What follows belongs to an exercise in optimizing a design on an open flow for small area and a short achievable clock period; a production flow would make more cautious choices.
Where RTL was checked, it was by simulation tests only, not by an equivalence proof against the original.
The series may have gaps, and a smaller design here may also do less where the tests do not look.
The RTL of runs 5 to 14 and 16 to 18 was laid out without a check of its function.
No activity file was given, so power comes from the tool's default toggle rates.

Figure 1. Routing congestion (run 1).
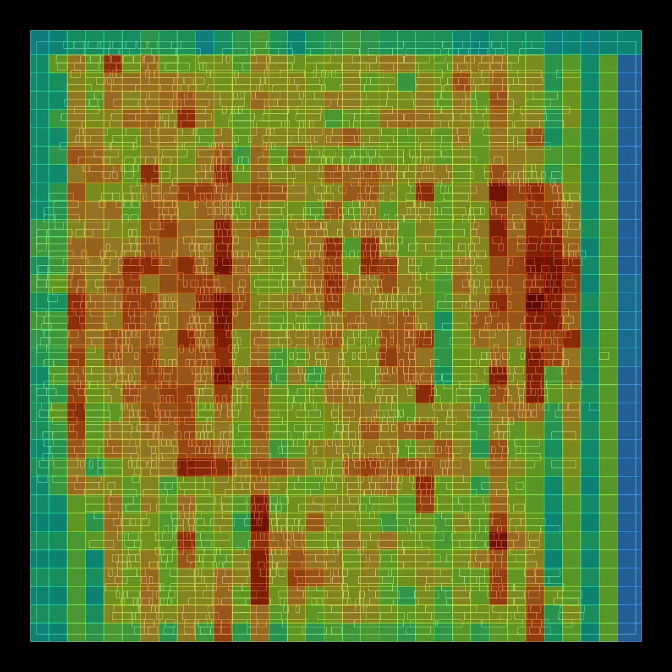
Figure 2. Routed metal per tile (run 1).
Scale: 1.5 px per um. 23 x 23 tiles, from white (low) to dark blue (high), scaled to the fullest tile. Values are wire area over tile area, all layers added.
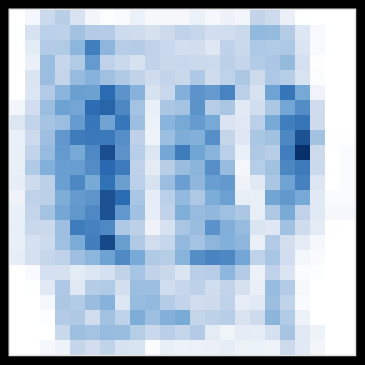
Figure 3. Sequential cells coloured by instance or generate block (run 1).
Scale: 2 px per um. Other sequential cells in the stronger grey, the rest of the logic in the fainter grey.
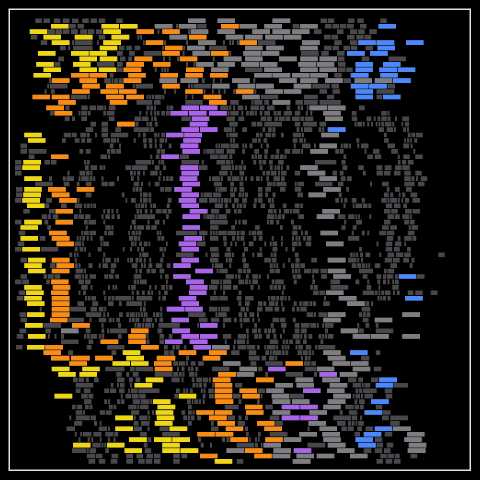
## flow/config.mk

```make
export PLATFORM = sky130hd
export DESIGN_NAME = PipelinedFAdd
export DESIGN_NICKNAME = PipelinedFAdd
export VERILOG_FILES = /design/flow/design.v
export SDC_FILE = /design/flow/constraint.sdc
export NUM_CORES = 4
export LEC_CHECK = 0
export CAP_MARGIN = 20
export CORE_MARGIN = 2
export CORE_UTILIZATION = 40
export SLEW_MARGIN = 20
```

## flow/constraint.sdc

```tcl
create_clock -name core_clock -period 8.0 [get_ports {clk}]
set_input_delay 1.6000 -clock core_clock [delete_from_list [all_inputs] [get_ports {clk}]]
set_output_delay 1.6000 -clock core_clock [all_outputs]
set_load 0.01 [all_outputs]
```

## flow/design.v

```verilog
module Stage1_Compare (
  input  wire         clk,
  input  wire         rst,
  input  wire [31:0]  A,
  input  wire [31:0]  B,
  input  wire         operation,    
  output reg          A_sign,
  output reg          B_sign,
  output reg          B_sign_eff,   
  output reg  [7:0]   A_exp,
  output reg  [7:0]   B_exp,
  output reg  [23:0]  A_man,
  output reg  [23:0]  B_man,
  output reg  [7:0]   exp_diff,
  output reg          A_bigger,
  output reg          op_out        
);
  always @(posedge clk or posedge rst) begin
    if (rst) begin
      {A_sign,B_sign,B_sign_eff,A_exp,B_exp,A_man,B_man,exp_diff,A_bigger,op_out} <= 0;
    end else begin
      A_sign <= A[31];
      B_sign <= B[31];
      B_sign_eff <= B[31] ^ operation;  
      op_out     <= operation;
      A_exp  <= A[30:23];
      B_exp  <= B[30:23];
      A_man  <= (A[30:23]==0) ? {1'b0, A[22:0]} : {1'b1, A[22:0]};  
      B_man  <= (B[30:23]==0) ? {1'b0, B[22:0]} : {1'b1, B[22:0]};
      if (A[30:23] >= B[30:23]) begin
        exp_diff  <= A[30:23] - B[30:23];
        A_bigger  <= 1;
      end else begin
        exp_diff  <= B[30:23] - A[30:23];
        A_bigger  <= 0;
      end
    end
  end
endmodule
module Stage1_5_SpecialCase (
  input  wire        clk,
  input  wire        rst,
  input  wire        sign_A,
  input  wire        sign_B_eff,
  input  wire [7:0]  exp_A,
  input  wire [7:0]  exp_B,
  input  wire [23:0] man_A,        
  input  wire [23:0] man_B,
  input  wire [7:0]  exp_diff,
  input  wire        A_is_bigger,
  input  wire        operation,    
  output reg         bypass,         
  output reg  [31:0] bypass_result,  
  output reg         sign_A_out,
  output reg         sign_B_out,
  output reg  [7:0]  exp_A_out,
  output reg  [7:0]  exp_B_out,
  output reg  [23:0] man_A_out,
  output reg  [23:0] man_B_out,
  output reg  [7:0]  exp_diff_out,
  output reg         A_is_bigger_out
);
  wire A_zero = (exp_A == 8'd0    && man_A[22:0] == 0);  
  wire B_zero = (exp_B == 8'd0    && man_B[22:0] == 0); 
  wire A_inf  = (exp_A == 8'hFF   && man_A[22:0] == 0);  
  wire B_inf  = (exp_B == 8'hFF   && man_B[22:0] == 0);
  wire A_nan  = (exp_A == 8'hFF   && man_A[22:0] != 0);  
  wire B_nan  = (exp_B == 8'hFF   && man_B[22:0] != 0);
  always @(posedge clk or posedge rst) begin
    if (rst) begin
      bypass         <= 1'b0;
      bypass_result  <= 32'd0;
      {sign_A_out, sign_B_out, exp_A_out, exp_B_out, man_A_out, man_B_out, exp_diff_out, A_is_bigger_out}
                     <= 0;
    end else begin
      bypass            <= 1'b0;
      sign_A_out        <= sign_A;
      sign_B_out        <= sign_B_eff;
      exp_A_out         <= exp_A;
      exp_B_out         <= exp_B;
      man_A_out         <= man_A;
      man_B_out         <= man_B;
      exp_diff_out      <= exp_diff;
      A_is_bigger_out   <= A_is_bigger;
      if (A_nan || B_nan) begin
        bypass        <= 1'b1;
        bypass_result <= A_nan ? {sign_A, 8'hFF, man_A[22:0]} 
                               : {sign_B_eff, 8'hFF, man_B[22:0]};
      end
      else if (A_inf || B_inf) begin
        bypass       <= 1'b1;
        if (A_inf && B_inf) begin
          if (operation && (sign_A ^ sign_B_eff)) begin  
            bypass_result <= 32'h7FC00000;  
          end else begin
            bypass_result <= { sign_A, 8'hFF, 23'd0 };
          end
        end else if (A_inf) begin
          bypass_result <= { sign_A, 8'hFF, 23'd0 };
        end else begin
          bypass_result <= { sign_B_eff, 8'hFF, 23'd0 };
        end
      end
      else if (A_zero || B_zero) begin
        bypass       <= 1'b1;
        if (A_zero && B_zero) begin
          bypass_result <= {(operation ? {sign_A ^ 1'b1} : {sign_A}) , 8'd0, 23'd0 };
        end
        else if (A_zero) begin
          bypass_result <= { sign_B_eff, exp_B, man_B[22:0] };
        end else begin
          bypass_result <= { sign_A, exp_A, man_A[22:0] };
        end
      end
    end
  end
endmodule
module Stage2_Align (
  input  wire        clk,
  input  wire        rst,
  input  wire [23:0] A_man,
  input  wire [23:0] B_man,
  input  wire [7:0]  exp_diff,
  input  wire        A_bigger,
  input  wire [7:0]  A_exp,
  input  wire [7:0]  B_exp,
  output reg  [23:0] A_man_aligned,
  output reg  [23:0] B_man_aligned,
  output reg  [7:0]  exp_out
);
  always @(posedge clk or posedge rst) begin
    if (rst) begin
      {A_man_aligned,B_man_aligned,exp_out} <= 0;
    end else if (A_bigger) begin
      A_man_aligned <= A_man;
      B_man_aligned <= B_man >> exp_diff;
      exp_out       <= A_exp;
    end else begin
      A_man_aligned <= A_man >> exp_diff;
      B_man_aligned <= B_man;
      exp_out       <= B_exp;
    end
  end
endmodule
module Stage3_Adder (
  input  wire        clk,
  input  wire        rst,
  input  wire [23:0] A_man_aligned,
  input  wire [23:0] B_man_aligned,
  input  wire        A_sign,
  input  wire        B_sign_eff,    
  output reg  [24:0] sum_man,
  output reg         sum_sign
);
  wire same_sign = (A_sign == B_sign_eff);
  reg  [24:0] temp_result;  
  always @(posedge clk or posedge rst) begin
    if (rst) begin
      sum_man  <= 0;
      sum_sign <= 0;
    end else begin
      if (same_sign) begin
        temp_result = A_man_aligned + B_man_aligned;
        sum_sign <= A_sign;   
      end else begin
        if (A_man_aligned >= B_man_aligned) begin
          temp_result = A_man_aligned - B_man_aligned;
          sum_sign <= A_sign;   
        end else begin
          temp_result = B_man_aligned - A_man_aligned;
          sum_sign <= B_sign_eff;   
        end
      end
      sum_man <= temp_result;
    end
  end
endmodule
module Stage4_Normalize (
  input  wire        clk,
  input  wire        rst,
  input  wire [24:0] sum_man,  
  input  wire [7:0]  exp_in,  
  input  wire        sum_sign,
  output reg  [31:0] result
);
  reg [7:0]  exp_adj;  
  reg [23:0] norm_man; 
  reg [4:0]  shift;  
  function integer leading_zeros;
    input [23:0] val;
    integer i;
    begin
      leading_zeros = 0;
      for (i = 0; i <= 23; i = i + 1) begin
        if (val[i] == 1'b1) begin
          leading_zeros = 23 - i;
        end
      end
    end
  endfunction
  always @(posedge clk or posedge rst) begin
    if (rst) begin
      result <= 0;
    end else begin
      if (sum_man[24]) begin
        exp_adj   = exp_in + 1;
        norm_man  = sum_man[24:1];  
      end else begin
        shift     = leading_zeros(sum_man[23:0]);
        exp_adj   = exp_in - shift;
        norm_man  = sum_man[23:0] << shift;
      end
      result <= { sum_sign, exp_adj, norm_man[22:0] };
    end
  end
endmodule
module PipelinedFAdd (
  input  wire        clk,
  input  wire        rst,
  input  wire [31:0] A,
  input  wire [31:0] B,
  input  wire        operation,
  input  wire        in_valid,
  output wire [31:0] result,
  output wire        out_valid
);
  wire        A_sign1, B_sign1_eff, A_bigger1, op1;
  wire [7:0]  A_exp1, B_exp1, diff1;
  wire [23:0] A_man1, B_man1;
  Stage1_Compare U1 (
    .clk(clk),
    .rst(rst),
    .A(A),
    .B(B),
    .operation(operation),
    .A_sign(A_sign1),
    .B_sign_eff(B_sign1_eff),
    .A_exp(A_exp1),
    .B_exp(B_exp1),
    .A_man(A_man1),
    .B_man(B_man1),
    .exp_diff(diff1),
    .A_bigger(A_bigger1),
    .op_out(op1)
  );
  wire        bypass_1_5;
  wire [31:0] bypass_res;
  wire        sA2, sB2, A_big2;
  wire [7:0]  eA2, eB2, diff2;
  wire [23:0] mA2, mB2;
  Stage1_5_SpecialCase U1_5 (
    .clk(clk),
    .rst(rst),
    .sign_A(A_sign1),
    .sign_B_eff(B_sign1_eff),
    .exp_A(A_exp1),
    .exp_B(B_exp1),
    .man_A(A_man1),
    .man_B(B_man1),
    .exp_diff(diff1),
    .A_is_bigger(A_bigger1),
    .operation(op1),
    .bypass(bypass_1_5),
    .bypass_result(bypass_res),
    .sign_A_out(sA2),
    .sign_B_out(sB2),
    .exp_A_out(eA2),
    .exp_B_out(eB2),
    .man_A_out(mA2),
    .man_B_out(mB2),
    .exp_diff_out(diff2),
    .A_is_bigger_out(A_big2)
  );
  wire [23:0] A_man2, B_man2;
  wire [7:0]  exp2;
  Stage2_Align U2 (
    .clk(clk),
    .rst(rst),
    .A_man(mA2),
    .B_man(mB2),
    .exp_diff(diff2),
    .A_bigger(A_big2),
    .A_exp(eA2),
    .B_exp(eB2),
    .A_man_aligned(A_man2),
    .B_man_aligned(B_man2),
    .exp_out(exp2)
  );
  reg        sA3, sB3;
  reg [7:0]  exp4;
  reg [2:0]  bypass_d;
  reg [31:0] bypass_res_d0, bypass_res_d1, bypass_res_d2;
  reg [4:0]  valid_d;
  always @(posedge clk or posedge rst) begin
    if (rst) begin
      {sA3, sB3, exp4, bypass_d, valid_d} <= 0;
      {bypass_res_d0, bypass_res_d1, bypass_res_d2} <= 0;
    end else begin
      sA3             <= sA2;
      sB3             <= sB2;
      exp4            <= exp2;
      bypass_d        <= {bypass_d[1:0], bypass_1_5};
      bypass_res_d0   <= bypass_res;
      bypass_res_d1   <= bypass_res_d0;
      bypass_res_d2   <= bypass_res_d1;
      valid_d         <= {valid_d[3:0], in_valid};
    end
  end
  assign out_valid = valid_d[4];
  wire [24:0] sum3;
  wire        sum_sign3;
  Stage3_Adder U3 (
    .clk(clk),
    .rst(rst),
    .A_man_aligned(A_man2),
    .B_man_aligned(B_man2),
    .A_sign(sA3),
    .B_sign_eff(sB3),
    .sum_man(sum3),
    .sum_sign(sum_sign3)
  );
  wire [31:0] result_stage4;
  Stage4_Normalize U4 (
    .clk(clk),
    .rst(rst),
    .sum_man(sum3),
    .exp_in(exp4),
    .sum_sign(sum_sign3),
    .result(result_stage4)
  );
  assign result = bypass_d[2] ? bypass_res_d2 : result_stage4;
endmodule
```

## flow/run.sh

```bash
#!/bin/bash
# synth_recipe.tcl (not shown) runs the flow's synth.tcl, then flattens the netlist and writes it again
# the make line also repeats each setting of config.mk as NAME=value (left out here)
make -C /OpenROAD-flow-scripts/flow DESIGN_CONFIG=/design/flow/config.mk WORK_HOME=/design/flow/orfs CLKGATE_MAP_FILE= SYNTH_SCRIPT=/design/flow/synth_recipe.tcl finish
```

==> impl_metrics.tcl, run 1 <==
set metrics [dict create \
    r2r-start "U3.sum_man[15]$_DFF_PP0_" \
    well_tap_count 672 \
    pwr-share-seq_pct 36.4 \
    tightest_slew_ns 1.06 \
    dieWidth_um 230 \
    finalSetupTns_ns 0 \
    wl_met3_mm 2.58 \
    fill_cells 4754 \
    whs_endpoint "sA3$_DFF_PP0_" \
    final-clk-cell-share_pct 6.26 \
    antenna_found_initial 0 \
    wl_met2_mm 27.1 \
    drive_gt1_share_pct 9.96 \
    startpoint "A[23]" \
    drt_iter0_drc 1156 \
    crit_family "compound AO/OA/AOI/OAI gates" \
    min_period_ns 4.42 \
    ff2ff_path_depth 16 \
    status "no timing/DRC/antenna violations" \
    grt_setup_unrepaired "no" \
    floorplan.core_area_um2 50300 \
    vias_per_cell 5.48 \
    final_cell_mix "dfrtp_1, nor2_1, nand2_1" \
    leakagePower_uw 0.0104 \
    grt_overflow 0 \
    path_cells "clkdlybuf4s50_1 > inv_1 > ha_1 > fa_1 > nor2b_1 > o21ai_0 > a31oi_1 > a31o_2 > mux2_2 > o31ai_1 > a21oi_1 > o2111a_1 > nor3_1" \
    p_switching_uw 2760 \
    hold_depth 0 \
    clkPwrFrac_pct 26.8 \
    buffers 124 \
    worst_slack_ns 3.58 \
    critPathSlowestCell "clkdlybuf4s50_1" \
    synth_ff_type "dfrtp_1" \
    ctsHoldBuffers 0 \
    worstSetupStartpointType "input port" \
    ys_async_sr_fraction_pct 100 \
    start_util_pct 40.6 \
    first_pass_iters 5 \
    r2r_slack_ns 3.89 \
    critPathMaxStageDelay_ns 0.56 \
    comb.multi_input.count 1295 \
    end_kind "flip-flop" \
    path_buf_inv 2 \
    clkbuf_count 59 \
    mostFrequentLayoutCell "dfrtp_1" \
]
About Figure 1:
Top Usage Layer GRT: met2
met2 usage: 35.9%
WL/cell: 21.1 um
GR Util met3: 2.77%
met1 Use GR: 29.9%

About Figure 2:
mean over tiles = 0.17
fullest tile = 0.60
densest ninth of the die = west
vias: 14900
GRT Total Usage: 21.8%
Post-Route WL: 57.3 mm

About Figure 3:
`U4` -> blue  # flops 32, where a column on the right
`U1` -> yellow  # flops 76
`U2` -> purple  # flops 56
`U1_5` -> orange  # flops 108
not coloured = 140
fin cells: 2720
Final Core Density: 46.9%
total die area: 52800 um2

--- run 2 (diff from run 1) ---
==> flow/design.v (replaced) <==
module PipelinedFAdd (
  input  wire        clk,
  input  wire        rst,
  input  wire [31:0] A,
  input  wire [31:0] B,
  input  wire        operation,
  input  wire        in_valid,
  output wire [31:0] result,
  output wire        out_valid
);
  wire       sa = A[31];
  wire       sb = B[31] ^ operation;
  wire [7:0] ea = A[30:23];
  wire [7:0] eb = B[30:23];
  wire [22:0] fa = A[22:0];
  wire [22:0] fb = B[22:0];
  wire ea_max = &ea;
  wire eb_max = &eb;
  wire ea_nz  = |ea;
  wire eb_nz  = |eb;
  wire fa_nz  = |fa;
  wire fb_nz  = |fb;
  wire a_nan  = ea_max & fa_nz;
  wire a_inf  = ea_max & ~fa_nz;
  wire b_inf  = eb_max & ~fb_nz;
  wire a_zero = ~ea_nz & ~fa_nz;
  wire b_zero = ~eb_nz & ~fb_nz;
  wire special = ea_max | eb_max | a_zero | b_zero;
  wire b_gt_a = B[30:0] > A[30:0];
  wire swap   = b_gt_a & ~a_nan;
  wire [8:0] dab = {1'b0, ea} - {1'b0, eb};
  wire [7:0] dba = eb - ea;
  wire [7:0] d   = dab[8] ? dba : dab[7:0];
  wire [7:0]  e_big   = swap ? eb : ea;
  wire [22:0] f_big   = swap ? fb : fa;
  wire [22:0] f_small = swap ? fa : fb;
  wire        h_small = swap ? ea_nz : eb_nz;
  wire        h_big   = (swap ? eb_nz : ea_nz) | special;
  reg  [7:0]  r1_e;
  reg  [23:0] r1_mb, r1_ms;
  reg  [4:0]  r1_d;
  reg         r1_kill, r1_s, r1_sub, r1_qnan, r1_zflip;
  always @(posedge clk) begin
    r1_e     <= e_big;
    r1_mb    <= {h_big, f_big};
    r1_ms    <= {h_small, f_small};
    r1_d     <= d[4:0];
    r1_kill  <= special | (d > 8'd23);
    r1_s     <= swap ? sb : sa;
    r1_sub   <= sa ^ sb;
    r1_qnan  <= a_inf & b_inf & operation & (sa ^ sb);
    r1_zflip <= a_zero & b_zero & operation;
  end
  wire [23:0] ms_al = r1_kill ? 24'd0 : (r1_ms >> r1_d);
  wire [24:0] sum   = r1_sub ? ({1'b0, r1_mb} - {1'b0, ms_al})
                             : ({1'b0, r1_mb} + {1'b0, ms_al});
  reg [4:0] lz;
  integer i;
  always @(*) begin
    lz = 5'd1;
    for (i = 0; i <= 24; i = i + 1)
      if (sum[i]) lz = 5'd24 - i[4:0];
  end
  reg  [7:0]  r2_e;
  reg  [24:0] r2_sum;
  reg  [4:0]  r2_lz;
  reg         r2_s, r2_qnan;
  always @(posedge clk) begin
    r2_e    <= r1_e;
    r2_sum  <= sum;
    r2_lz   <= lz;
    r2_s    <= r1_qnan ? 1'b0 : (r1_s ^ r1_zflip);
    r2_qnan <= r1_qnan;
  end
  wire [24:0] nsum = r2_sum << r2_lz;
  wire [7:0]  e_out = r2_e + 8'd1 - {3'd0, r2_lz};
  assign result = {r2_s, e_out, nsum[23] | r2_qnan, nsum[22:1]};
  reg [1:0] vld;
  always @(posedge clk or posedge rst)
    if (rst) vld <= 2'b00;
    else     vld <= {vld[0], in_valid};
  assign out_valid = vld[1];
endmodule
--- a/flow/config.mk
+++ b/flow/config.mk
@@ -5,7 +5,9 @@
 export SDC_FILE = /design/flow/constraint.sdc
 export NUM_CORES = 4
 export LEC_CHECK = 0
+export ABC_CLOCK_PERIOD_IN_PS = 4500
 export CAP_MARGIN = 20
 export CORE_MARGIN = 2
 export CORE_UTILIZATION = 40
+export SETUP_SLACK_MARGIN = 3.5
 export SLEW_MARGIN = 20
Figure 4. I/O nets highlighted (run 2).
Scale: 3 px per um.
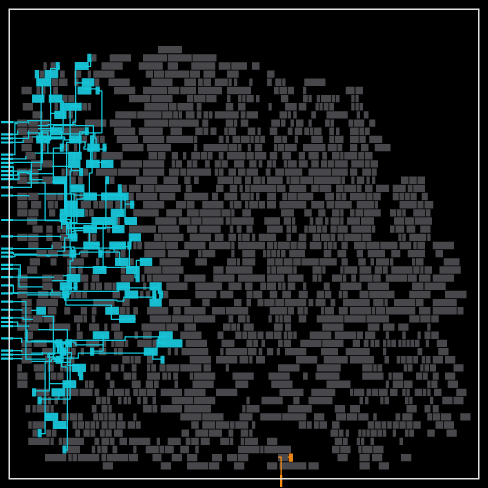
`rst` -> orange  # bits 1, direction input, edge south, end cells 1, buffers 1, wire 8.20 um
`B` -> cyan  # bits 32, direction input, edge west, end cells 96, buffers 32, wire 1680 um

==> impl_metrics.tcl, run 2 <==
set metrics [dict create \
    seq_area_um2 2160 \
    status "no timing/DRC/antenna violations" \
    crit_family "compound AO/OA/AOI/OAI gates" \
    drc_errors 0 \
    whs_endpoint "r2_e[1]$_DFF_P_" \
    clkPwrFrac_pct 9.8 \
    pwr-share-seq_pct 16.7 \
    tightest_slew_ns 0.672 \
    grt_overflow 0 \
    hold_depth 0 \
    cts_buffer_depth 2 \
    drt_iter0_drc 647 \
    ctsHoldBuffers 0 \
    wl_met2_mm 12.6 \
    post-route-util_pct 52.6 \
    clkbuf_count 9 \
    r2r_slack_ns 3.02 \
    path_buf_inv 4 \
    ys_async_sr_fraction_pct 1.87 \
    buffers 169 \
    first_pass_iters 5 \
    critPathSlowestCell "mux4_2" \
    stdcell_count 1558 \
    fill_cells 2122 \
    final-clk-cell-share_pct 2.59 \
    mostFrequentLayoutCell "nand2_1" \
    vias_per_cell 5.72 \
    use_met1_pct 31.5 \
    gr-max-usage-layer "met2" \
    grt_util_met3_pct 2.75 \
    grt_util_all_layers_pct 22.2 \
    synth_ff_type "dfxtp_1" \
    antenna_found_initial 0 \
    final_cell_mix "nand2_1, dfxtp_1, clkdlybuf4s50_1" \
    min_period_ns 4.98 \
    end_kind "flip-flop" \
    path_cells "buf_6 > mux4_2 > mux2_4 > a221o_2 > nor4b_2 > and4b_2 > a31oi_4 > xor2_1 > ha_2 > buf_4 > a21o_1 > a21oi_2 > nor2_1 > nor3b_2 > buf_4 > nand2_4 > a21oi_4 > o211a_1 > inv_2 > nor2_4 > nand2_4 > a2111oi_4" \
    dieArea_um2 24300 \
    worstSetupStartpointType "flip-flop" \
    leakagePower_uw 0.00489 \
    finalSetupTns_ns 0 \
    wirelength_mm 27.4 \
    inverters 86 \
    dieWidth_um 156 \
    well_tap_count 285 \
    grt_use_met2_pct 35.7 \
    wl_met3_mm 1.46 \
    drive_gt1_share_pct 21.5 \
    num_vias 8918 \
    p_switching_uw 2130 \
    ys_warn_count 1 \
    floorplan.core_area_um2 22600 \
    critPathMaxStageDelay_ns 0.56 \
]
Figure 5. Sizing map (run 2).
Scale: 4 px per um.
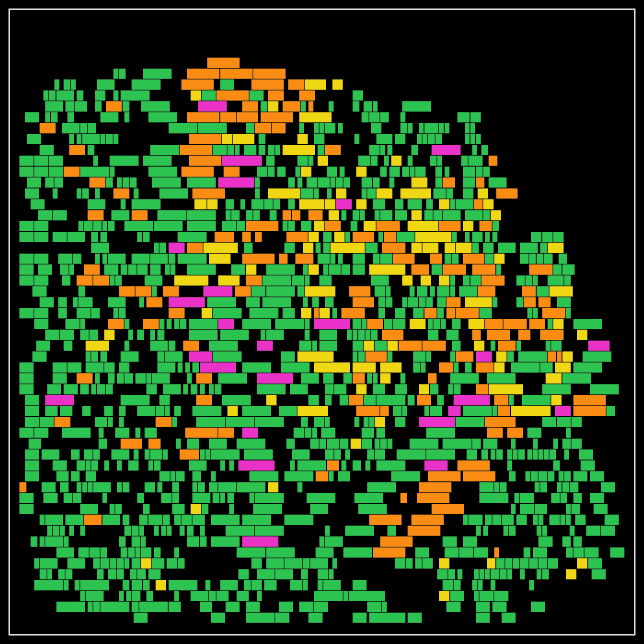
drive 2 -> orange  # cells 151, share 12%
drive 1 or less -> green  # cells 999, share 78%
drive 6 and up -> magenta  # cells 25, share 2.0%
drive 3 to 4 -> yellow  # cells 98, share 7.7%

--- run 3 (diff from run 2) ---
--- a/flow/config.mk
+++ b/flow/config.mk
@@ -5,9 +5,7 @@
 export SDC_FILE = /design/flow/constraint.sdc
 export NUM_CORES = 4
 export LEC_CHECK = 0
-export ABC_CLOCK_PERIOD_IN_PS = 4500
 export CAP_MARGIN = 20
 export CORE_MARGIN = 2
 export CORE_UTILIZATION = 40
-export SETUP_SLACK_MARGIN = 3.5
 export SLEW_MARGIN = 20
Figure 6. Routing congestion (run 3).
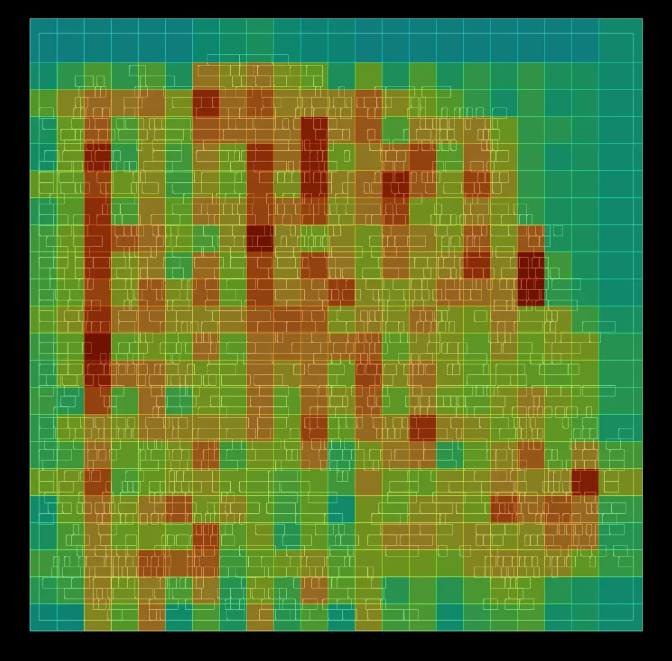
met2 usage: 34.5%
WL/cell: 17.3 um
met1 Use GR: 30.1%

==> impl_metrics.tcl, run 3 <==
set metrics [dict create \
    status "no timing/DRC/antenna violations" \
    seq_area_um2 2150 \
    synth_top_area_share_pct 22.7 \
    timing.rr.end "r2_lz[4]$_SDFF_PP0_" \
    r2r_slack_ns 2.07 \
    p_switching_uw 1830 \
    antenna_found_initial 1 \
    top_power_group "combinational logic" \
    floorplan.core_area_um2 22600 \
    clkbuf_count 10 \
    wl_met2_mm 11.7 \
    ys_async_sr_fraction_pct 1.87 \
    critPathMaxStageDelay_ns 0.58 \
    ctsHoldBuffers 0 \
    inverters 86 \
    path_buf_inv 4 \
    buffers 109 \
    clkPwrFrac_pct 10.5 \
    whs_endpoint "r2_e[0]$_DFF_P_" \
    finClkSkew_ns 0.0125 \
    p_per_area_nw_per_um2 370 \
    clk_latency_ns 0.35 \
    vias_per_cell 5.71 \
    drt_iter0_drc 518 \
    area_growth_pct 16.4 \
    synth_nets 1282 \
    wl_met3_mm 1.37 \
    leakagePower_uw 0.00443 \
    end_kind "flip-flop" \
    critPathSlowestCell "mux4_2" \
    path_cells "buf_4 > mux4_2 > mux2i_1 > o22ai_1 > inv_1 > ha_1 > inv_1 > nor4_4 > nor2b_1 > nor2_1 > xnor2_1 > ha_1 > a21oi_1 > a21boi_0 > o2bb2ai_1 > or4_1 > nand2_1 > a21oi_1 > xnor2_1 > nor4_1 > inv_1 > a2111oi_4" \
    well_tap_count 285 \
    fill_cells 2185 \
    finalSetupTns_ns 0 \
    grt_first_pass_wirelength_mm 41.3 \
    dieWidth_um 156 \
    crit_required_ns 8.25 \
    ys_warn_count 1 \
    crit_type "reg -> reg" \
    drive_gt1_share_pct 9.32 \
    min_period_ns 5.93 \
    hold_depth 0 \
    dieArea_um2 24300 \
    grt_overflow 0 \
    cts_buffer_depth 2 \
    worstSetupStartpointType "flip-flop" \
    first_pass_iters 4 \
    gr-max-usage-layer "met2" \
    startpoint "r1_d[0]$_DFF_P_" \
    grt_util_met3_pct 2.78 \
    fp.dieH_um 156 \
    worstSetupEndpoint "r2_lz[4]$_SDFF_PP0_" \
    stdcell_count 1497 \
    tightest_slew_ns 0.836 \
    pwr-share-seq_pct 19.3 \
    final-clk-cell-share_pct 2.60 \
]
Figure 7. Routed metal per tile (run 3).
Scale: 2 px per um. 31 x 31 tiles, from white (low) to dark blue (high), scaled to the fullest tile. Values are wire area over tile area, all layers added.
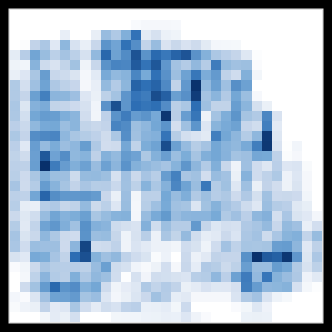
emptiest ninth of the die = north-east
tiles over half the peak = 18%
fullest tile = 0.59
vias: 8548
Post-Route WL: 25.9 mm
GRT Total Usage: 21.4%

--- run 4 (diff from run 3) ---
--- a/flow/config.mk
+++ b/flow/config.mk
@@ -5,7 +5,9 @@
 export SDC_FILE = /design/flow/constraint.sdc
 export NUM_CORES = 4
 export LEC_CHECK = 0
+export ABC_CLOCK_PERIOD_IN_PS = 3500
 export CAP_MARGIN = 20
 export CORE_MARGIN = 2
 export CORE_UTILIZATION = 40
+export SETUP_SLACK_MARGIN = 4.5
 export SLEW_MARGIN = 20
Figure 8. Routed metal per tile (run 4).
Scale: 2 px per um. 31 x 31 tiles, from white (low) to dark blue (high), scaled to the fullest tile. Values are wire area over tile area, all layers added.
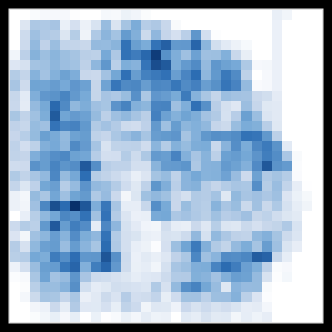
tiles over half the peak = 23%
emptiest ninth of the die = north-east
mean over tiles = 0.20

==> impl_metrics.tcl, run 4 <==
set metrics [dict create \
    gr-max-usage-layer "met2" \
    final-clk-cell-share_pct 2.11 \
    antenna_found_initial 1 \
    top_power_group "combinational logic" \
    crit_type "reg -> reg" \
    wl_per_cell_um 18.9 \
    ys_async_sr_fraction_pct 1.87 \
    num_vias 9375 \
    cts_buffer_depth 2 \
    clkPwrFrac_pct 8.1 \
    path_cells "buf_6 > mux4_2 > mux2_4 > a221o_2 > nor4b_4 > and4b_2 > buf_12 > a31oi_4 > xor2_1 > ha_4 > and4_4 > nand2_2 > or4_4 > nand2_4 > a21oi_4 > xnor2_4 > buf_6 > a21oi_2 > o31ai_1 > a211oi_1" \
    area_growth_pct 47.2 \
    grt_util_met3_pct 3.47 \
    seq_area_um2 2170 \
    critPathMaxStageDelay_ns 0.57 \
    floorplan.core_area_um2 22600 \
    crit_required_ns 8.26 \
    clk_latency_ns 0.35 \
    path_buf_inv 3 \
    buffers 235 \
    finClkSkew_ns 0.0124 \
    finalSetupTns_ns 0 \
    clkbuf_count 10 \
    worstSetupEndpoint "r2_lz[0]$_SDFF_PP0_" \
    fp.dieH_um 156 \
    startpoint "r1_d[0]$_DFF_P_" \
    hold_depth 0 \
    synth_top_area_share_pct 22.7 \
    critPathSlowestCell "or4_4" \
    end_kind "flip-flop" \
    grt_use_met2_pct 40.5 \
    leakagePower_uw 0.00576 \
    wirelength_mm 30.7 \
    status "no timing/DRC/antenna violations" \
    ctsHoldBuffers 0 \
    r2r_slack_ns 3.00 \
]
Figure 9. Sizing map (run 4).
Scale: 4 px per um.
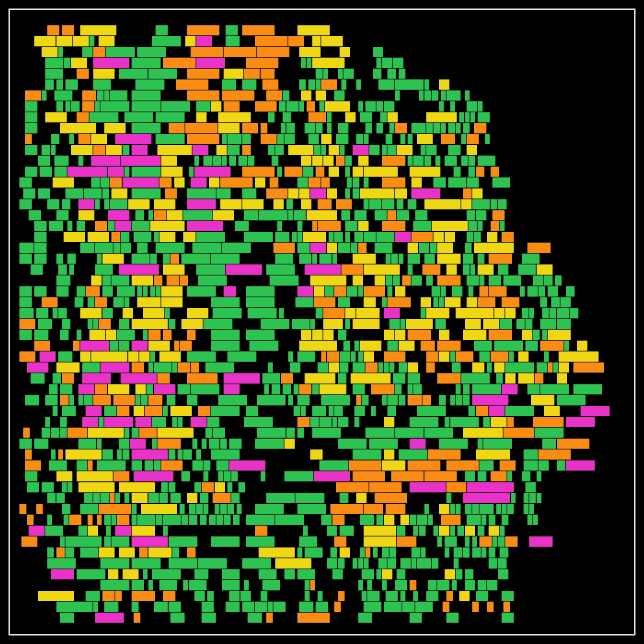
drive 6 and up -> magenta  # cells 66, share 4.9%
drive 2 -> orange  # cells 217, share 16%
drive 1 or less -> green  # cells 841, share 63%
drive 3 to 4 -> yellow  # cells 214, share 16%

--- run 5 (diff from run 4) ---
==> flow/design.v (replaced) <==
module PipelinedFAdd (
  input  wire        clk,
  input  wire        rst,
  input  wire [31:0] A,
  input  wire [31:0] B,
  input  wire        operation,
  input  wire        in_valid,
  output wire [31:0] result,
  output wire        out_valid
);
  reg [31:0] r1_a, r1_b;
  reg        r1_op;
  always @(posedge clk) begin
    r1_a  <= A;
    r1_b  <= B;
    r1_op <= operation;
  end
  wire        sa = r1_a[31];
  wire        sb = r1_b[31] ^ r1_op;
  wire [7:0]  ea = r1_a[30:23];
  wire [7:0]  eb = r1_b[30:23];
  wire [22:0] fa = r1_a[22:0];
  wire [22:0] fb = r1_b[22:0];
  wire ea_max = &ea;
  wire eb_max = &eb;
  wire ea_nz  = |ea;
  wire eb_nz  = |eb;
  wire fa_nz  = |fa;
  wire fb_nz  = |fb;
  wire a_nan  = ea_max & fa_nz;
  wire a_inf  = ea_max & ~fa_nz;
  wire b_inf  = eb_max & ~fb_nz;
  wire a_zero = ~ea_nz & ~fa_nz;
  wire b_zero = ~eb_nz & ~fb_nz;
  wire special = ea_max | eb_max | a_zero | b_zero;
  wire b_gt_a = r1_b[30:0] > r1_a[30:0];
  wire swap   = b_gt_a & ~a_nan;
  wire [8:0] dab = {1'b0, ea} - {1'b0, eb};
  wire [7:0] dba = eb - ea;
  wire [7:0] d   = dab[8] ? dba : dab[7:0];
  reg  [7:0]  r2_e;
  reg  [23:0] r2_mb, r2_ms;
  reg  [4:0]  r2_d;
  reg         r2_kill, r2_s, r2_sub, r2_qnan;
  always @(posedge clk) begin
    r2_e    <= swap ? eb : ea;
    r2_mb   <= {(swap ? eb_nz : ea_nz) | special, swap ? fb : fa};
    r2_ms   <= {swap ? ea_nz : eb_nz, swap ? fa : fb};
    r2_d    <= d[4:0];
    r2_kill <= special | (d > 8'd23);
    r2_sub  <= sa ^ sb;
    r2_qnan <= a_inf & b_inf & r1_op & (sa ^ sb);
    r2_s    <= (a_inf & b_inf & r1_op & (sa ^ sb)) ? 1'b0 :
               ((swap ? sb : sa) ^ (a_zero & b_zero & r1_op));
  end
  wire [23:0] ms_al = r2_kill ? 24'd0 : (r2_ms >> r2_d);
  wire [24:0] sum   = r2_sub ? ({1'b0, r2_mb} - {1'b0, ms_al})
                             : ({1'b0, r2_mb} + {1'b0, ms_al});
  reg  [7:0]  r3_e;
  reg  [24:0] r3_sum;
  reg         r3_s, r3_qnan;
  always @(posedge clk) begin
    r3_e    <= r2_e;
    r3_sum  <= sum;
    r3_s    <= r2_s;
    r3_qnan <= r2_qnan;
  end
  reg [4:0] lz;
  integer i;
  always @(*) begin
    lz = 5'd1;
    for (i = 0; i <= 24; i = i + 1)
      if (r3_sum[i]) lz = 5'd24 - i[4:0];
  end
  wire [24:0] nsum  = r3_sum << lz;
  wire [7:0]  e_out = r3_e + 8'd1 - {3'd0, lz};
  reg [31:0] r4_res;
  always @(posedge clk)
    r4_res <= {r3_s, e_out, nsum[23] | r3_qnan, nsum[22:1]};
  assign result = r4_res;
  reg [3:0] vld;
  always @(posedge clk or posedge rst)
    if (rst) vld <= 4'b0000;
    else     vld <= {vld[2:0], in_valid};
  assign out_valid = vld[3];
endmodule
--- a/flow/config.mk
+++ b/flow/config.mk
@@ -5,9 +5,9 @@
 export SDC_FILE = /design/flow/constraint.sdc
 export NUM_CORES = 4
 export LEC_CHECK = 0
-export ABC_CLOCK_PERIOD_IN_PS = 3500
+export ABC_CLOCK_PERIOD_IN_PS = 2500
 export CAP_MARGIN = 20
 export CORE_MARGIN = 2
 export CORE_UTILIZATION = 40
-export SETUP_SLACK_MARGIN = 4.5
+export SETUP_SLACK_MARGIN = 5
 export SLEW_MARGIN = 20
Figure 10. Sizing map (run 5).
Scale: 4 px per um.
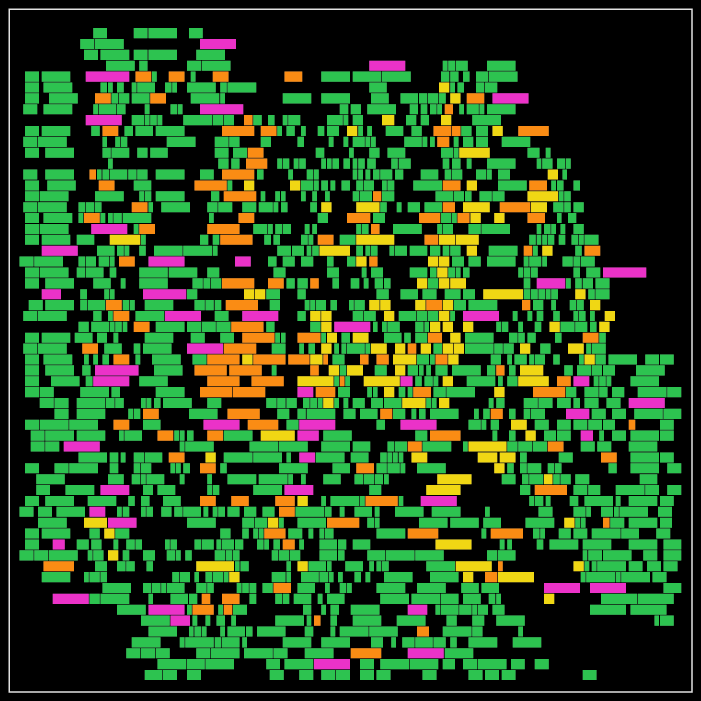
drive 3 to 4 -> yellow  # cells 108, share 7.8%
drive 2 -> orange  # cells 122, share 8.8%
drive 6 and up -> magenta  # cells 47, share 3.4%
drive 1 or less -> green  # cells 1113, share 80%

==> impl_metrics.tcl, run 5 <==
set metrics [dict create \
    gr-max-usage-layer "met2" \
    post-route-period-util_pct 59.1 \
    p_per_area_nw_per_um2 388 \
    vias_per_cell 5.53 \
    yosys.area_share.simple_pct 14.7 \
    num_vias 9573 \
    fp.dieH_um 170 \
    grt_util_met3_pct 2.58 \
    startpoint "r2_d[1]$_DFF_P_" \
    worstSetupEndpoint "r3_sum[21]$_DFF_P_" \
    critPathMaxStageDelay_ns 0.51 \
    end_kind "flip-flop" \
    finClkSkew_ns 0.0160 \
    whs_endpoint "r3_s$_DFF_P_" \
    r2r_slack_ns 3.27 \
    antenna_found_initial 0 \
    floorplan.core_area_um2 27000 \
    synth_xor_area_share_pct 4.12 \
    status "no timing/DRC/antenna violations" \
    path_buf_inv 3 \
    wl_per_cell_um 17.4 \
    clk_latency_ns 0.52 \
    ctsHoldBuffers 0 \
    leakagePower_uw 0.00608 \
    start_util_pct 40.9 \
    hold_depth 0 \
    area_growth_pct 30.1 \
    clkPwrFrac_pct 19.7 \
    placed_area_um2 12500 \
    grt_use_met2_pct 34.4 \
    ys_seq_area_share_pct 36.5 \
    path_cells "buf_6 > mux4_2 > a222oi_1 > buf_4 > a2bb2oi_2 > or2_4 > ha_4 > inv_2 > or4_4 > nor2_4 > a21oi_2 > xor2_1 > ha_1 > nand2_2 > nor3_2 > a31oi_1 > o311a_1 > or4_4 > a31oi_4 > nand4_1 > o311ai_0" \
    cts_buffer_depth 3 \
    buffers 176 \
    antenna_cells 0 \
    wirelength_mm 30.2 \
    worstSetupStartpointType "flip-flop" \
    mostFrequentLayoutCell "dfxtp_1" \
    clkbuf_count 27 \
    seq_area_um2 4060 \
    synth_top_area_share_pct 35.6 \
    final-clk-cell-share_pct 5.68 \
    crit_required_ns 8.41 \
    top_power_group "combinational logic" \
    crit_type "reg -> reg" \
]
Figure 11. Wiring by layer (run 5).
Scale: 2 px per um.
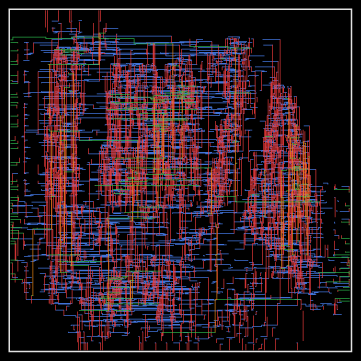
met2 -> red  # wire length 14400 um
met1 -> blue  # wire length 13000 um
met4 -> orange  # wire length 1310 um
met3 -> green  # wire length 1440 um

--- run 6 (changed files replaced; the others as in run 5) ---
==> flow/design.v <==
module Cmp31 (
  input  wire [30:0] a,
  input  wire [30:0] b,
  output wire        gt,
  output wire        eq
);
  wire [31:0] g0 = {1'b0, b & ~a};
  wire [31:0] e0 = {1'b1, ~(a ^ b)};
  wire [15:0] g1, e1;
  wire [7:0]  g2, e2;
  wire [3:0]  g3, e3;
  wire [1:0]  g4, e4;
  genvar i;
  generate
    for (i = 0; i < 16; i = i + 1) begin : l1
      assign g1[i] = g0[2*i+1] | (e0[2*i+1] & g0[2*i]);
      assign e1[i] = e0[2*i+1] & e0[2*i];
    end
    for (i = 0; i < 8; i = i + 1) begin : l2
      assign g2[i] = g1[2*i+1] | (e1[2*i+1] & g1[2*i]);
      assign e2[i] = e1[2*i+1] & e1[2*i];
    end
    for (i = 0; i < 4; i = i + 1) begin : l3
      assign g3[i] = g2[2*i+1] | (e2[2*i+1] & g2[2*i]);
      assign e3[i] = e2[2*i+1] & e2[2*i];
    end
    for (i = 0; i < 2; i = i + 1) begin : l4
      assign g4[i] = g3[2*i+1] | (e3[2*i+1] & g3[2*i]);
      assign e4[i] = e3[2*i+1] & e3[2*i];
    end
  endgenerate
  assign gt = g4[1] | (e4[1] & g4[0]);
  assign eq = e4[1] & e4[0];
endmodule
module Adder24 (
  input  wire [23:0] x,
  input  wire [23:0] y,
  input  wire        cin,
  output wire [23:0] s,
  output wire [23:0] cout
);
  wire [23:0] p = x ^ y;
  wire [23:0] g0 = x & y;
  wire [23:0] gi = {g0[23:1], g0[0] | (p[0] & cin)};
  wire [23:0] g [0:5];
  wire [23:0] pp [0:5];
  assign g[0] = gi;
  assign pp[0] = p;
  genvar l, i;
  generate
    for (l = 0; l < 5; l = l + 1) begin : lvl
      for (i = 0; i < 24; i = i + 1) begin : bt
        if (i >= (1 << l)) begin : comb
          assign g[l+1][i]  = g[l][i] | (pp[l][i] & g[l][i - (1 << l)]);
          assign pp[l+1][i] = pp[l][i] & pp[l][i - (1 << l)];
        end else begin : ps
          assign g[l+1][i]  = g[l][i];
          assign pp[l+1][i] = pp[l][i];
        end
      end
    end
  endgenerate
  assign cout = g[5];
  assign s = p ^ {g[5][22:0], cin};
endmodule
module Lzc32 (
  input  wire [31:0] x,
  output wire [4:0]  cnt,
  output wire        zero
);
  wire [15:0] z1; wire [15:0] c1;           
  wire [7:0]  z2; wire [15:0] c2;           
  wire [3:0]  z3; wire [11:0] c3;           
  wire [1:0]  z4; wire [7:0]  c4;           
  genvar i;
  generate
    for (i = 0; i < 16; i = i + 1) begin : l1
      assign z1[i] = ~(x[2*i+1] | x[2*i]);
      assign c1[i] = ~x[2*i+1];
    end
    for (i = 0; i < 8; i = i + 1) begin : l2
      assign z2[i] = z1[2*i+1] & z1[2*i];
      assign c2[2*i+1:2*i] = z1[2*i+1] ? {1'b1, c1[2*i]} : {1'b0, c1[2*i+1]};
    end
    for (i = 0; i < 4; i = i + 1) begin : l3
      assign z3[i] = z2[2*i+1] & z2[2*i];
      assign c3[3*i+2:3*i] = z2[2*i+1] ? {1'b1, c2[4*i+1:4*i]} : {1'b0, c2[4*i+3:4*i+2]};
    end
    for (i = 0; i < 2; i = i + 1) begin : l4
      assign z4[i] = z3[2*i+1] & z3[2*i];
      assign c4[4*i+3:4*i] = z3[2*i+1] ? {1'b1, c3[6*i+2:6*i]} : {1'b0, c3[6*i+5:6*i+3]};
    end
  endgenerate
  assign zero = z4[1] & z4[0];
  assign cnt  = z4[1] ? {1'b1, c4[3:0]} : {1'b0, c4[7:4]};
endmodule
module PipelinedFAdd (
  input  wire        clk,
  input  wire        rst,
  input  wire [31:0] A,
  input  wire [31:0] B,
  input  wire        operation,
  input  wire        in_valid,
  output wire [31:0] result,
  output wire        out_valid
);
  wire        sa = A[31];
  wire        sb = B[31] ^ operation;
  wire [7:0]  ea = A[30:23];
  wire [7:0]  eb = B[30:23];
  wire [22:0] fa = A[22:0];
  wire [22:0] fb = B[22:0];
  wire ea_max = &ea;
  wire eb_max = &eb;
  wire fa_nz  = |fa;
  wire fb_nz  = |fb;
  wire a_nan  = ea_max & fa_nz;
  wire a_inf  = ea_max & ~fa_nz;
  wire b_inf  = eb_max & ~fb_nz;
  wire a_zero = ~(|ea) & ~fa_nz;
  wire b_zero = ~(|eb) & ~fb_nz;
  wire special = ea_max | eb_max | a_zero | b_zero;
  wire b_gt_a, ab_eq;
  Cmp31 u_cmp (.a(A[30:0]), .b(B[30:0]), .gt(b_gt_a), .eq(ab_eq));
  wire swap = b_gt_a & ~a_nan;
  wire [8:0] dab = {1'b0, ea} - {1'b0, eb};
  wire [7:0] dba = eb - ea;
  wire [7:0] d   = dab[8] ? dba : dab[7:0];
  wire qnan  = a_inf & b_inf & operation & (sa ^ sb);
  wire zflip = a_zero & b_zero & operation;
  reg  [7:0]  r1_ea, r1_eb;
  reg  [22:0] r1_fa, r1_fb;
  reg  [4:0]  r1_d;
  reg         r1_swap, r1_kill, r1_s, r1_sub, r1_qnan;
  always @(posedge clk) begin
    r1_ea   <= ea;
    r1_eb   <= eb;
    r1_fa   <= fa;
    r1_fb   <= fb;
    r1_swap <= swap;
    r1_d    <= d[4:0];
    r1_kill <= special | (dab[8] ? (dba > 8'd23) : (dab[7:0] > 8'd23));
    r1_sub  <= sa ^ sb;
    r1_qnan <= qnan;
    r1_s    <= ~qnan & ((swap ? sb : sa) ^ zflip);
  end
  wire r1_special = (&r1_ea) | (&r1_eb) | ~(|r1_ea) & ~(|r1_fa) | ~(|r1_eb) & ~(|r1_fb);
  wire [7:0]  e_big   = r1_swap ? r1_eb : r1_ea;
  wire [22:0] f_big   = r1_swap ? r1_fb : r1_fa;
  wire [22:0] f_small = r1_swap ? r1_fa : r1_fb;
  wire        h_big   = (|e_big) | r1_special;
  wire        h_small = r1_swap ? (|r1_ea) : (|r1_eb);
  wire [23:0] ms_al   = r1_kill ? 24'd0 : ({h_small, f_small} >> r1_d);
  reg  [7:0]  r2_e;
  reg  [23:0] r2_mb, r2_ms;
  reg         r2_s, r2_sub, r2_qnan;
  always @(posedge clk) begin
    r2_e    <= e_big;
    r2_mb   <= {h_big, f_big};
    r2_ms   <= ms_al ^ {24{r1_sub}};
    r2_s    <= r1_s;
    r2_sub  <= r1_sub;
    r2_qnan <= r1_qnan;
  end
  wire [23:0] ad_s, ad_c;
  Adder24 u_add (.x(r2_mb), .y(r2_ms), .cin(r2_sub), .s(ad_s), .cout(ad_c));
  reg  [7:0]  r3_e;
  reg  [24:0] r3_sum;
  reg         r3_s, r3_qnan;
  always @(posedge clk) begin
    r3_e    <= r2_e;
    r3_sum  <= {ad_c[23] & ~r2_sub, ad_s};
    r3_s    <= r2_s;
    r3_qnan <= r2_qnan;
  end
  wire [4:0] lz;
  wire       sum_zero;
  Lzc32 u_lzc (.x({r3_sum, 7'd0}), .cnt(lz), .zero(sum_zero));
  wire [24:0] nsum  = r3_sum << lz;
  wire [7:0]  e_out = sum_zero ? r3_e : (r3_e + 8'd1 - {3'd0, lz});
  reg [31:0] r4_res;
  always @(posedge clk)
    r4_res <= {r3_s, e_out, nsum[23] | r3_qnan, nsum[22:1]};
  assign result = r4_res;
  reg [3:0] vld;
  always @(posedge clk or posedge rst)
    if (rst) vld <= 4'b0000;
    else     vld <= {vld[2:0], in_valid};
  assign out_valid = vld[3];
endmodule
Figure 12. Sizing map (run 6).
Scale: 4 px per um.
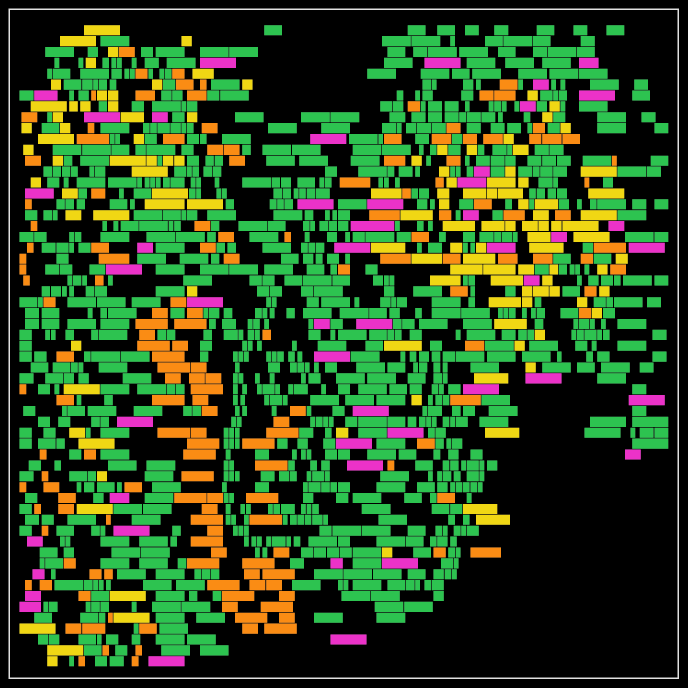
drive 1 or less -> green  # cells 949, share 74%
drive 6 and up -> magenta  # cells 48, share 3.8%
drive 3 to 4 -> yellow  # cells 119, share 9.3%
drive 2 -> orange  # cells 159, share 12%

==> impl_metrics.tcl, run 6 <==
set metrics [dict create \
    leakagePower_uw 0.00593 \
    whs_endpoint "r4_res[31]$_DFF_P_" \
    vias_per_cell 5.42 \
    clk_latency_ns 0.52 \
    mostFrequentLayoutCell "dfxtp_1" \
    wirelength_mm 28.7 \
    antenna_found_initial 1 \
    end_kind "flip-flop" \
    worstSetupStartpointType "flip-flop" \
    seq_area_um2 4090 \
    p_per_area_nw_per_um2 340 \
    critPathMaxStageDelay_ns 0.56 \
    start_util_pct 40.7 \
    status "no timing/DRC/antenna violations" \
    cts_buffer_depth 3 \
    fp.dieH_um 167 \
    synth_top_area_share_pct 37.3 \
    hold_depth 0 \
    antenna_cells 0 \
    grt_util_met3_pct 3.07 \
    wl_per_cell_um 17.8 \
    gr-max-usage-layer "met2" \
    worstSetupEndpoint "r4_res[30]$_DFF_P_" \
    top_power_group "combinational logic" \
    path_buf_inv 3 \
]
Figure 13. I/O nets highlighted (run 6).
Scale: 3 px per um.
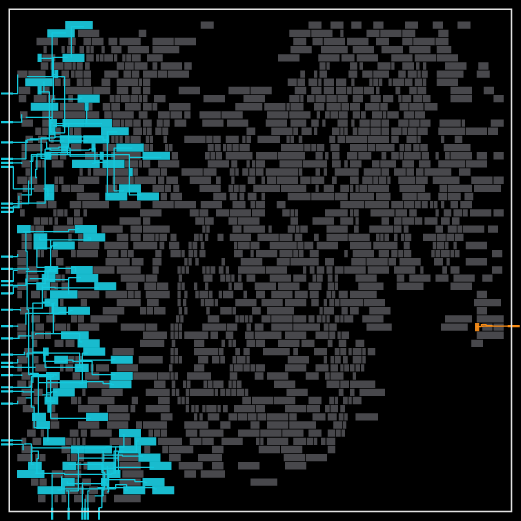
# port buffers: 100
I/O pin total: 101

--- run 7 (diff from run 6) ---
--- a/flow/config.mk
+++ b/flow/config.mk
@@ -5,7 +5,7 @@
 export SDC_FILE = /design/flow/constraint.sdc
 export NUM_CORES = 4
 export LEC_CHECK = 0
-export ABC_CLOCK_PERIOD_IN_PS = 2500
+export ABC_CLOCK_PERIOD_IN_PS = 2000
 export CAP_MARGIN = 20
 export CORE_MARGIN = 2
 export CORE_UTILIZATION = 40
Figure 14. Routing congestion (run 7).
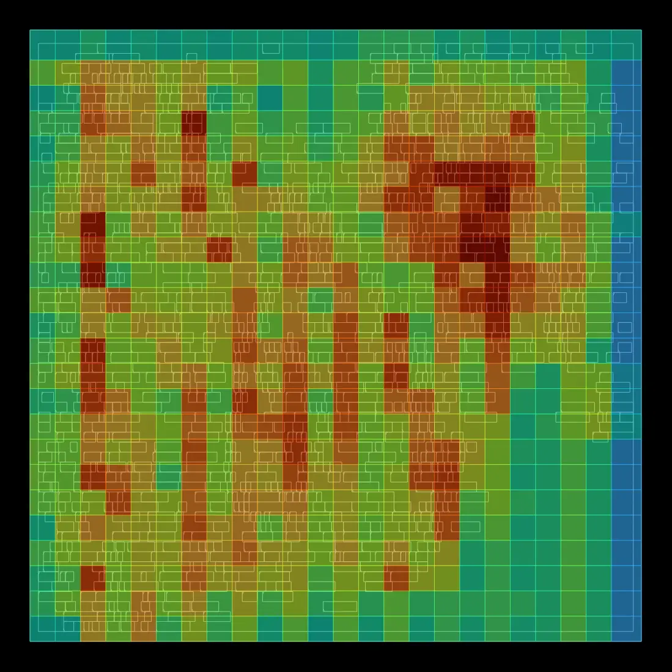
met2 usage: 34.8%
GR Util met3: 3.07%
GRT Total Usage: 19.9%
WL/cell: 17.8 um

==> impl_metrics.tcl, run 7 <==
set metrics [dict create \
    status "no timing/DRC/antenna violations" \
    critPathSlowestCell "or4_4" \
    cts_tree "yes" \
    worstSetupStartpointType "flip-flop" \
    mostFrequentLayoutCell "dfxtp_1" \
    fp.dieH_um 167 \
    leakagePower_uw 0.00593 \
    wirelength_mm 28.7 \
    port_buffers 100 \
    gr-max-usage-layer "met2" \
    antenna_cells 0 \
    cts_buffer_depth 3 \
    whs_endpoint "r4_res[31]$_DFF_P_" \
    nets 1404 \
    critPathMaxStageDelay_ns 0.56 \
    end_kind "flip-flop" \
    hold_depth 0 \
    clk_latency_ns 0.52 \
    antenna_found_initial 1 \
    synth_top_area_share_pct 37.3 \
    vias_per_cell 5.42 \
    seq_area_um2 4090 \
    start_util_pct 40.7 \
    pin_count 101 \
    worstSetupEndpoint "r4_res[30]$_DFF_P_" \
]
Figure 15. Wiring by layer (run 7).
Scale: 2 px per um.
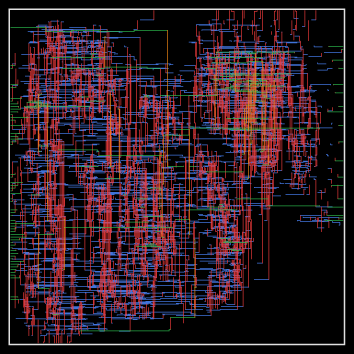
met2 -> red  # wire length 14100 um
met4 -> orange  # wire length 842 um
met3 -> green  # wire length 1380 um
met1 -> blue  # wire length 12400 um

--- run 8 (diff from run 7) ---
--- a/flow/config.mk
+++ b/flow/config.mk
@@ -5,9 +5,8 @@
 export SDC_FILE = /design/flow/constraint.sdc
 export NUM_CORES = 4
 export LEC_CHECK = 0
-export ABC_CLOCK_PERIOD_IN_PS = 2000
 export CAP_MARGIN = 20
 export CORE_MARGIN = 2
 export CORE_UTILIZATION = 40
-export SETUP_SLACK_MARGIN = 5
+export SETUP_SLACK_MARGIN = 4.0
 export SLEW_MARGIN = 20
Figure 16. Sizing map (run 8).
Scale: 4 px per um.
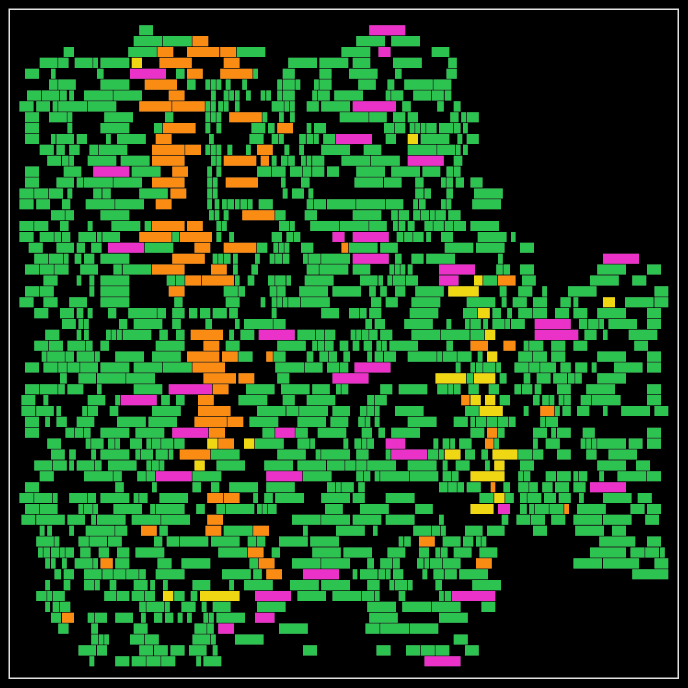
drive 2 -> orange  # cells 79, share 6.4%
drive 1 or less -> green  # cells 1087, share 89%
drive 6 and up -> magenta  # cells 35, share 2.9%
drive 3 to 4 -> yellow  # cells 24, share 2.0%

==> impl_metrics.tcl, run 8 <==
set metrics [dict create \
    start_util_pct 40.7 \
    p_sw_share_pct 36.4 \
    drv_cap 0 \
    worstSetupEndpoint "r1_d[1]$_DFF_P_" \
    pin_count 101 \
    critPathSlowestCell "clkdlybuf4s50_1" \
    syn-cell-area_um2 10600 \
    clkbuf_count 31 \
    grt_pass1_vias 8361 \
    grt_overflow 0 \
    grt_use_met2_pct 33.2 \
    mostFrequentLayoutCell "dfxtp_1" \
    cts_buffer_depth 3 \
    buffers 111 \
    ys_async_sr_fraction_pct 1.98 \
    fp.dieH_um 167 \
    antenna_cells 0 \
    nets 1353 \
    grt_util_met3_pct 2.45 \
    antenna_found_initial 0 \
    end_kind "flip-flop" \
    status "no timing/DRC/antenna violations" \
    clk_latency_ns 0.51 \
    vias_per_cell 5.44 \
    seq_area_um2 4070 \
    finClkSkew_ns 0.0229 \
    cts_tree "yes" \
    grt_util_all_layers_pct 19.2 \
    hold_depth 0 \
    worstSetupStartpointType "input port" \
    gr-max-usage-layer "met2" \
    hold_violations 0 \
    largest_register_ffs 32 \
    leakagePower_uw 0.00547 \
    min_period_ns 3.87 \
    port_buffers 100 \
    crit_type "in -> reg" \
    whs_endpoint "r3_e[3]$_DFF_P_" \
    synth.largest_area_cell "dfxtp_1" \
    synth_top_area_share_pct 37.3 \
    wirelength_mm 27.0 \
]
Figure 17. Routed metal per tile (run 8).
Scale: 2 px per um. 33 x 33 tiles, from white (low) to dark blue (high), scaled to the fullest tile. Values are wire area over tile area, all layers added.
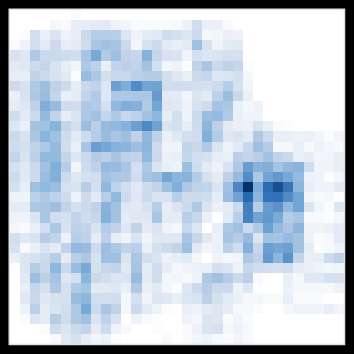
vias: 8483
WL/cell: 17.3 um

--- run 9 (diff from run 8) ---
--- a/flow/config.mk
+++ b/flow/config.mk
@@ -8,5 +8,5 @@
 export CAP_MARGIN = 20
 export CORE_MARGIN = 2
 export CORE_UTILIZATION = 40
-export SETUP_SLACK_MARGIN = 4.0
+export SETUP_SLACK_MARGIN = 4.5
 export SLEW_MARGIN = 20
Figure 18. Wiring by layer (run 9).
Scale: 2 px per um.
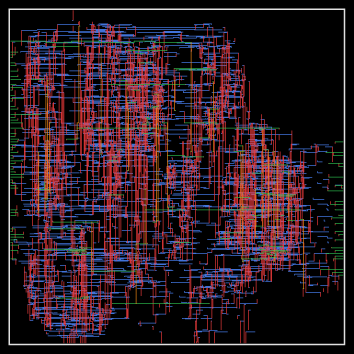
met4 -> orange  # wire length 1070 um
met3 -> green  # wire length 1160 um
met2 -> red  # wire length 13000 um
met1 -> blue  # wire length 12200 um
Post-Route WL: 27.4 mm
WL/cell: 17.5 um
vias: 8526
GRT Total Usage: 19.0%

==> impl_metrics.tcl, run 9 <==
set metrics [dict create \
    largest_register_ffs 32 \
    dp.cells 1509 \
    synth_fa_ha_area_share_pct 9.43 \
    grt_overflow 0 \
    grt_util_met3_pct 2.40 \
    leakagePower_uw 0.00552 \
    seq_share_pct 31.3 \
    hold_depth 0 \
    p_sw_share_pct 37.2 \
    grt_use_met2_pct 33.1 \
    cts_buffer_depth 3 \
    inverters 80 \
    pre_cts_ws_ns 2.98 \
    drv_cap 0 \
    critPathSlowestCell "clkdlybuf4s50_1" \
    hold_violations 0 \
    mostFrequentLayoutCell "dfxtp_1" \
    synth_top_area_share_pct 37.3 \
    finClkSkew_ns 0.0148 \
    postCtsResizedCells 51 \
    port_buffers 100 \
    grt_first_pass_wirelength_mm 43.0 \
    gr-max-usage-layer "met2" \
    vias_per_cell 5.43 \
    crit_fanout 3 \
    syn-cell-area_um2 10600 \
    synth_mux_area_share_pct 15.2 \
    antenna_cells 0 \
    path_cells "clkdlybuf4s50_1 > inv_1 > ha_1 > a21o_1 > a21o_1 > a21oi_1 > o21ai_1 > and2_1 > o31a_1 > nor2_1 > a211oi_1" \
    clk_latency_ns 0.51 \
    synth.largest_area_cell "dfxtp_1" \
    startpoint "A[17]" \
    nets 1367 \
    status "no timing/DRC/antenna violations" \
    worst_slack_ns 4.60 \
    buffers 126 \
    end_kind "flip-flop" \
    min_period_ns 3.40 \
    cts_tree "yes" \
    timing.fmax_mhz 294 \
    pin_count 101 \
    start_util_pct 40.7 \
    synth_area_leaders "dfxtp_1, ha_1, mux4_2" \
    whs_endpoint "r2_qnan$_DFF_P_" \
    worstSetupStartpointType "input port" \
    antenna_found_initial 1 \
    std_cell_rows 59 \
    worstSetupEndpoint "r1_s$_DFF_P_" \
    ys_async_sr_fraction_pct 1.98 \
    crit_type "in -> reg" \
    drive_gt1_share_pct 14.6 \
    synth_edf_count 0 \
    crit_path_frequent_cell "a21o_1" \
    clkbuf_count 28 \
    fp.dieH_um 167 \
]
Figure 19. Sizing map (run 9).
Scale: 4 px per um.
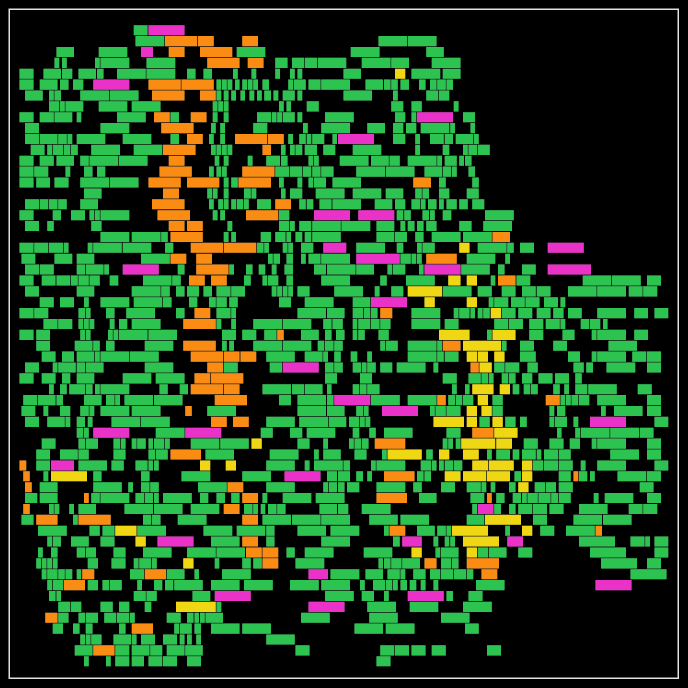
drive 6 and up -> magenta  # cells 31, share 2.5%
drive 1 or less -> green  # cells 1055, share 85%
drive 2 -> orange  # cells 98, share 7.9%
drive 3 to 4 -> yellow  # cells 51, share 4.1%

==> run 10: a larger rewrite; changed files in full <==
==> flow/design.v <==
module CmpTree #(parameter N = 8) (
  input  wire [N-1:0] a,
  input  wire [N-1:0] b,
  output wire         gt,
  output wire         eq
);
  localparam L = $clog2(N);
  localparam M = 1 << L;
  wire [M-1:0] g [0:L];
  wire [M-1:0] e [0:L];
  assign g[0] = {{(M-N){1'b0}}, b & ~a};
  assign e[0] = {{(M-N){1'b1}}, ~(a ^ b)};
  genvar l, i;
  generate
    for (l = 0; l < L; l = l + 1) begin : lvl
      for (i = 0; i < (M >> (l + 1)); i = i + 1) begin : nd
        assign g[l+1][i] = g[l][2*i+1] | (e[l][2*i+1] & g[l][2*i]);
        assign e[l+1][i] = e[l][2*i+1] & e[l][2*i];
      end
      if ((M >> (l + 1)) < M) begin : pad
        assign g[l+1][M-1:(M >> (l + 1))] = 0;
        assign e[l+1][M-1:(M >> (l + 1))] = 0;
      end
    end
  endgenerate
  assign gt = g[L][0];
  assign eq = e[L][0];
endmodule
module KsAdd #(parameter N = 24) (
  input  wire [N-1:0] x,
  input  wire [N-1:0] y,
  output wire [N-1:0] s,
  output wire         co
);
  localparam L = $clog2(N);
  wire [N-1:0] p = x ^ y;
  wire [N-1:0] g [0:L];
  wire [N-1:0] pp [0:L];
  assign g[0]  = x & y;
  assign pp[0] = p;
  genvar l, i;
  generate
    for (l = 0; l < L; l = l + 1) begin : lvl
      for (i = 0; i < N; i = i + 1) begin : bt
        if (i >= (1 << l)) begin : cb
          assign g[l+1][i]  = g[l][i] | (pp[l][i] & g[l][i - (1 << l)]);
          assign pp[l+1][i] = pp[l][i] & pp[l][i - (1 << l)];
        end else begin : ps
          assign g[l+1][i]  = g[l][i];
          assign pp[l+1][i] = pp[l][i];
        end
      end
    end
  endgenerate
  assign s  = p ^ {g[L][N-2:0], 1'b0};
  assign co = g[L][N-1];
endmodule
module Lzc32 (
  input  wire [31:0] x,
  output wire [4:0]  cnt,
  output wire        zero
);
  wire [15:0] z1; wire [15:0] c1;           
  wire [7:0]  z2; wire [15:0] c2;           
  wire [3:0]  z3; wire [11:0] c3;           
  wire [1:0]  z4; wire [7:0]  c4;           
  genvar i;
  generate
    for (i = 0; i < 16; i = i + 1) begin : l1
      assign z1[i] = ~(x[2*i+1] | x[2*i]);
      assign c1[i] = ~x[2*i+1];
    end
    for (i = 0; i < 8; i = i + 1) begin : l2
      assign z2[i] = z1[2*i+1] & z1[2*i];
      assign c2[2*i+1:2*i] = z1[2*i+1] ? {1'b1, c1[2*i]} : {1'b0, c1[2*i+1]};
    end
    for (i = 0; i < 4; i = i + 1) begin : l3
      assign z3[i] = z2[2*i+1] & z2[2*i];
      assign c3[3*i+2:3*i] = z2[2*i+1] ? {1'b1, c2[4*i+1:4*i]} : {1'b0, c2[4*i+3:4*i+2]};
    end
    for (i = 0; i < 2; i = i + 1) begin : l4
      assign z4[i] = z3[2*i+1] & z3[2*i];
      assign c4[4*i+3:4*i] = z3[2*i+1] ? {1'b1, c3[6*i+2:6*i]} : {1'b0, c3[6*i+5:6*i+3]};
    end
  endgenerate
  assign zero = z4[1] & z4[0];
  assign cnt  = z4[1] ? {1'b1, c4[3:0]} : {1'b0, c4[7:4]};
endmodule
module PipelinedFAdd (
  input  wire        clk,
  input  wire        rst,
  input  wire [31:0] A,
  input  wire [31:0] B,
  input  wire        operation,
  input  wire        in_valid,
  output wire [31:0] result,
  output wire        out_valid
);
  wire        sa = A[31];
  wire        sb = B[31] ^ operation;
  wire [7:0]  ea = A[30:23];
  wire [7:0]  eb = B[30:23];
  wire [22:0] fa = A[22:0];
  wire [22:0] fb = B[22:0];
  wire fa_nz  = |fa;
  wire fb_nz  = |fb;
  wire a_nan  = (&ea) & fa_nz;
  wire a_inf  = (&ea) & ~fa_nz;
  wire b_inf  = (&eb) & ~fb_nz;
  wire a_zero = ~(|ea) & ~fa_nz;
  wire b_zero = ~(|eb) & ~fb_nz;
  wire special = (&ea) | (&eb) | a_zero | b_zero;
  wire e_gt, e_eq, f_gt, f_eq;
  CmpTree #(8)  u_ce (.a(ea), .b(eb), .gt(e_gt), .eq(e_eq));
  CmpTree #(23) u_cf (.a(fa), .b(fb), .gt(f_gt), .eq(f_eq));
  wire swap = (e_gt | (e_eq & f_gt)) & ~a_nan;
  wire [4:0] nd_ab, nd_ba;
  wire       co_ab, co_ba;
  KsAdd #(5) u_dab (.x(~ea[4:0]), .y(eb[4:0]), .s(nd_ab), .co(co_ab));
  KsAdd #(5) u_dba (.x(~eb[4:0]), .y(ea[4:0]), .s(nd_ba), .co(co_ba));
  wire [4:0] d = e_gt ? ~nd_ba : ~nd_ab;
  reg  [7:0]  r1_ea, r1_eb;
  reg  [22:0] r1_fa, r1_fb;
  reg  [4:0]  r1_d;
  reg         r1_swap, r1_sa, r1_sb, r1_qnan, r1_zflip, r1_cancel;
  always @(posedge clk) begin
    r1_ea     <= ea;
    r1_eb     <= eb;
    r1_fa     <= fa;
    r1_fb     <= fb;
    r1_sa     <= sa;
    r1_sb     <= sb;
    r1_swap   <= swap;
    r1_d      <= d;
    r1_qnan   <= a_inf & b_inf & operation & (sa ^ sb);
    r1_zflip  <= a_zero & b_zero & operation;
    r1_cancel <= e_eq & f_eq & (sa ^ sb) & ~special;
  end
  wire r1_special = (&r1_ea) | (&r1_eb) | (~(|r1_ea) & ~(|r1_fa)) |
                    (~(|r1_eb) & ~(|r1_fb));
  wire [7:0]  e_big   = r1_swap ? r1_eb : r1_ea;
  wire [7:0]  e_small = r1_swap ? r1_ea : r1_eb;
  wire [22:0] f_big   = r1_swap ? r1_fb : r1_fa;
  wire [22:0] f_small = r1_swap ? r1_fa : r1_fb;
  wire        h_big   = (|e_big) | r1_special;
  wire        h_small = |e_small;
  wire [7:0]  dab8    = r1_ea - r1_eb;
  wire [7:0]  dba8    = r1_eb - r1_ea;
  wire        kill    = r1_special | (r1_swap ? (dba8 > 8'd23) : (dab8 > 8'd23));
  wire [23:0] ms_al   = kill ? 24'd0 : ({h_small, f_small} >> r1_d);
  wire        sub     = r1_sa ^ r1_sb;
  reg  [7:0]  r2_q;
  reg  [23:0] r2_xb, r2_ys;
  reg         r2_s, r2_sub, r2_qnan;
  always @(posedge clk) begin
    r2_q    <= r1_cancel ? (~e_big - 8'd25) : (~e_big - 8'd1);
    r2_xb   <= {h_big, f_big} ^ {24{sub}};
    r2_ys   <= ms_al;
    r2_sub  <= sub;
    r2_qnan <= r1_qnan;
    r2_s    <= ~r1_qnan & ((r1_swap ? r1_sb : r1_sa) ^ r1_zflip);
  end
  wire [23:0] ad_s;
  wire        ad_co;
  KsAdd #(24) u_add (.x(r2_xb), .y(r2_ys), .s(ad_s), .co(ad_co));
  reg  [7:0]  r3_q;
  reg  [24:0] r3_sum;
  reg         r3_s, r3_qnan;
  always @(posedge clk) begin
    r3_q    <= r2_q;
    r3_sum  <= {ad_co & ~r2_sub, ad_s ^ {24{r2_sub}}};
    r3_s    <= r2_s;
    r3_qnan <= r2_qnan;
  end
  wire [4:0] lz;
  wire       lz_zero;
  Lzc32 u_lzc (.x({r3_sum, 7'h7F}), .cnt(lz), .zero(lz_zero));
  wire [24:0] sh4 = lz[4] ? {r3_sum[8:0], 16'd0} : r3_sum;
  wire [24:0] sh3 = lz[3] ? {sh4[16:0], 8'd0} : sh4;
  wire [24:0] sh2 = lz[2] ? {sh3[20:0], 4'd0} : sh3;
  wire [24:0] sh1 = lz[1] ? {sh2[22:0], 2'd0} : sh2;
  wire [24:0] sh0 = lz[0] ? {sh1[23:0], 1'd0} : sh1;
  wire [7:0] ne_out;
  wire       ne_co;
  KsAdd #(8) u_exp (.x(r3_q), .y({3'd0, lz}), .s(ne_out), .co(ne_co));
  reg [31:0] r4_res;
  always @(posedge clk)
    r4_res <= {r3_s, ~ne_out, sh0[23] | r3_qnan, sh0[22:1]};
  assign result = r4_res;
  reg [3:0] vld;
  always @(posedge clk or posedge rst)
    if (rst) vld <= 4'b0000;
    else     vld <= {vld[2:0], in_valid};
  assign out_valid = vld[3];
endmodule
==> flow/config.mk <==
export PLATFORM = sky130hd
export DESIGN_NAME = PipelinedFAdd
export DESIGN_NICKNAME = PipelinedFAdd
export VERILOG_FILES = /design/flow/design.v
export SDC_FILE = /design/flow/constraint.sdc
export NUM_CORES = 4
export LEC_CHECK = 0
export CAP_MARGIN = 20
export CORE_MARGIN = 2
export CORE_UTILIZATION = 40
export SETUP_SLACK_MARGIN = 5
export SLEW_MARGIN = 20
Figure 20. Wiring by layer (run 10).
Scale: 2 px per um.
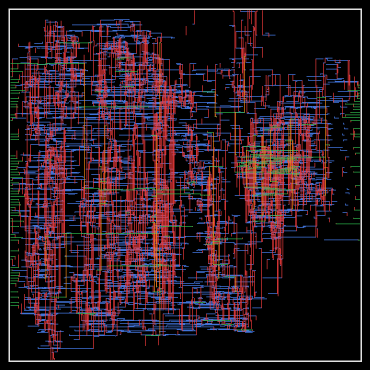
vias: 9286
Post-Route WL: 29.7 mm
GRT Total Usage: 18.6%

==> impl_metrics.tcl, run 10 <==
set metrics [dict create \
    first_pass_iters 5 \
    critPathSlowestCell "fa_2" \
    gr-max-usage-layer "met2" \
    grt_max_degree 60 \
    grt_overflow 0 \
    ys_warn_count 6 \
    port_buffers 100 \
    vias_per_cell 5.46 \
    min_period_ns 3.07 \
    dp.cells 1626 \
    seq_share_pct 28.1 \
    worstSetupEndpoint "r1_d[3]$_DFF_P_" \
    p_sw_share_pct 37.3 \
    antenna_cells 0 \
    wl_per_cell_um 17.4 \
    finClkSkew_ns 0.0234 \
    grt_util_met3_pct 2.15 \
    drv_cap 0 \
    crit_fanout 4 \
    synth_mux_area_share_pct 15.6 \
    hold_depth 0 \
    syn-cell-area_um2 11700 \
    inverters 92 \
    std_cell_rows 62 \
    synth_edf_count 0 \
    antenna_found_initial 0 \
    largest_register_ffs 32 \
    path_cells "buf_12 > inv_12 > ha_4 > inv_4 > fa_2 > nor2b_1 > o21ai_1 > nand2b_1 > a21oi_4 > mux2_4 > a2111o_1 > o211ai_1" \
    nets 1457 \
    leakagePower_uw 0.00601 \
    synth.largest_area_cell "dfxtp_1" \
    status "no timing/DRC/antenna violations" \
    timing.fmax_mhz 326 \
    pin_count 101 \
    mostFrequentLayoutCell "dfxtp_1" \
    startpoint "A[23]" \
    synth_fa_ha_area_share_pct 9.77 \
    cts_buffer_depth 3 \
    ys_async_sr_fraction_pct 1.97 \
    pre_cts_ws_ns 3.74 \
    crit_type "in -> reg" \
    clk_latency_ns 0.52 \
    worstSetupStartpointType "input port" \
    hold_violations 0 \
    grt_first_pass_wirelength_mm 46.6 \
    whs_endpoint "r3_q[3]$_DFF_P_" \
    synth_top_area_share_pct 34.0 \
    clkbuf_count 24 \
]
Figure 21. Sizing map (run 10).
Scale: 4 px per um.
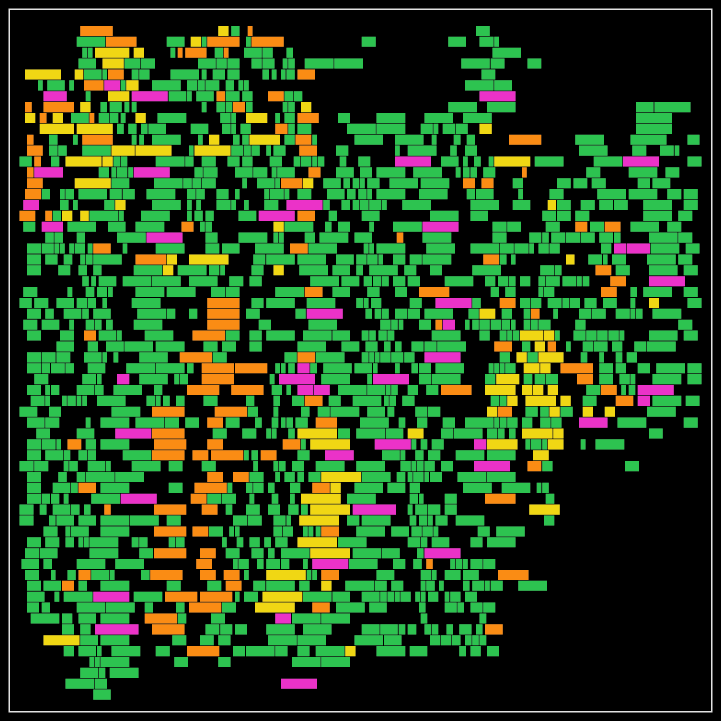
bufs w/o clock: 135
area grow syn2layout: 24.4%
Setup WS post-layout: 4.93 ns
post-route cell area: 14600 um2

--- run 11 (diff from run 10) ---
--- a/flow/config.mk
+++ b/flow/config.mk
@@ -8,5 +8,5 @@
 export CAP_MARGIN = 20
 export CORE_MARGIN = 2
 export CORE_UTILIZATION = 40
-export SETUP_SLACK_MARGIN = 5
+export SETUP_SLACK_MARGIN = 4.5
 export SLEW_MARGIN = 20
Figure 22. Sizing map (run 11).
Scale: 4 px per um.
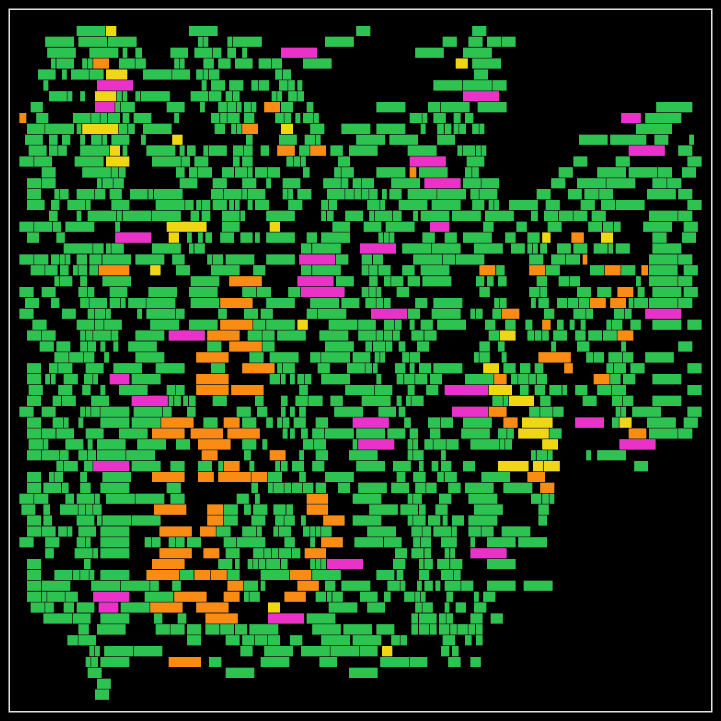
bufs w/o clock: 108
area grow syn2layout: 18.1%
Setup WS post-layout: 4.60 ns

==> impl_metrics.tcl, run 11 <==
set metrics [dict create \
    status "no timing/DRC/antenna violations" \
    crit_type "reg -> reg" \
    synth_top_area_share_pct 34.0 \
    clk_latency_ns 0.50 \
    vias_per_cell 5.35 \
    port_buffers 100 \
    synth_fa_ha_area_share_pct 9.77 \
    syn-cell-area_um2 11700 \
    crit_fanout 12 \
    antenna_found_initial 0 \
    path_cells "nor4_2 > nand4_4 > or4_4 > o21ai_4 > inv_4 > fa_1 > nor2b_1 > o21ai_0 > a21oi_1 > o21ai_0 > xor2_1" \
    synth_edf_count 0 \
    min_period_ns 3.40 \
    first_pass_iters 5 \
    finClkSkew_ns 0.00972 \
    ys_warn_count 6 \
    cts_buffer_depth 3 \
    worstSetupStartpointType "flip-flop" \
    critPathSlowestCell "or4_4" \
    largest_register_ffs 32 \
    drv_cap 0 \
    timing.fmax_mhz 294 \
    ys_async_sr_fraction_pct 1.97 \
    grt_overflow 0 \
    synth_mux_area_share_pct 15.6 \
    grt_first_pass_wirelength_mm 46.3 \
    p_sw_share_pct 36.0 \
    pin_count 101 \
    seq_share_pct 29.5 \
]
Figure 23. Routing congestion (run 11).
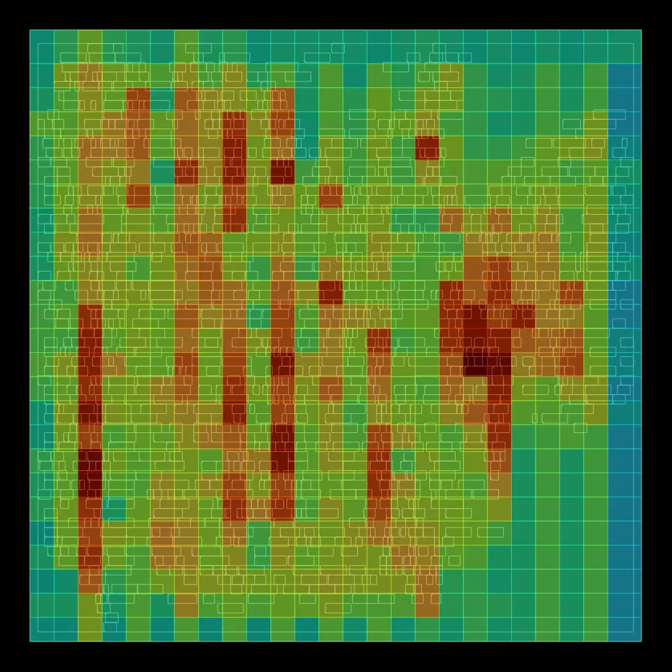
met1 Use GR: 23.9%
GRT Total Usage: 18.4%
GR Util met3: 2.22%
met2 usage: 31.5%
WL/cell: 16.9 um

--- run 12 (diff from run 11) ---
--- a/flow/config.mk
+++ b/flow/config.mk
@@ -7,6 +7,7 @@
 export LEC_CHECK = 0
 export CAP_MARGIN = 20
 export CORE_MARGIN = 2
-export CORE_UTILIZATION = 40
-export SETUP_SLACK_MARGIN = 4.5
+export CORE_UTILIZATION = 65
+export PLACE_DENSITY = 0.75
+export SETUP_SLACK_MARGIN = 5
 export SLEW_MARGIN = 20
Figure 24. I/O nets highlighted (run 12).
Scale: 3 px per um.
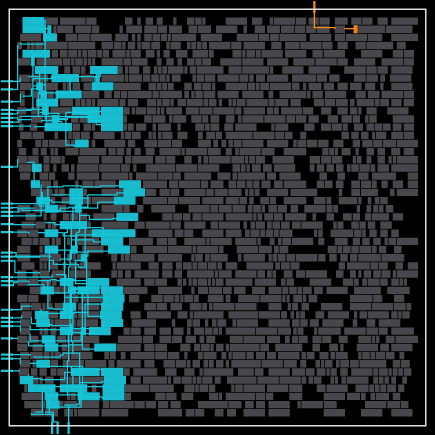
`rst` -> orange  # bits 1, direction input, edge north, end cells 1, buffers 1, wire 16.3 um
`B` -> cyan  # bits 32, direction input, edge 29 west, 3 south, end cells 79, buffers 32, wire 1440 um

==> impl_metrics.tcl, run 12 <==
set metrics [dict create \
    status "no timing/DRC/antenna violations" \
    pre_cts_ws_ns 3.70 \
    finalSetupTns_ns 0 \
    crit_arrival_ns 3.50 \
    critical_path_depth 13 \
    wl_met1_mm 12.3 \
    clock_power_uw 947 \
    wirelength_mm 30.5 \
    startpoint "A[23]" \
    largest_register_ffs 32 \
    top_power_group "combinational logic" \
    grt_first_pass_wirelength_mm 47.2 \
    wl_per_cell_um 19.6 \
    hold_slack_ns 0.326 \
    vias_per_cell 6.20 \
    ctsHoldBuffers 0 \
    seq_share_pct 28.5 \
    synth_fa_ha_area_share_pct 9.77 \
    ys_warn_count 6 \
    grt_util_all_layers_pct 30.0 \
    dieWidth_um 138 \
    path_cells "buf_12 > inv_12 > ha_4 > inv_4 > fa_2 > nor2b_1 > o21ai_1 > nand2b_1 > a21oi_4 > mux2_4 > buf_4 > mux2i_1 > o211ai_1" \
    p_seq_uw 1520 \
    crit_fanout 5 \
    worstSetupStartpointType "input port" \
    grt_overflow 0 \
    ys_async_sr_fraction_pct 1.97 \
    antenna_found_initial 0 \
    syn-cell-area_um2 11700 \
    critPathMaxStageDelay_ns 0.38 \
    final-clk-cell-share_pct 4.73 \
    drc_errors 0 \
    std_cell_rows 49 \
    drive_gt1_share_pct 19.5 \
    place.gp.congestion 0.972 \
    synth_top_area_share_pct 34.0 \
    p_sw_share_pct 38.1 \
    clk_latency_ns 0.51 \
    timing.fmax_mhz 321 \
    port_buffers 100 \
    drv_cap 0 \
    placed_area_um2 12900 \
    cts_buffer_depth 3 \
    synth_mux_area_share_pct 15.6 \
    grt_util_met3_pct 4.43 \
    gr-max-usage-layer "met2" \
    synth.largest_area_cell "dfxtp_1" \
    synth_cells 1193 \
    min_period_ns 3.11 \
    synth_edf_count 0 \
    p_switching_uw 1650 \
    first_pass_iters 5 \
    critPathSlowestCell "fa_2" \
    finClkSkew_ns 0.0211 \
    grt_use_met2_pct 52.0 \
    post-cts-setup-buffers 19 \
    use_met1_pct 37.4 \
    hold_violations 0 \
    crit_type "in -> reg" \
    pin_count 101 \
]
Figure 25. Sizing map (run 12).
Scale: 6 px per um.
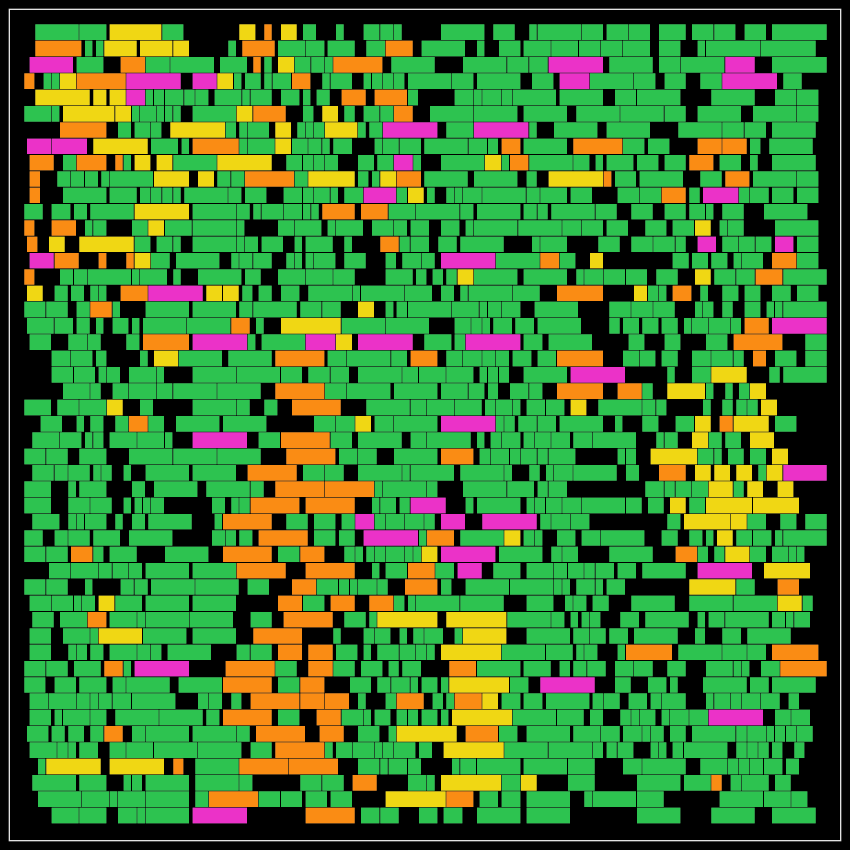
drive 2 -> orange  # cells 122, share 9.2%
drive 1 or less -> green  # cells 1067, share 80%
drive 6 and up -> magenta  # cells 41, share 3.1%
drive 3 to 4 -> yellow  # cells 96, share 7.2%
post-route cell area: 14400 um2
Setup WS post-layout: 4.89 ns
bufs w/o clock: 149
area grow syn2layout: 22.8%

--- run 13 (diff from run 12) ---
--- a/flow/design.v
+++ b/flow/design.v
@@ -45,6 +45,71 @@
         if (i >= (1 << l)) begin : cb
           assign g[l+1][i]  = g[l][i] | (pp[l][i] & g[l][i - (1 << l)]);
           assign pp[l+1][i] = pp[l][i] & pp[l][i - (1 << l)];
+        end else begin : ps
+          assign g[l+1][i]  = g[l][i];
+          assign pp[l+1][i] = pp[l][i];
+        end
+      end
+    end
+  endgenerate
+  assign s  = p ^ {g[L][N-2:0], 1'b0};
+  assign co = g[L][N-1];
+endmodule
+module ExpDiff (
+  input  wire [7:0] ea,
+  input  wire [7:0] eb,
+  output wire [7:0] dab,     
+  output wire [7:0] dba,     
+  output wire       ge,      
+  output wire       eq       
+);
+  wire [7:0] x = ea;
+  wire [7:0] y = ~eb;
+  wire [7:0] p = x ^ y;
+  wire [7:0] g [0:3];
+  wire [7:0] pp [0:3];
+  assign g[0]  = x & y;
+  assign pp[0] = p;
+  genvar l, i;
+  generate
+    for (l = 0; l < 3; l = l + 1) begin : lvl
+      for (i = 0; i < 8; i = i + 1) begin : bt
+        if (i >= (1 << l)) begin : cb
+          assign g[l+1][i]  = g[l][i] | (pp[l][i] & g[l][i - (1 << l)]);
+          assign pp[l+1][i] = pp[l][i] & pp[l][i - (1 << l)];
+        end else begin : ps
+          assign g[l+1][i]  = g[l][i];
+          assign pp[l+1][i] = pp[l][i];
+        end
+      end
+    end
+  endgenerate
+  wire [7:0] c0 = {g[3][6:0], 1'b0};
+  wire [7:0] c1 = {g[3][6:0] | pp[3][6:0], 1'b1};
+  assign dba = ~(p ^ c0);
+  assign dab = p ^ c1;
+  assign ge  = g[3][7] | pp[3][7];
+  assign eq  = pp[3][7];
+endmodule
+module SkAdd #(parameter N = 24) (
+  input  wire [N-1:0] x,
+  input  wire [N-1:0] y,
+  output wire [N-1:0] s,
+  output wire         co
+);
+  localparam L = $clog2(N);
+  wire [N-1:0] p = x ^ y;
+  wire [N-1:0] g [0:L];
+  wire [N-1:0] pp [0:L];
+  assign g[0]  = x & y;
+  assign pp[0] = p;
+  genvar l, i;
+  generate
+    for (l = 0; l < L; l = l + 1) begin : lvl
+      for (i = 0; i < N; i = i + 1) begin : bt
+        if ((i >> l) & 1) begin : cb
+          assign g[l+1][i]  = g[l][i] | (pp[l][i] & g[l][((i >> l) << l) - 1]);
+          assign pp[l+1][i] = pp[l][i] & pp[l][((i >> l) << l) - 1];
         end else begin : ps
           assign g[l+1][i]  = g[l][i];
           assign pp[l+1][i] = pp[l][i];
@@ -110,19 +175,18 @@
   wire a_zero = ~(|ea) & ~fa_nz;
   wire b_zero = ~(|eb) & ~fb_nz;
   wire special = (&ea) | (&eb) | a_zero | b_zero;
-  wire e_gt, e_eq, f_gt, f_eq;
-  CmpTree #(8)  u_ce (.a(ea), .b(eb), .gt(e_gt), .eq(e_eq));
+  wire [7:0] dab, dba;
+  wire       e_ge, e_eq;
+  ExpDiff u_ed (.ea(ea), .eb(eb), .dab(dab), .dba(dba), .ge(e_ge), .eq(e_eq));
+  wire f_gt, f_eq;
   CmpTree #(23) u_cf (.a(fa), .b(fb), .gt(f_gt), .eq(f_eq));
-  wire swap = (e_gt | (e_eq & f_gt)) & ~a_nan;
-  wire [4:0] nd_ab, nd_ba;
-  wire       co_ab, co_ba;
-  KsAdd #(5) u_dab (.x(~ea[4:0]), .y(eb[4:0]), .s(nd_ab), .co(co_ab));
-  KsAdd #(5) u_dba (.x(~eb[4:0]), .y(ea[4:0]), .s(nd_ba), .co(co_ba));
-  wire [4:0] d = e_gt ? ~nd_ba : ~nd_ab;
+  wire swap = (~e_ge | (e_eq & f_gt)) & ~a_nan;
+  wire [7:0] d = e_ge ? dab : dba;
   reg  [7:0]  r1_ea, r1_eb;
   reg  [22:0] r1_fa, r1_fb;
   reg  [4:0]  r1_d;
   reg         r1_swap, r1_sa, r1_sb, r1_qnan, r1_zflip, r1_cancel;
+  reg         r1_special, r1_kill;
   always @(posedge clk) begin
     r1_ea     <= ea;
     r1_eb     <= eb;
@@ -131,23 +195,19 @@
     r1_sa     <= sa;
     r1_sb     <= sb;
     r1_swap   <= swap;
-    r1_d      <= d;
+    r1_d      <= d[4:0];
+    r1_special <= special;
+    r1_kill   <= special | (d > 8'd23);
     r1_qnan   <= a_inf & b_inf & operation & (sa ^ sb);
     r1_zflip  <= a_zero & b_zero & operation;
     r1_cancel <= e_eq & f_eq & (sa ^ sb) & ~special;
   end
-  wire r1_special = (&r1_ea) | (&r1_eb) | (~(|r1_ea) & ~(|r1_fa)) |
-                    (~(|r1_eb) & ~(|r1_fb));
   wire [7:0]  e_big   = r1_swap ? r1_eb : r1_ea;
-  wire [7:0]  e_small = r1_swap ? r1_ea : r1_eb;
   wire [22:0] f_big   = r1_swap ? r1_fb : r1_fa;
   wire [22:0] f_small = r1_swap ? r1_fa : r1_fb;
   wire        h_big   = (|e_big) | r1_special;
-  wire        h_small = |e_small;
-  wire [7:0]  dab8    = r1_ea - r1_eb;
-  wire [7:0]  dba8    = r1_eb - r1_ea;
-  wire        kill    = r1_special | (r1_swap ? (dba8 > 8'd23) : (dab8 > 8'd23));
-  wire [23:0] ms_al   = kill ? 24'd0 : ({h_small, f_small} >> r1_d);
+  wire        h_small = r1_swap ? (|r1_ea) : (|r1_eb);
+  wire [23:0] ms_al   = r1_kill ? 24'd0 : ({h_small, f_small} >> r1_d);
   wire        sub     = r1_sa ^ r1_sb;
   reg  [7:0]  r2_q;
   reg  [23:0] r2_xb, r2_ys;
@@ -162,7 +222,7 @@
   end
   wire [23:0] ad_s;
   wire        ad_co;
-  KsAdd #(24) u_add (.x(r2_xb), .y(r2_ys), .s(ad_s), .co(ad_co));
+  SkAdd #(24) u_add (.x(r2_xb), .y(r2_ys), .s(ad_s), .co(ad_co));
   reg  [7:0]  r3_q;
   reg  [24:0] r3_sum;
   reg         r3_s, r3_qnan;
--- a/flow/config.mk
+++ b/flow/config.mk
@@ -7,7 +7,6 @@
 export LEC_CHECK = 0
 export CAP_MARGIN = 20
 export CORE_MARGIN = 2
-export CORE_UTILIZATION = 65
-export PLACE_DENSITY = 0.75
+export CORE_UTILIZATION = 40
 export SETUP_SLACK_MARGIN = 5
 export SLEW_MARGIN = 20
Figure 26. Sizing map (run 13).
Scale: 4 px per um.
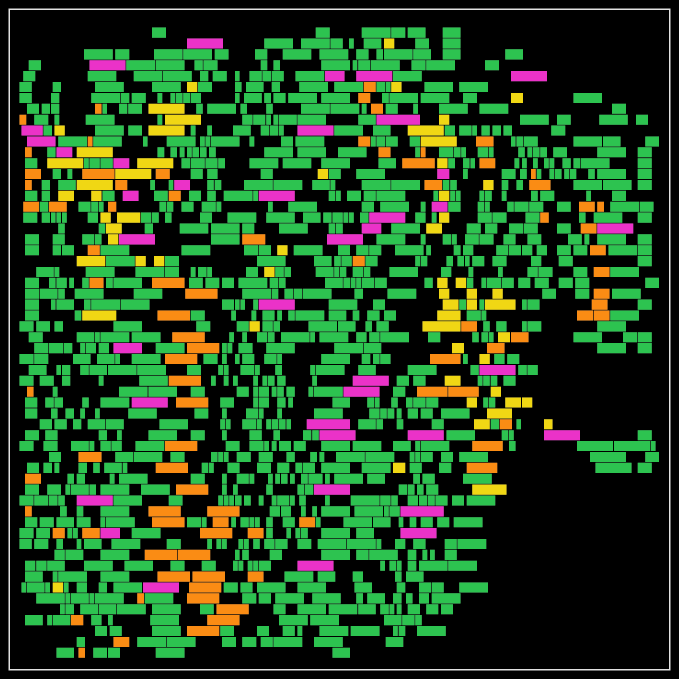
drive 2 -> orange  # cells 86, share 7.2%
drive 3 to 4 -> yellow  # cells 59, share 5.0%
drive 6 and up -> magenta  # cells 38, share 3.2%
drive 1 or less -> green  # cells 1005, share 85%

==> impl_metrics.tcl, run 13 <==
set metrics [dict create \
    ys_warn_count 5 \
    synth.largest_area_cell "dfxtp_1" \
    path_cells "buf_12 > inv_8 > ha_4 > fa_2 > a21o_1 > or3_4 > a21oi_4 > mux2i_1 > xor2_1 > a21oi_1 > nand4_1" \
    place.gp.congestion 0.934 \
    antenna_found_initial 0 \
    critPathSlowestCell "fa_2" \
    hold_violations 0 \
    finalSetupTns_ns 0 \
    synth_mux_area_share_pct 13.6 \
    timing.fmax_mhz 314 \
    final_cell_area_um2 12900 \
    drv_cap 0 \
    grt_first_pass_wirelength_mm 40.6 \
    pin_count 101 \
    crit_type "in -> reg" \
    ctsHoldBuffers 0 \
    wl_met1_mm 11.3 \
    synth_fa_ha_area_share_pct 9.10 \
    status "no timing/DRC/antenna violations" \
    wirelength_mm 25.6 \
    top_power_group "combinational logic" \
    startpoint "B[23]" \
    gr-max-usage-layer "met2" \
    clk_latency_ns 0.50 \
    use_met1_pct 23.7 \
    port_buffers 100 \
    synth_cells 1064 \
    drive_gt1_share_pct 15.4 \
    crit_fanout 5 \
    pre_cts_ws_ns 3.59 \
    vias_per_cell 5.28 \
    drc_errors 0 \
    hold_slack_ns 0.326 \
    cts_buffer_depth 3 \
    clock_power_uw 1060 \
    synth_edf_count 0 \
    min_period_ns 3.18 \
    p_switching_uw 1500 \
    dieWidth_um 165 \
]
Figure 27. Routed metal per tile (run 13).
Scale: 2 px per um. 33 x 33 tiles, from white (low) to dark blue (high), scaled to the fullest tile. Values are wire area over tile area, all layers added.
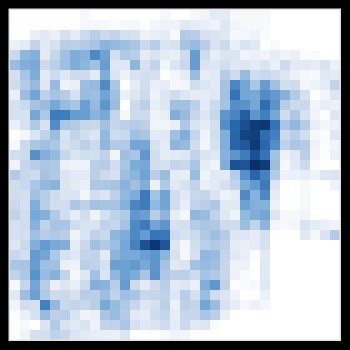
GRT Total Usage: 18.9%
WL/cell: 16.9 um

--- run 14 (diff from run 13) ---
--- a/flow/config.mk
+++ b/flow/config.mk
@@ -5,6 +5,7 @@
 export SDC_FILE = /design/flow/constraint.sdc
 export NUM_CORES = 4
 export LEC_CHECK = 0
+export ABC_AREA = 1
 export CAP_MARGIN = 20
 export CORE_MARGIN = 2
 export CORE_UTILIZATION = 40
Figure 28. Wiring by layer (run 14).
Scale: 2 px per um.
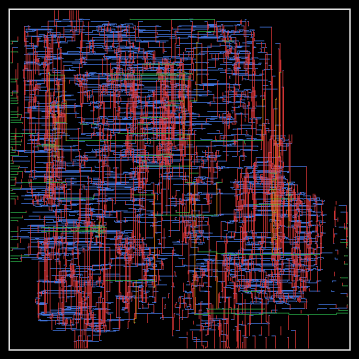
met2 -> red  # wire length 12700 um
met3 -> green  # wire length 1070 um
met1 -> blue  # wire length 12600 um
met4 -> orange  # wire length 673 um
Post-Route WL: 27.0 mm
vias: 9317
GRT Total Usage: 18.7%
WL/cell: 14.0 um

==> impl_metrics.tcl, run 14 <==
set metrics [dict create \
    synth_fa_ha_area_share_pct 8.58 \
    crit_fanout 1 \
    grt_first_pass_wirelength_mm 43.8 \
    place.gp.congestion 0.924 \
    min_period_ns 2.95 \
    worstSetupEndpoint "result[1]" \
    hold_slack_ns 0.326 \
    clock_power_uw 1060 \
    drive_gt1_share_pct 8.77 \
    finalPower_uw 4190 \
    port_buffers 100 \
    ys_warn_count 5 \
    crit_type "reg -> out" \
    worst_ir_drop_vdd_mv 0.138 \
    leakagePower_uw 0.00669 \
    critPathSlowestCell "clkdlybuf4s50_1" \
    synth_mux_area_share_pct 0.913 \
    cts_buffers 24 \
    dieWidth_um 170 \
    synth_edf_count 0 \
    path_buf_inv 1 \
    finalSetupTns_ns 0 \
    cts_buffer_depth 3 \
    status "no timing/DRC/antenna violations" \
    clk_latency_ns 0.52 \
    ctsHoldBuffers 0 \
    worst_slack_ns 5.05 \
    gr-max-usage-layer "met2" \
    drv_cap 0 \
    setup_viol 0 \
    pin_count 101 \
    pre_cts_ws_ns 4.06 \
    hold_violations 0 \
    path_cells "clkdlybuf4s50_1" \
    p_switching_uw 1610 \
    timing.fmax_mhz 339 \
    synth_cells 1482 \
    top_power_group "combinational logic" \
    antenna_found_initial 0 \
    synth.largest_area_cell "dfxtp_1" \
    htree_num_levels 1 \
    whs_endpoint "r3_q[7]$_DFF_P_" \
    ff2ff_path_depth 13 \
    wl_met1_mm 12.6 \
    post-cts-setup-buffers 1 \
    inverters 183 \
    vias_per_cell 4.84 \
]
Figure 29. Routed metal per tile (run 14).
Scale: 2 px per um. 34 x 34 tiles, from white (low) to dark blue (high), scaled to the fullest tile. Values are wire area over tile area, all layers added.
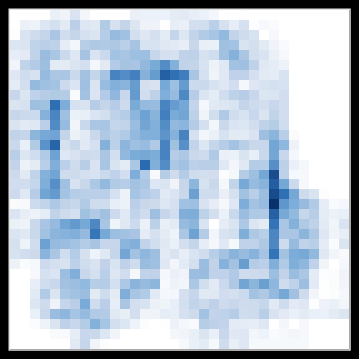
fullest tile = 0.67
emptiest ninth of the die = north-east
tiles over half the peak = 6.5%

--- run 15 (diff from run 14) ---
--- a/flow/design.v
+++ b/flow/design.v
@@ -4,7 +4,7 @@
   output wire         gt,
   output wire         eq
 );
-  localparam L = $clog2(N);
+  localparam L = (N > 16) ? 5 : (N > 8) ? 4 : (N > 4) ? 3 : (N > 2) ? 2 : 1;
   localparam M = 1 << L;
   wire [M-1:0] g [0:L];
   wire [M-1:0] e [0:L];
@@ -32,7 +32,7 @@
   output wire [N-1:0] s,
   output wire         co
 );
-  localparam L = $clog2(N);
+  localparam L = (N > 16) ? 5 : (N > 8) ? 4 : (N > 4) ? 3 : (N > 2) ? 2 : 1;
   wire [N-1:0] p = x ^ y;
   wire [N-1:0] g [0:L];
   wire [N-1:0] pp [0:L];
@@ -97,7 +97,7 @@
   output wire [N-1:0] s,
   output wire         co
 );
-  localparam L = $clog2(N);
+  localparam L = (N > 16) ? 5 : (N > 8) ? 4 : (N > 4) ? 3 : (N > 2) ? 2 : 1;
   wire [N-1:0] p = x ^ y;
   wire [N-1:0] g [0:L];
   wire [N-1:0] pp [0:L];
Figure 30. I/O nets highlighted (run 15).
Scale: 3 px per um.
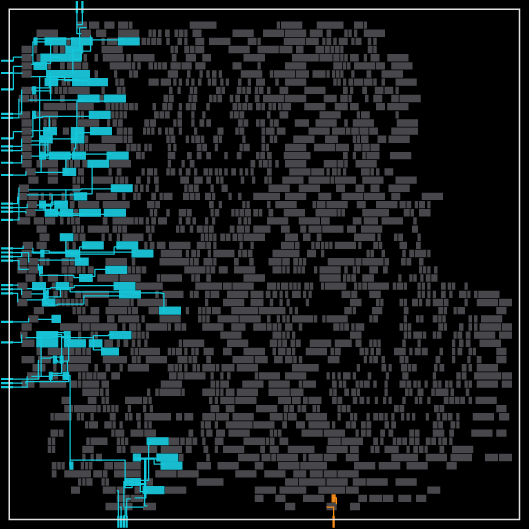

==> impl_metrics.tcl, run 15 <==
set metrics [dict create \
    finalPower_uw 4190 \
    place.gp.congestion 0.924 \
    ff2ff_path_depth 13 \
    path_cells "clkdlybuf4s50_1" \
    critical_path_depth 1 \
    synth_mux_area_share_pct 0.913 \
    tightest_slew_ns 1.01 \
    critPathSlowestCell "clkdlybuf4s50_1" \
    drv_cap 0 \
    hold_slack_ns 0.326 \
    hold_violations 0 \
    grt_util_all_layers_pct 18.7 \
    worstSetupEndpoint "result[1]" \
    cts_buffer_depth 3 \
    regMostFlops "r4_res" \
    post-cts-setup-buffers 1 \
    leakagePower_uw 0.00669 \
    wirelength_mm 27.0 \
    crit_fanout 1 \
    top_power_group "combinational logic" \
    synth_fa_ha_area_share_pct 8.58 \
    cts_buffers 24 \
    path_buf_inv 1 \
    grt_use_met2_pct 32.5 \
    ys_warn_count 5 \
    wl_met1_mm 12.6 \
    num_vias 9317 \
    ctsHoldBuffers 0 \
    status "no timing/DRC/antenna violations" \
    p_switching_uw 1610 \
    pre_cts_ws_ns 4.06 \
    synth_cells 1482 \
    timing.fmax_mhz 339 \
    inverters 183 \
    port_buffers 100 \
    crit_type "reg -> out" \
    multi_input_area_share_pct 46.0 \
    pin_count 101 \
    setup_viol 0 \
    worst_ir_drop_vdd_mv 0.138 \
    p_per_area_nw_per_um2 314 \
    antenna_found_initial 0 \
    finalSetupTns_ns 0 \
    drive_gt1_share_pct 8.77 \
    synth_edf_count 0 \
    whs_endpoint "r3_q[7]$_DFF_P_" \
    std_cell_rows 60 \
    vias_per_cell 4.84 \
    gr-max-usage-layer "met2" \
    grt_first_pass_wirelength_mm 43.8 \
    clock_power_uw 1060 \
    syn-cell-area_um2 11000 \
    dieWidth_um 170 \
    synth.largest_area_cell "dfxtp_1" \
    wl_per_cell_um 14.0 \
    clk_latency_ns 0.52 \
]
Figure 31. Sizing map (run 15).
Scale: 4 px per um.
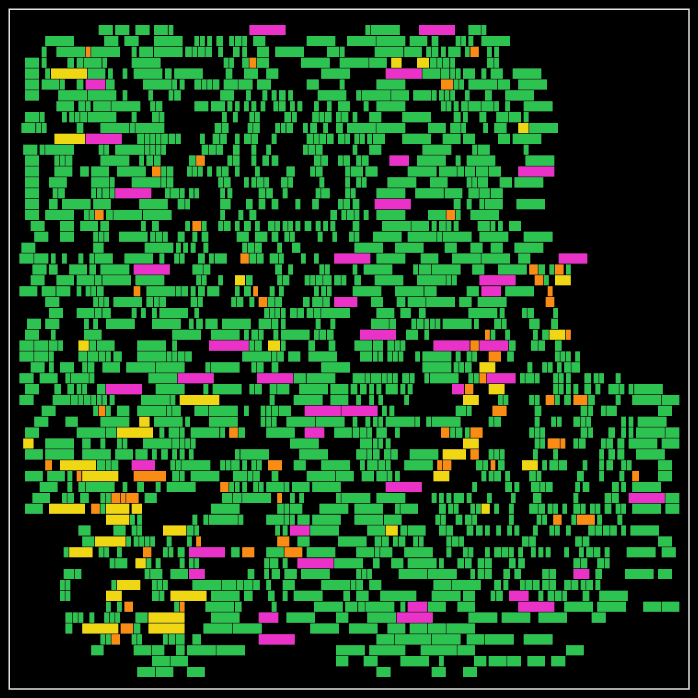
drive 2 -> orange  # cells 59, share 3.7%
drive 6 and up -> magenta  # cells 41, share 2.6%
drive 1 or less -> green  # cells 1446, share 91%
drive 3 to 4 -> yellow  # cells 39, share 2.5%
area grow syn2layout: 21.6%
Setup WS post-layout: 5.05 ns

--- run 16 (diff from run 15) ---
--- a/flow/design.v
+++ b/flow/design.v
@@ -4,7 +4,7 @@
   output wire         gt,
   output wire         eq
 );
-  localparam L = (N > 16) ? 5 : (N > 8) ? 4 : (N > 4) ? 3 : (N > 2) ? 2 : 1;
+  localparam L = $clog2(N);
   localparam M = 1 << L;
   wire [M-1:0] g [0:L];
   wire [M-1:0] e [0:L];
@@ -32,7 +32,7 @@
   output wire [N-1:0] s,
   output wire         co
 );
-  localparam L = (N > 16) ? 5 : (N > 8) ? 4 : (N > 4) ? 3 : (N > 2) ? 2 : 1;
+  localparam L = $clog2(N);
   wire [N-1:0] p = x ^ y;
   wire [N-1:0] g [0:L];
   wire [N-1:0] pp [0:L];
@@ -97,7 +97,7 @@
   output wire [N-1:0] s,
   output wire         co
 );
-  localparam L = (N > 16) ? 5 : (N > 8) ? 4 : (N > 4) ? 3 : (N > 2) ? 2 : 1;
+  localparam L = $clog2(N);
   wire [N-1:0] p = x ^ y;
   wire [N-1:0] g [0:L];
   wire [N-1:0] pp [0:L];
==> flow/flow/run.sh (new file) <==
#!/bin/bash
# Standard layout, with the adder cells left to ABC (no full/half adder
# extraction before it). make's output goes to standard.log, each ORFS step
# logs to orfs/logs/.
bash standard.sh ADDER_MAP_FILE= finish > standard.log 2>&1
==> flow/standard.sh (new file) <==
#!/bin/bash
# synth_recipe.tcl (not shown) runs the flow's synth.tcl, then flattens the netlist and writes it again
# the make line also repeats each setting of config.mk as NAME=value (left out here)
make -C /OpenROAD-flow-scripts/flow DESIGN_CONFIG=/design/flow/config.mk WORK_HOME=/design/flow/orfs CLKGATE_MAP_FILE= SYNTH_SCRIPT=/design/flow/synth_recipe.tcl "${@:-finish}"
removed: flow/run.sh
Figure 32. Routing congestion (run 16).
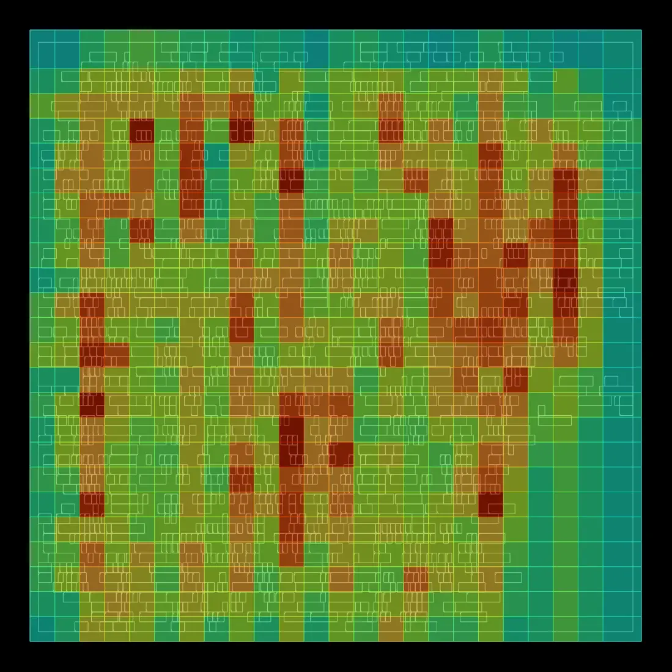
met1 Use GR: 25.0%
GR Util met3: 2.78%
met2 usage: 33.2%

==> impl_metrics.tcl, run 16 <==
set metrics [dict create \
    status "no timing/DRC/antenna violations" \
    fp.dieH_um 169 \
    inverters 199 \
    drive_gt1_share_pct 8.56 \
    synth_edf_count 0 \
    worstSetupEndpoint "out_valid" \
    setup_viol 0 \
    regMostFlops "r4_res" \
    num_vias 10100 \
    std_cell_rows 60 \
    crit_fanout 1 \
    area_growth_pct 20.2 \
    finalSetupTns_ns 0 \
    drv_cap 0 \
    clock_power_uw 1090 \
    synth_fa_ha_area_share_pct 0 \
    p_per_area_nw_per_um2 324 \
    well_tap_count 341 \
    wl_per_cell_um 13.5 \
    finalPower_uw 4250 \
    path_cells "clkdlybuf4s50_1" \
    gr-max-usage-layer "met2" \
    hold_violations 0 \
    critPathSlowestCell "clkdlybuf4s50_1" \
    p_switching_uw 1620 \
    pre_cts_ws_ns 4.42 \
    cts_buffers 24 \
    cts_buffer_depth 3 \
    ff2ff_path_depth 9 \
    leakagePower_uw 0.00652 \
    vias_per_cell 4.86 \
    synth_xor_area_share_pct 6.53 \
    multi_input_area_share_pct 45.1 \
    ys_warn_count 5 \
    synth_mux_area_share_pct 1.56 \
    wl_met1_mm 12.7 \
    worst_ir_drop_vdd_mv 0.132 \
    clk_latency_ns 0.52 \
    ctsHoldBuffers 0 \
    port_buffers 100 \
    place.gp.congestion 0.950 \
    whs_endpoint "r3_q[1]$_DFF_P_" \
    worst_slack_ns 5.05 \
    grt_first_pass_wirelength_mm 45.9 \
    timing.fmax_mhz 339 \
    syn-cell-area_um2 10900 \
    tightest_slew_ns 0.926 \
    synth.largest_area_cell "dfxtp_1" \
    antenna_found_initial 0 \
    synthTopCellsByCount "nand2_1, dfxtp_1, inv_1, nor2_1, nand3_1" \
    dieWidth_um 169 \
    top_power_group "combinational logic" \
]
Figure 33. Wiring by layer (run 16).
Scale: 2 px per um.
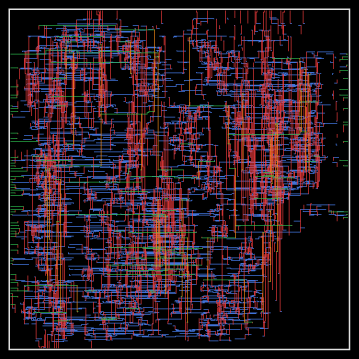
met4 -> orange  # wire length 1230 um
met1 -> blue  # wire length 12700 um
met2 -> red  # wire length 12800 um
met3 -> green  # wire length 1300 um

--- run 17 (diff from run 16) ---
==> flow/flow/run.sh (replaced) <==
#!/bin/bash
# Standard layout, with the adder cells left to ABC (no full/half adder
# extraction before it) and timing repair aiming at a tighter setup margin.
# make's output goes to standard.log, each ORFS step logs to orfs/logs/.
bash standard.sh ADDER_MAP_FILE= SETUP_SLACK_MARGIN=5.6 finish > standard.log 2>&1
Figure 34. Wiring by layer (run 17).
Scale: 2 px per um.
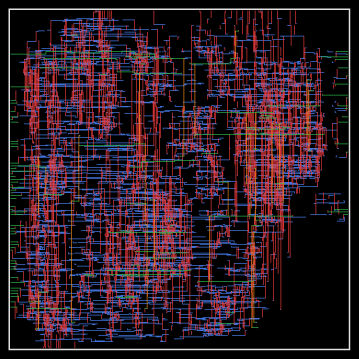
met1 -> blue  # wire length 13200 um
met3 -> green  # wire length 1150 um
met2 -> red  # wire length 13700 um
met4 -> orange  # wire length 833 um

==> impl_metrics.tcl, run 17 <==
set metrics [dict create \
    status "no timing/DRC/antenna violations" \
    use_met1_pct 25.9 \
    synth_edf_count 0 \
    path_cells "buf_2" \
    ff2ff_path_depth 10 \
    inverters 201 \
    critPathSlowestCell "dfrtp_1" \
    place.gp.congestion 0.928 \
    ys_warn_count 5 \
    top_power_group "combinational logic" \
    regMostFlops "r4_res" \
    synth_mux_area_share_pct 1.56 \
    drv_cap 0 \
    finalPower_uw 4280 \
    synth.largest_area_cell "dfxtp_1" \
    grt_first_pass_wirelength_mm 46.8 \
    leakagePower_uw 0.00682 \
    antenna_found_initial 0 \
    num_vias 10300 \
    ctsHoldBuffers 0 \
    cts_buffer_depth 3 \
    crit_fanout 1 \
    drive_gt1_share_pct 23.1 \
    port_buffers 100 \
    synth_xor_area_share_pct 6.53 \
    cts_buffers 24 \
]
Figure 35. Routing congestion (run 17).
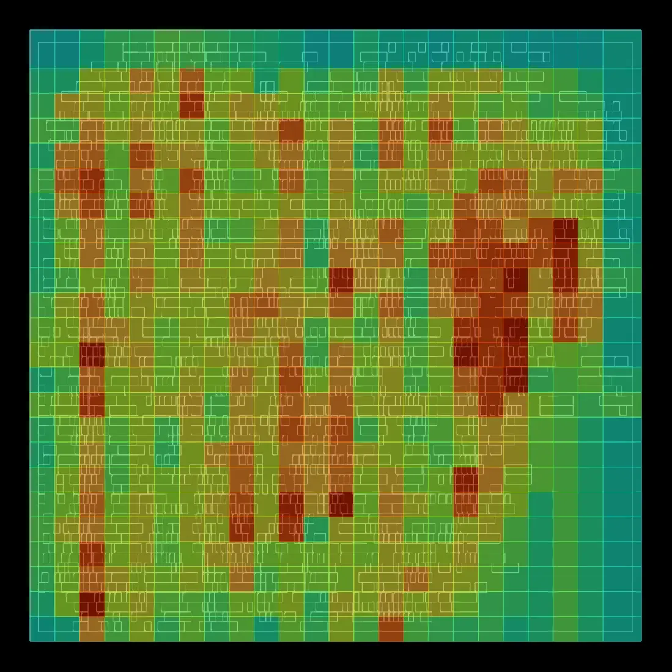
met2 usage: 34.9%
Final Core Density: 51.1%
GR Util met3: 2.47%

--- run 18 (diff from run 17) ---
==> flow/flow/run.sh (replaced) <==
#!/bin/bash
# Standard layout, with the adder cells left to ABC (no full/half adder
# extraction before it) and timing repair aiming at a tighter setup margin.
# make's output goes to standard.log, each ORFS step logs to orfs/logs/.
bash standard.sh ADDER_MAP_FILE= SETUP_SLACK_MARGIN=5.3 finish > standard.log 2>&1
Figure 36. Routing congestion (run 18).
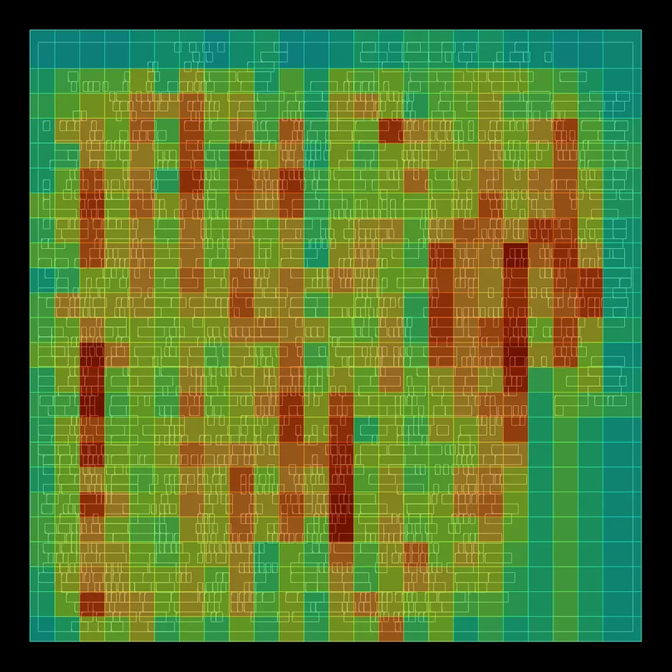
met2 usage: 34.2%
met1 Use GR: 25.4%
GRT Total Usage: 19.7%
Final Core Density: 49.5%

==> impl_metrics.tcl, run 18 <==
set metrics [dict create \
    port_buffers 100 \
    status "no timing/DRC/antenna violations" \
    finClkSkew_ns 0.00679 \
    crit_fanout 1 \
    antenna_found_initial 0 \
    ys_warn_count 5 \
    synth_edf_count 0 \
    finalPower_uw 4240 \
    synth_xor_area_share_pct 6.53 \
    synth_mux_area_share_pct 1.56 \
    multiInputGateArea_um2 6090 \
    wl_per_cell_um 13.6 \
    leakagePower_uw 0.00677 \
    grt_util_met3_pct 2.64 \
    antenna_cells 0 \
    regMostFlops "r4_res" \
    cts_buffers 24 \
    ff2ff_path_depth 8 \
    place.gp.congestion 0.939 \
    top_power_group "combinational logic" \
    synth.largest_area_cell "dfxtp_1" \
    path_cells "dlygate4sd2_1" \
    num_vias 10100 \
    syn_avg_cell_area_um2 6.73 \
    critPathSlowestCell "dfxtp_1" \
    ctsHoldBuffers 0 \
    grt_first_pass_wirelength_mm 46.2 \
    drive_gt1_share_pct 12.7 \
    dieArea_um2 28700 \
    cts_buffer_depth 3 \
    drv_cap 0 \
    synth_area_leaders "dfxtp_1, nand2_1, inv_1" \
    final-clk-cell-share_pct 6.28 \
    area_growth_pct 21.7 \
]
Figure 37. Sizing map (run 18).
Scale: 4 px per um.
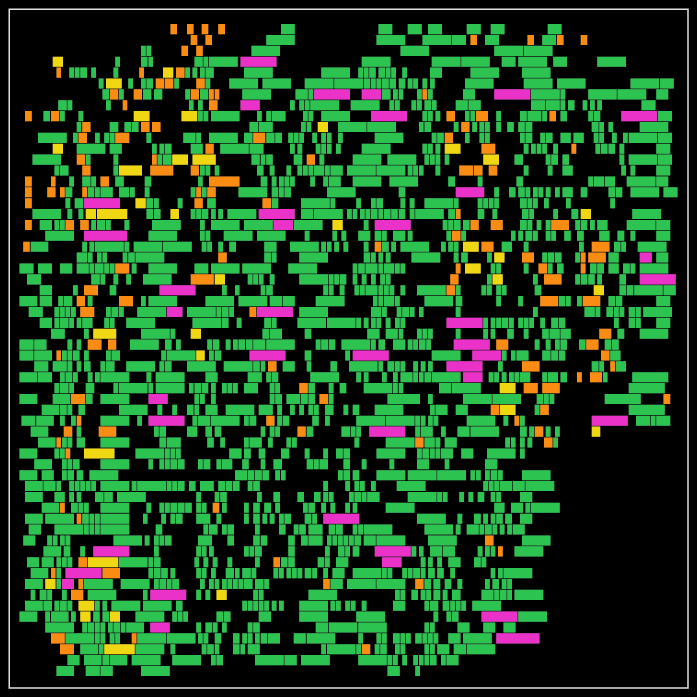
drive 3 to 4 -> yellow  # cells 38, share 2.2%
drive 1 or less -> green  # cells 1515, share 87%
drive 6 and up -> magenta  # cells 39, share 2.2%
drive 2 -> orange  # cells 143, share 8.2%
post-route cell area: 13300 um2
Setup WS post-layout: 5.34 ns
bufs w/o clock: 114


## Gallery

I/O nets highlighted.
Plate I
Scale: 2 px per um.
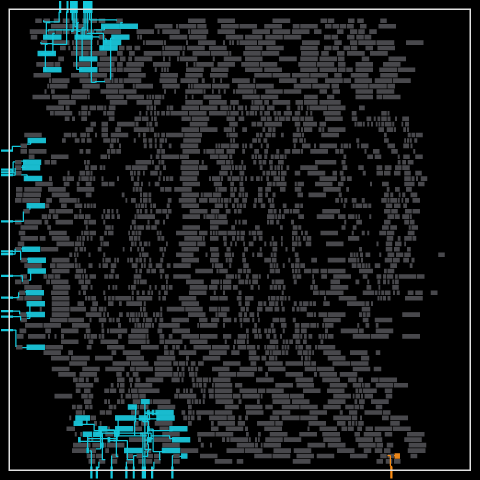
Plate II
Scale: 3 px per um.
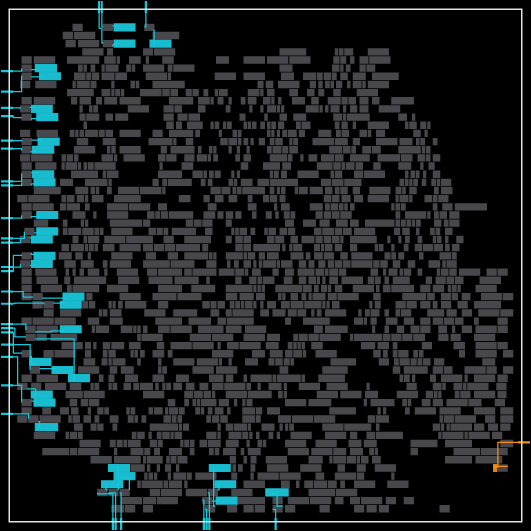
Plate III
Scale: 3 px per um.
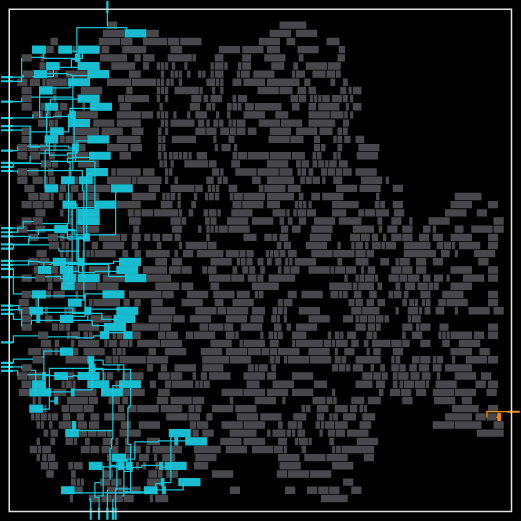
Plate IV
Scale: 3 px per um.
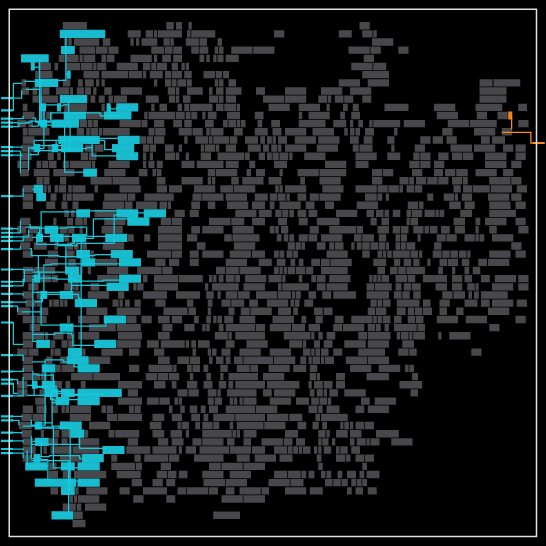
Plate V
Scale: 3 px per um.
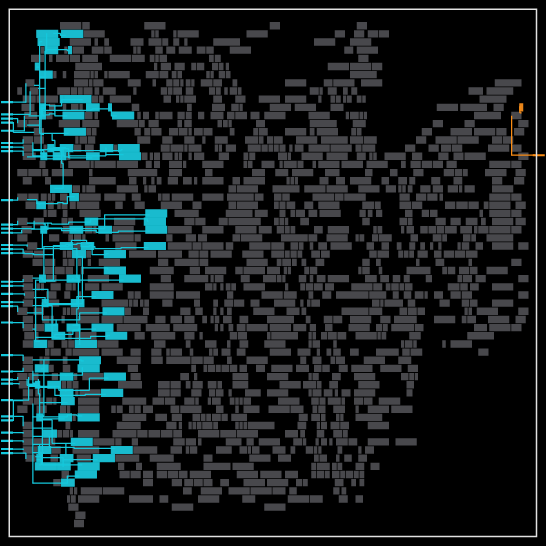
Plate VI
Scale: 3 px per um.
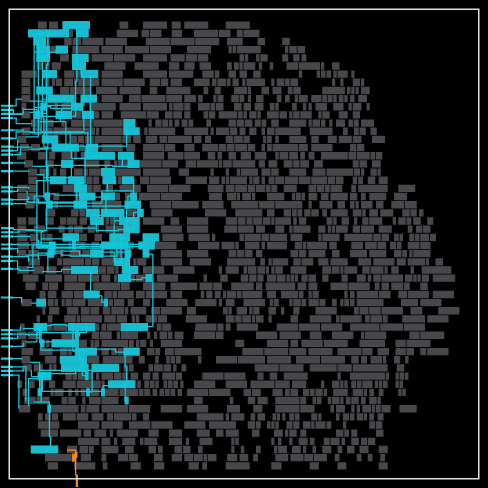
| picture | from |
|---|---|
| Plate V | run 11 |
| Plate II | run 5 |
| Plate I | run 1 |
| Plate III | run 8 |
| Plate VI | run 4 |
| Plate IV | run 10 |

Key to Plate IV:
`rst` -> orange  # bits 1, direction input, edge east, end cells 1, buffers 1, wire 19.4 um
`B` -> cyan  # bits 32, direction input, edge west, end cells 79, buffers 32, wire 1380 um


==> screenshots <==
Wiring by layer.
image #1
Scale: 3 px per um.
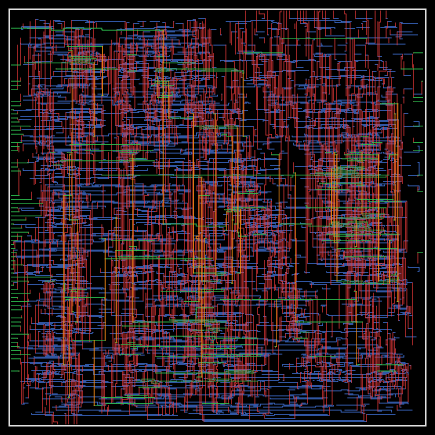
image #2
Scale: 2 px per um.
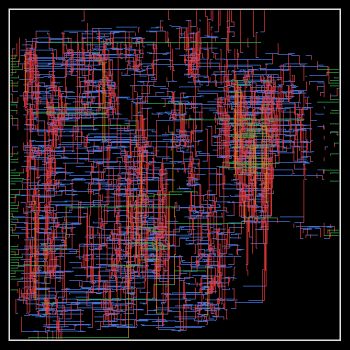
image #3
Scale: 1.5 px per um.
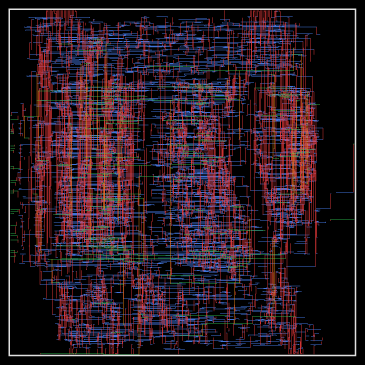
image #4
Scale: 2 px per um.
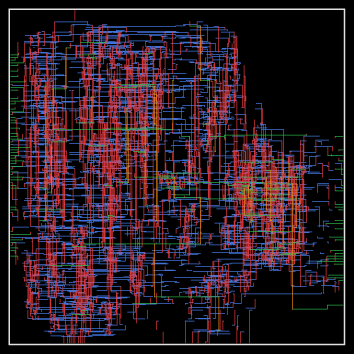
image #5
Scale: 2 px per um.
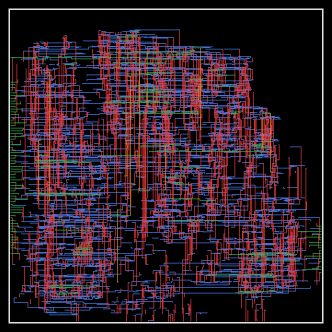
image #6
Scale: 2 px per um.
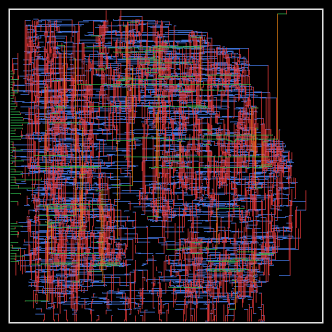
- image #2 = run 13
- image #4 = run 8
- image #6 = run 4
- image #1 = run 12
- image #3 = run 1
- image #5 = run 3
- largest die: image #3

Key to image #2:
met3 -> green  # wire length 1240 um
met2 -> red  # wire length 12200 um
met1 -> blue  # wire length 11300 um
met4 -> orange  # wire length 790 um

==> afterwards: timing with drivers on the ports <==
How much do the figures lean on ideal ports? The routed layouts below were timed once more, with nothing changed but the port constraints.
Step 1 sets driving cells, clkbuf_16 on the clock port and buf_2 on the other inputs (assumed; they add their load-dependent delay and slew).
Step 2 moves the port delays by t, midway between the first and last clock arrival at a register: inputs arrive t later, outputs are due t later. That takes back most of the time a late clock gives input paths.
Slacks: ideal ports / drivers / drivers and shift; pairs: ideal ports / drivers.
run | t (ns) | slack for setup (ns) | latest minus earliest clock arrival (ns) | cell pins on the clock port's net
run 1 | 0.606 | 3.583 / 3.612 / 3.006 | 0.018 / 0.018 | 1
run 2 | 0.401 | 3.022 / 3.022 / 3.022 | 0.021 / 0.022 | 1
run 3 | 0.392 | 2.070 / 2.070 / 2.070 | 0.013 / 0.013 | 1
run 4 | 0.388 | 2.999 / 2.999 / 2.999 | 0.019 / 0.018 | 1
run 5 | 0.563 | 3.272 / 3.272 / 3.272 | 0.016 / 0.016 | 1
run 6 | 0.558 | 4.637 / 4.637 / 4.141 | 0.023 / 0.024 | 1
run 7 | 0.558 | 4.637 / 4.637 / 4.141 | 0.023 / 0.024 | 1
run 8 | 0.553 | 4.133 / 4.158 / 3.605 | 0.023 / 0.024 | 1
run 9 | 0.548 | 4.600 / 4.624 / 4.076 | 0.015 / 0.015 | 1
run 10 | 0.556 | 4.928 / 4.928 / 4.371 | 0.026 / 0.027 | 1
run 11 | 0.545 | 4.598 / 4.598 / 4.085 | 0.010 / 0.010 | 1
run 12 | 0.550 | 4.886 / 4.886 / 4.336 | 0.022 / 0.022 | 1
run 13 | 0.547 | 4.816 / 4.801 / 4.254 | 0.009 / 0.008 | 1
run 14 | 0.558 | 5.049 / 5.001 / 4.517 | 0.021 / 0.021 | 1
run 15 | 0.558 | 5.049 / 5.001 / 4.517 | 0.021 / 0.021 | 1
run 16 | 0.561 | 5.050 / 5.000 / 4.549 | 0.017 / 0.017 | 1
run 17 | 0.555 | 5.408 / 5.362 / 4.988 | 0.017 / 0.018 | 1
run 18 | 0.554 | 5.337 / 5.288 / 4.841 | 0.008 / 0.007 | 1
After both steps every run listed still meets setup and hold. The setup slack of run 1, which loses most, moves by +0.029 ns with the drivers and by -0.577 ns with both steps.
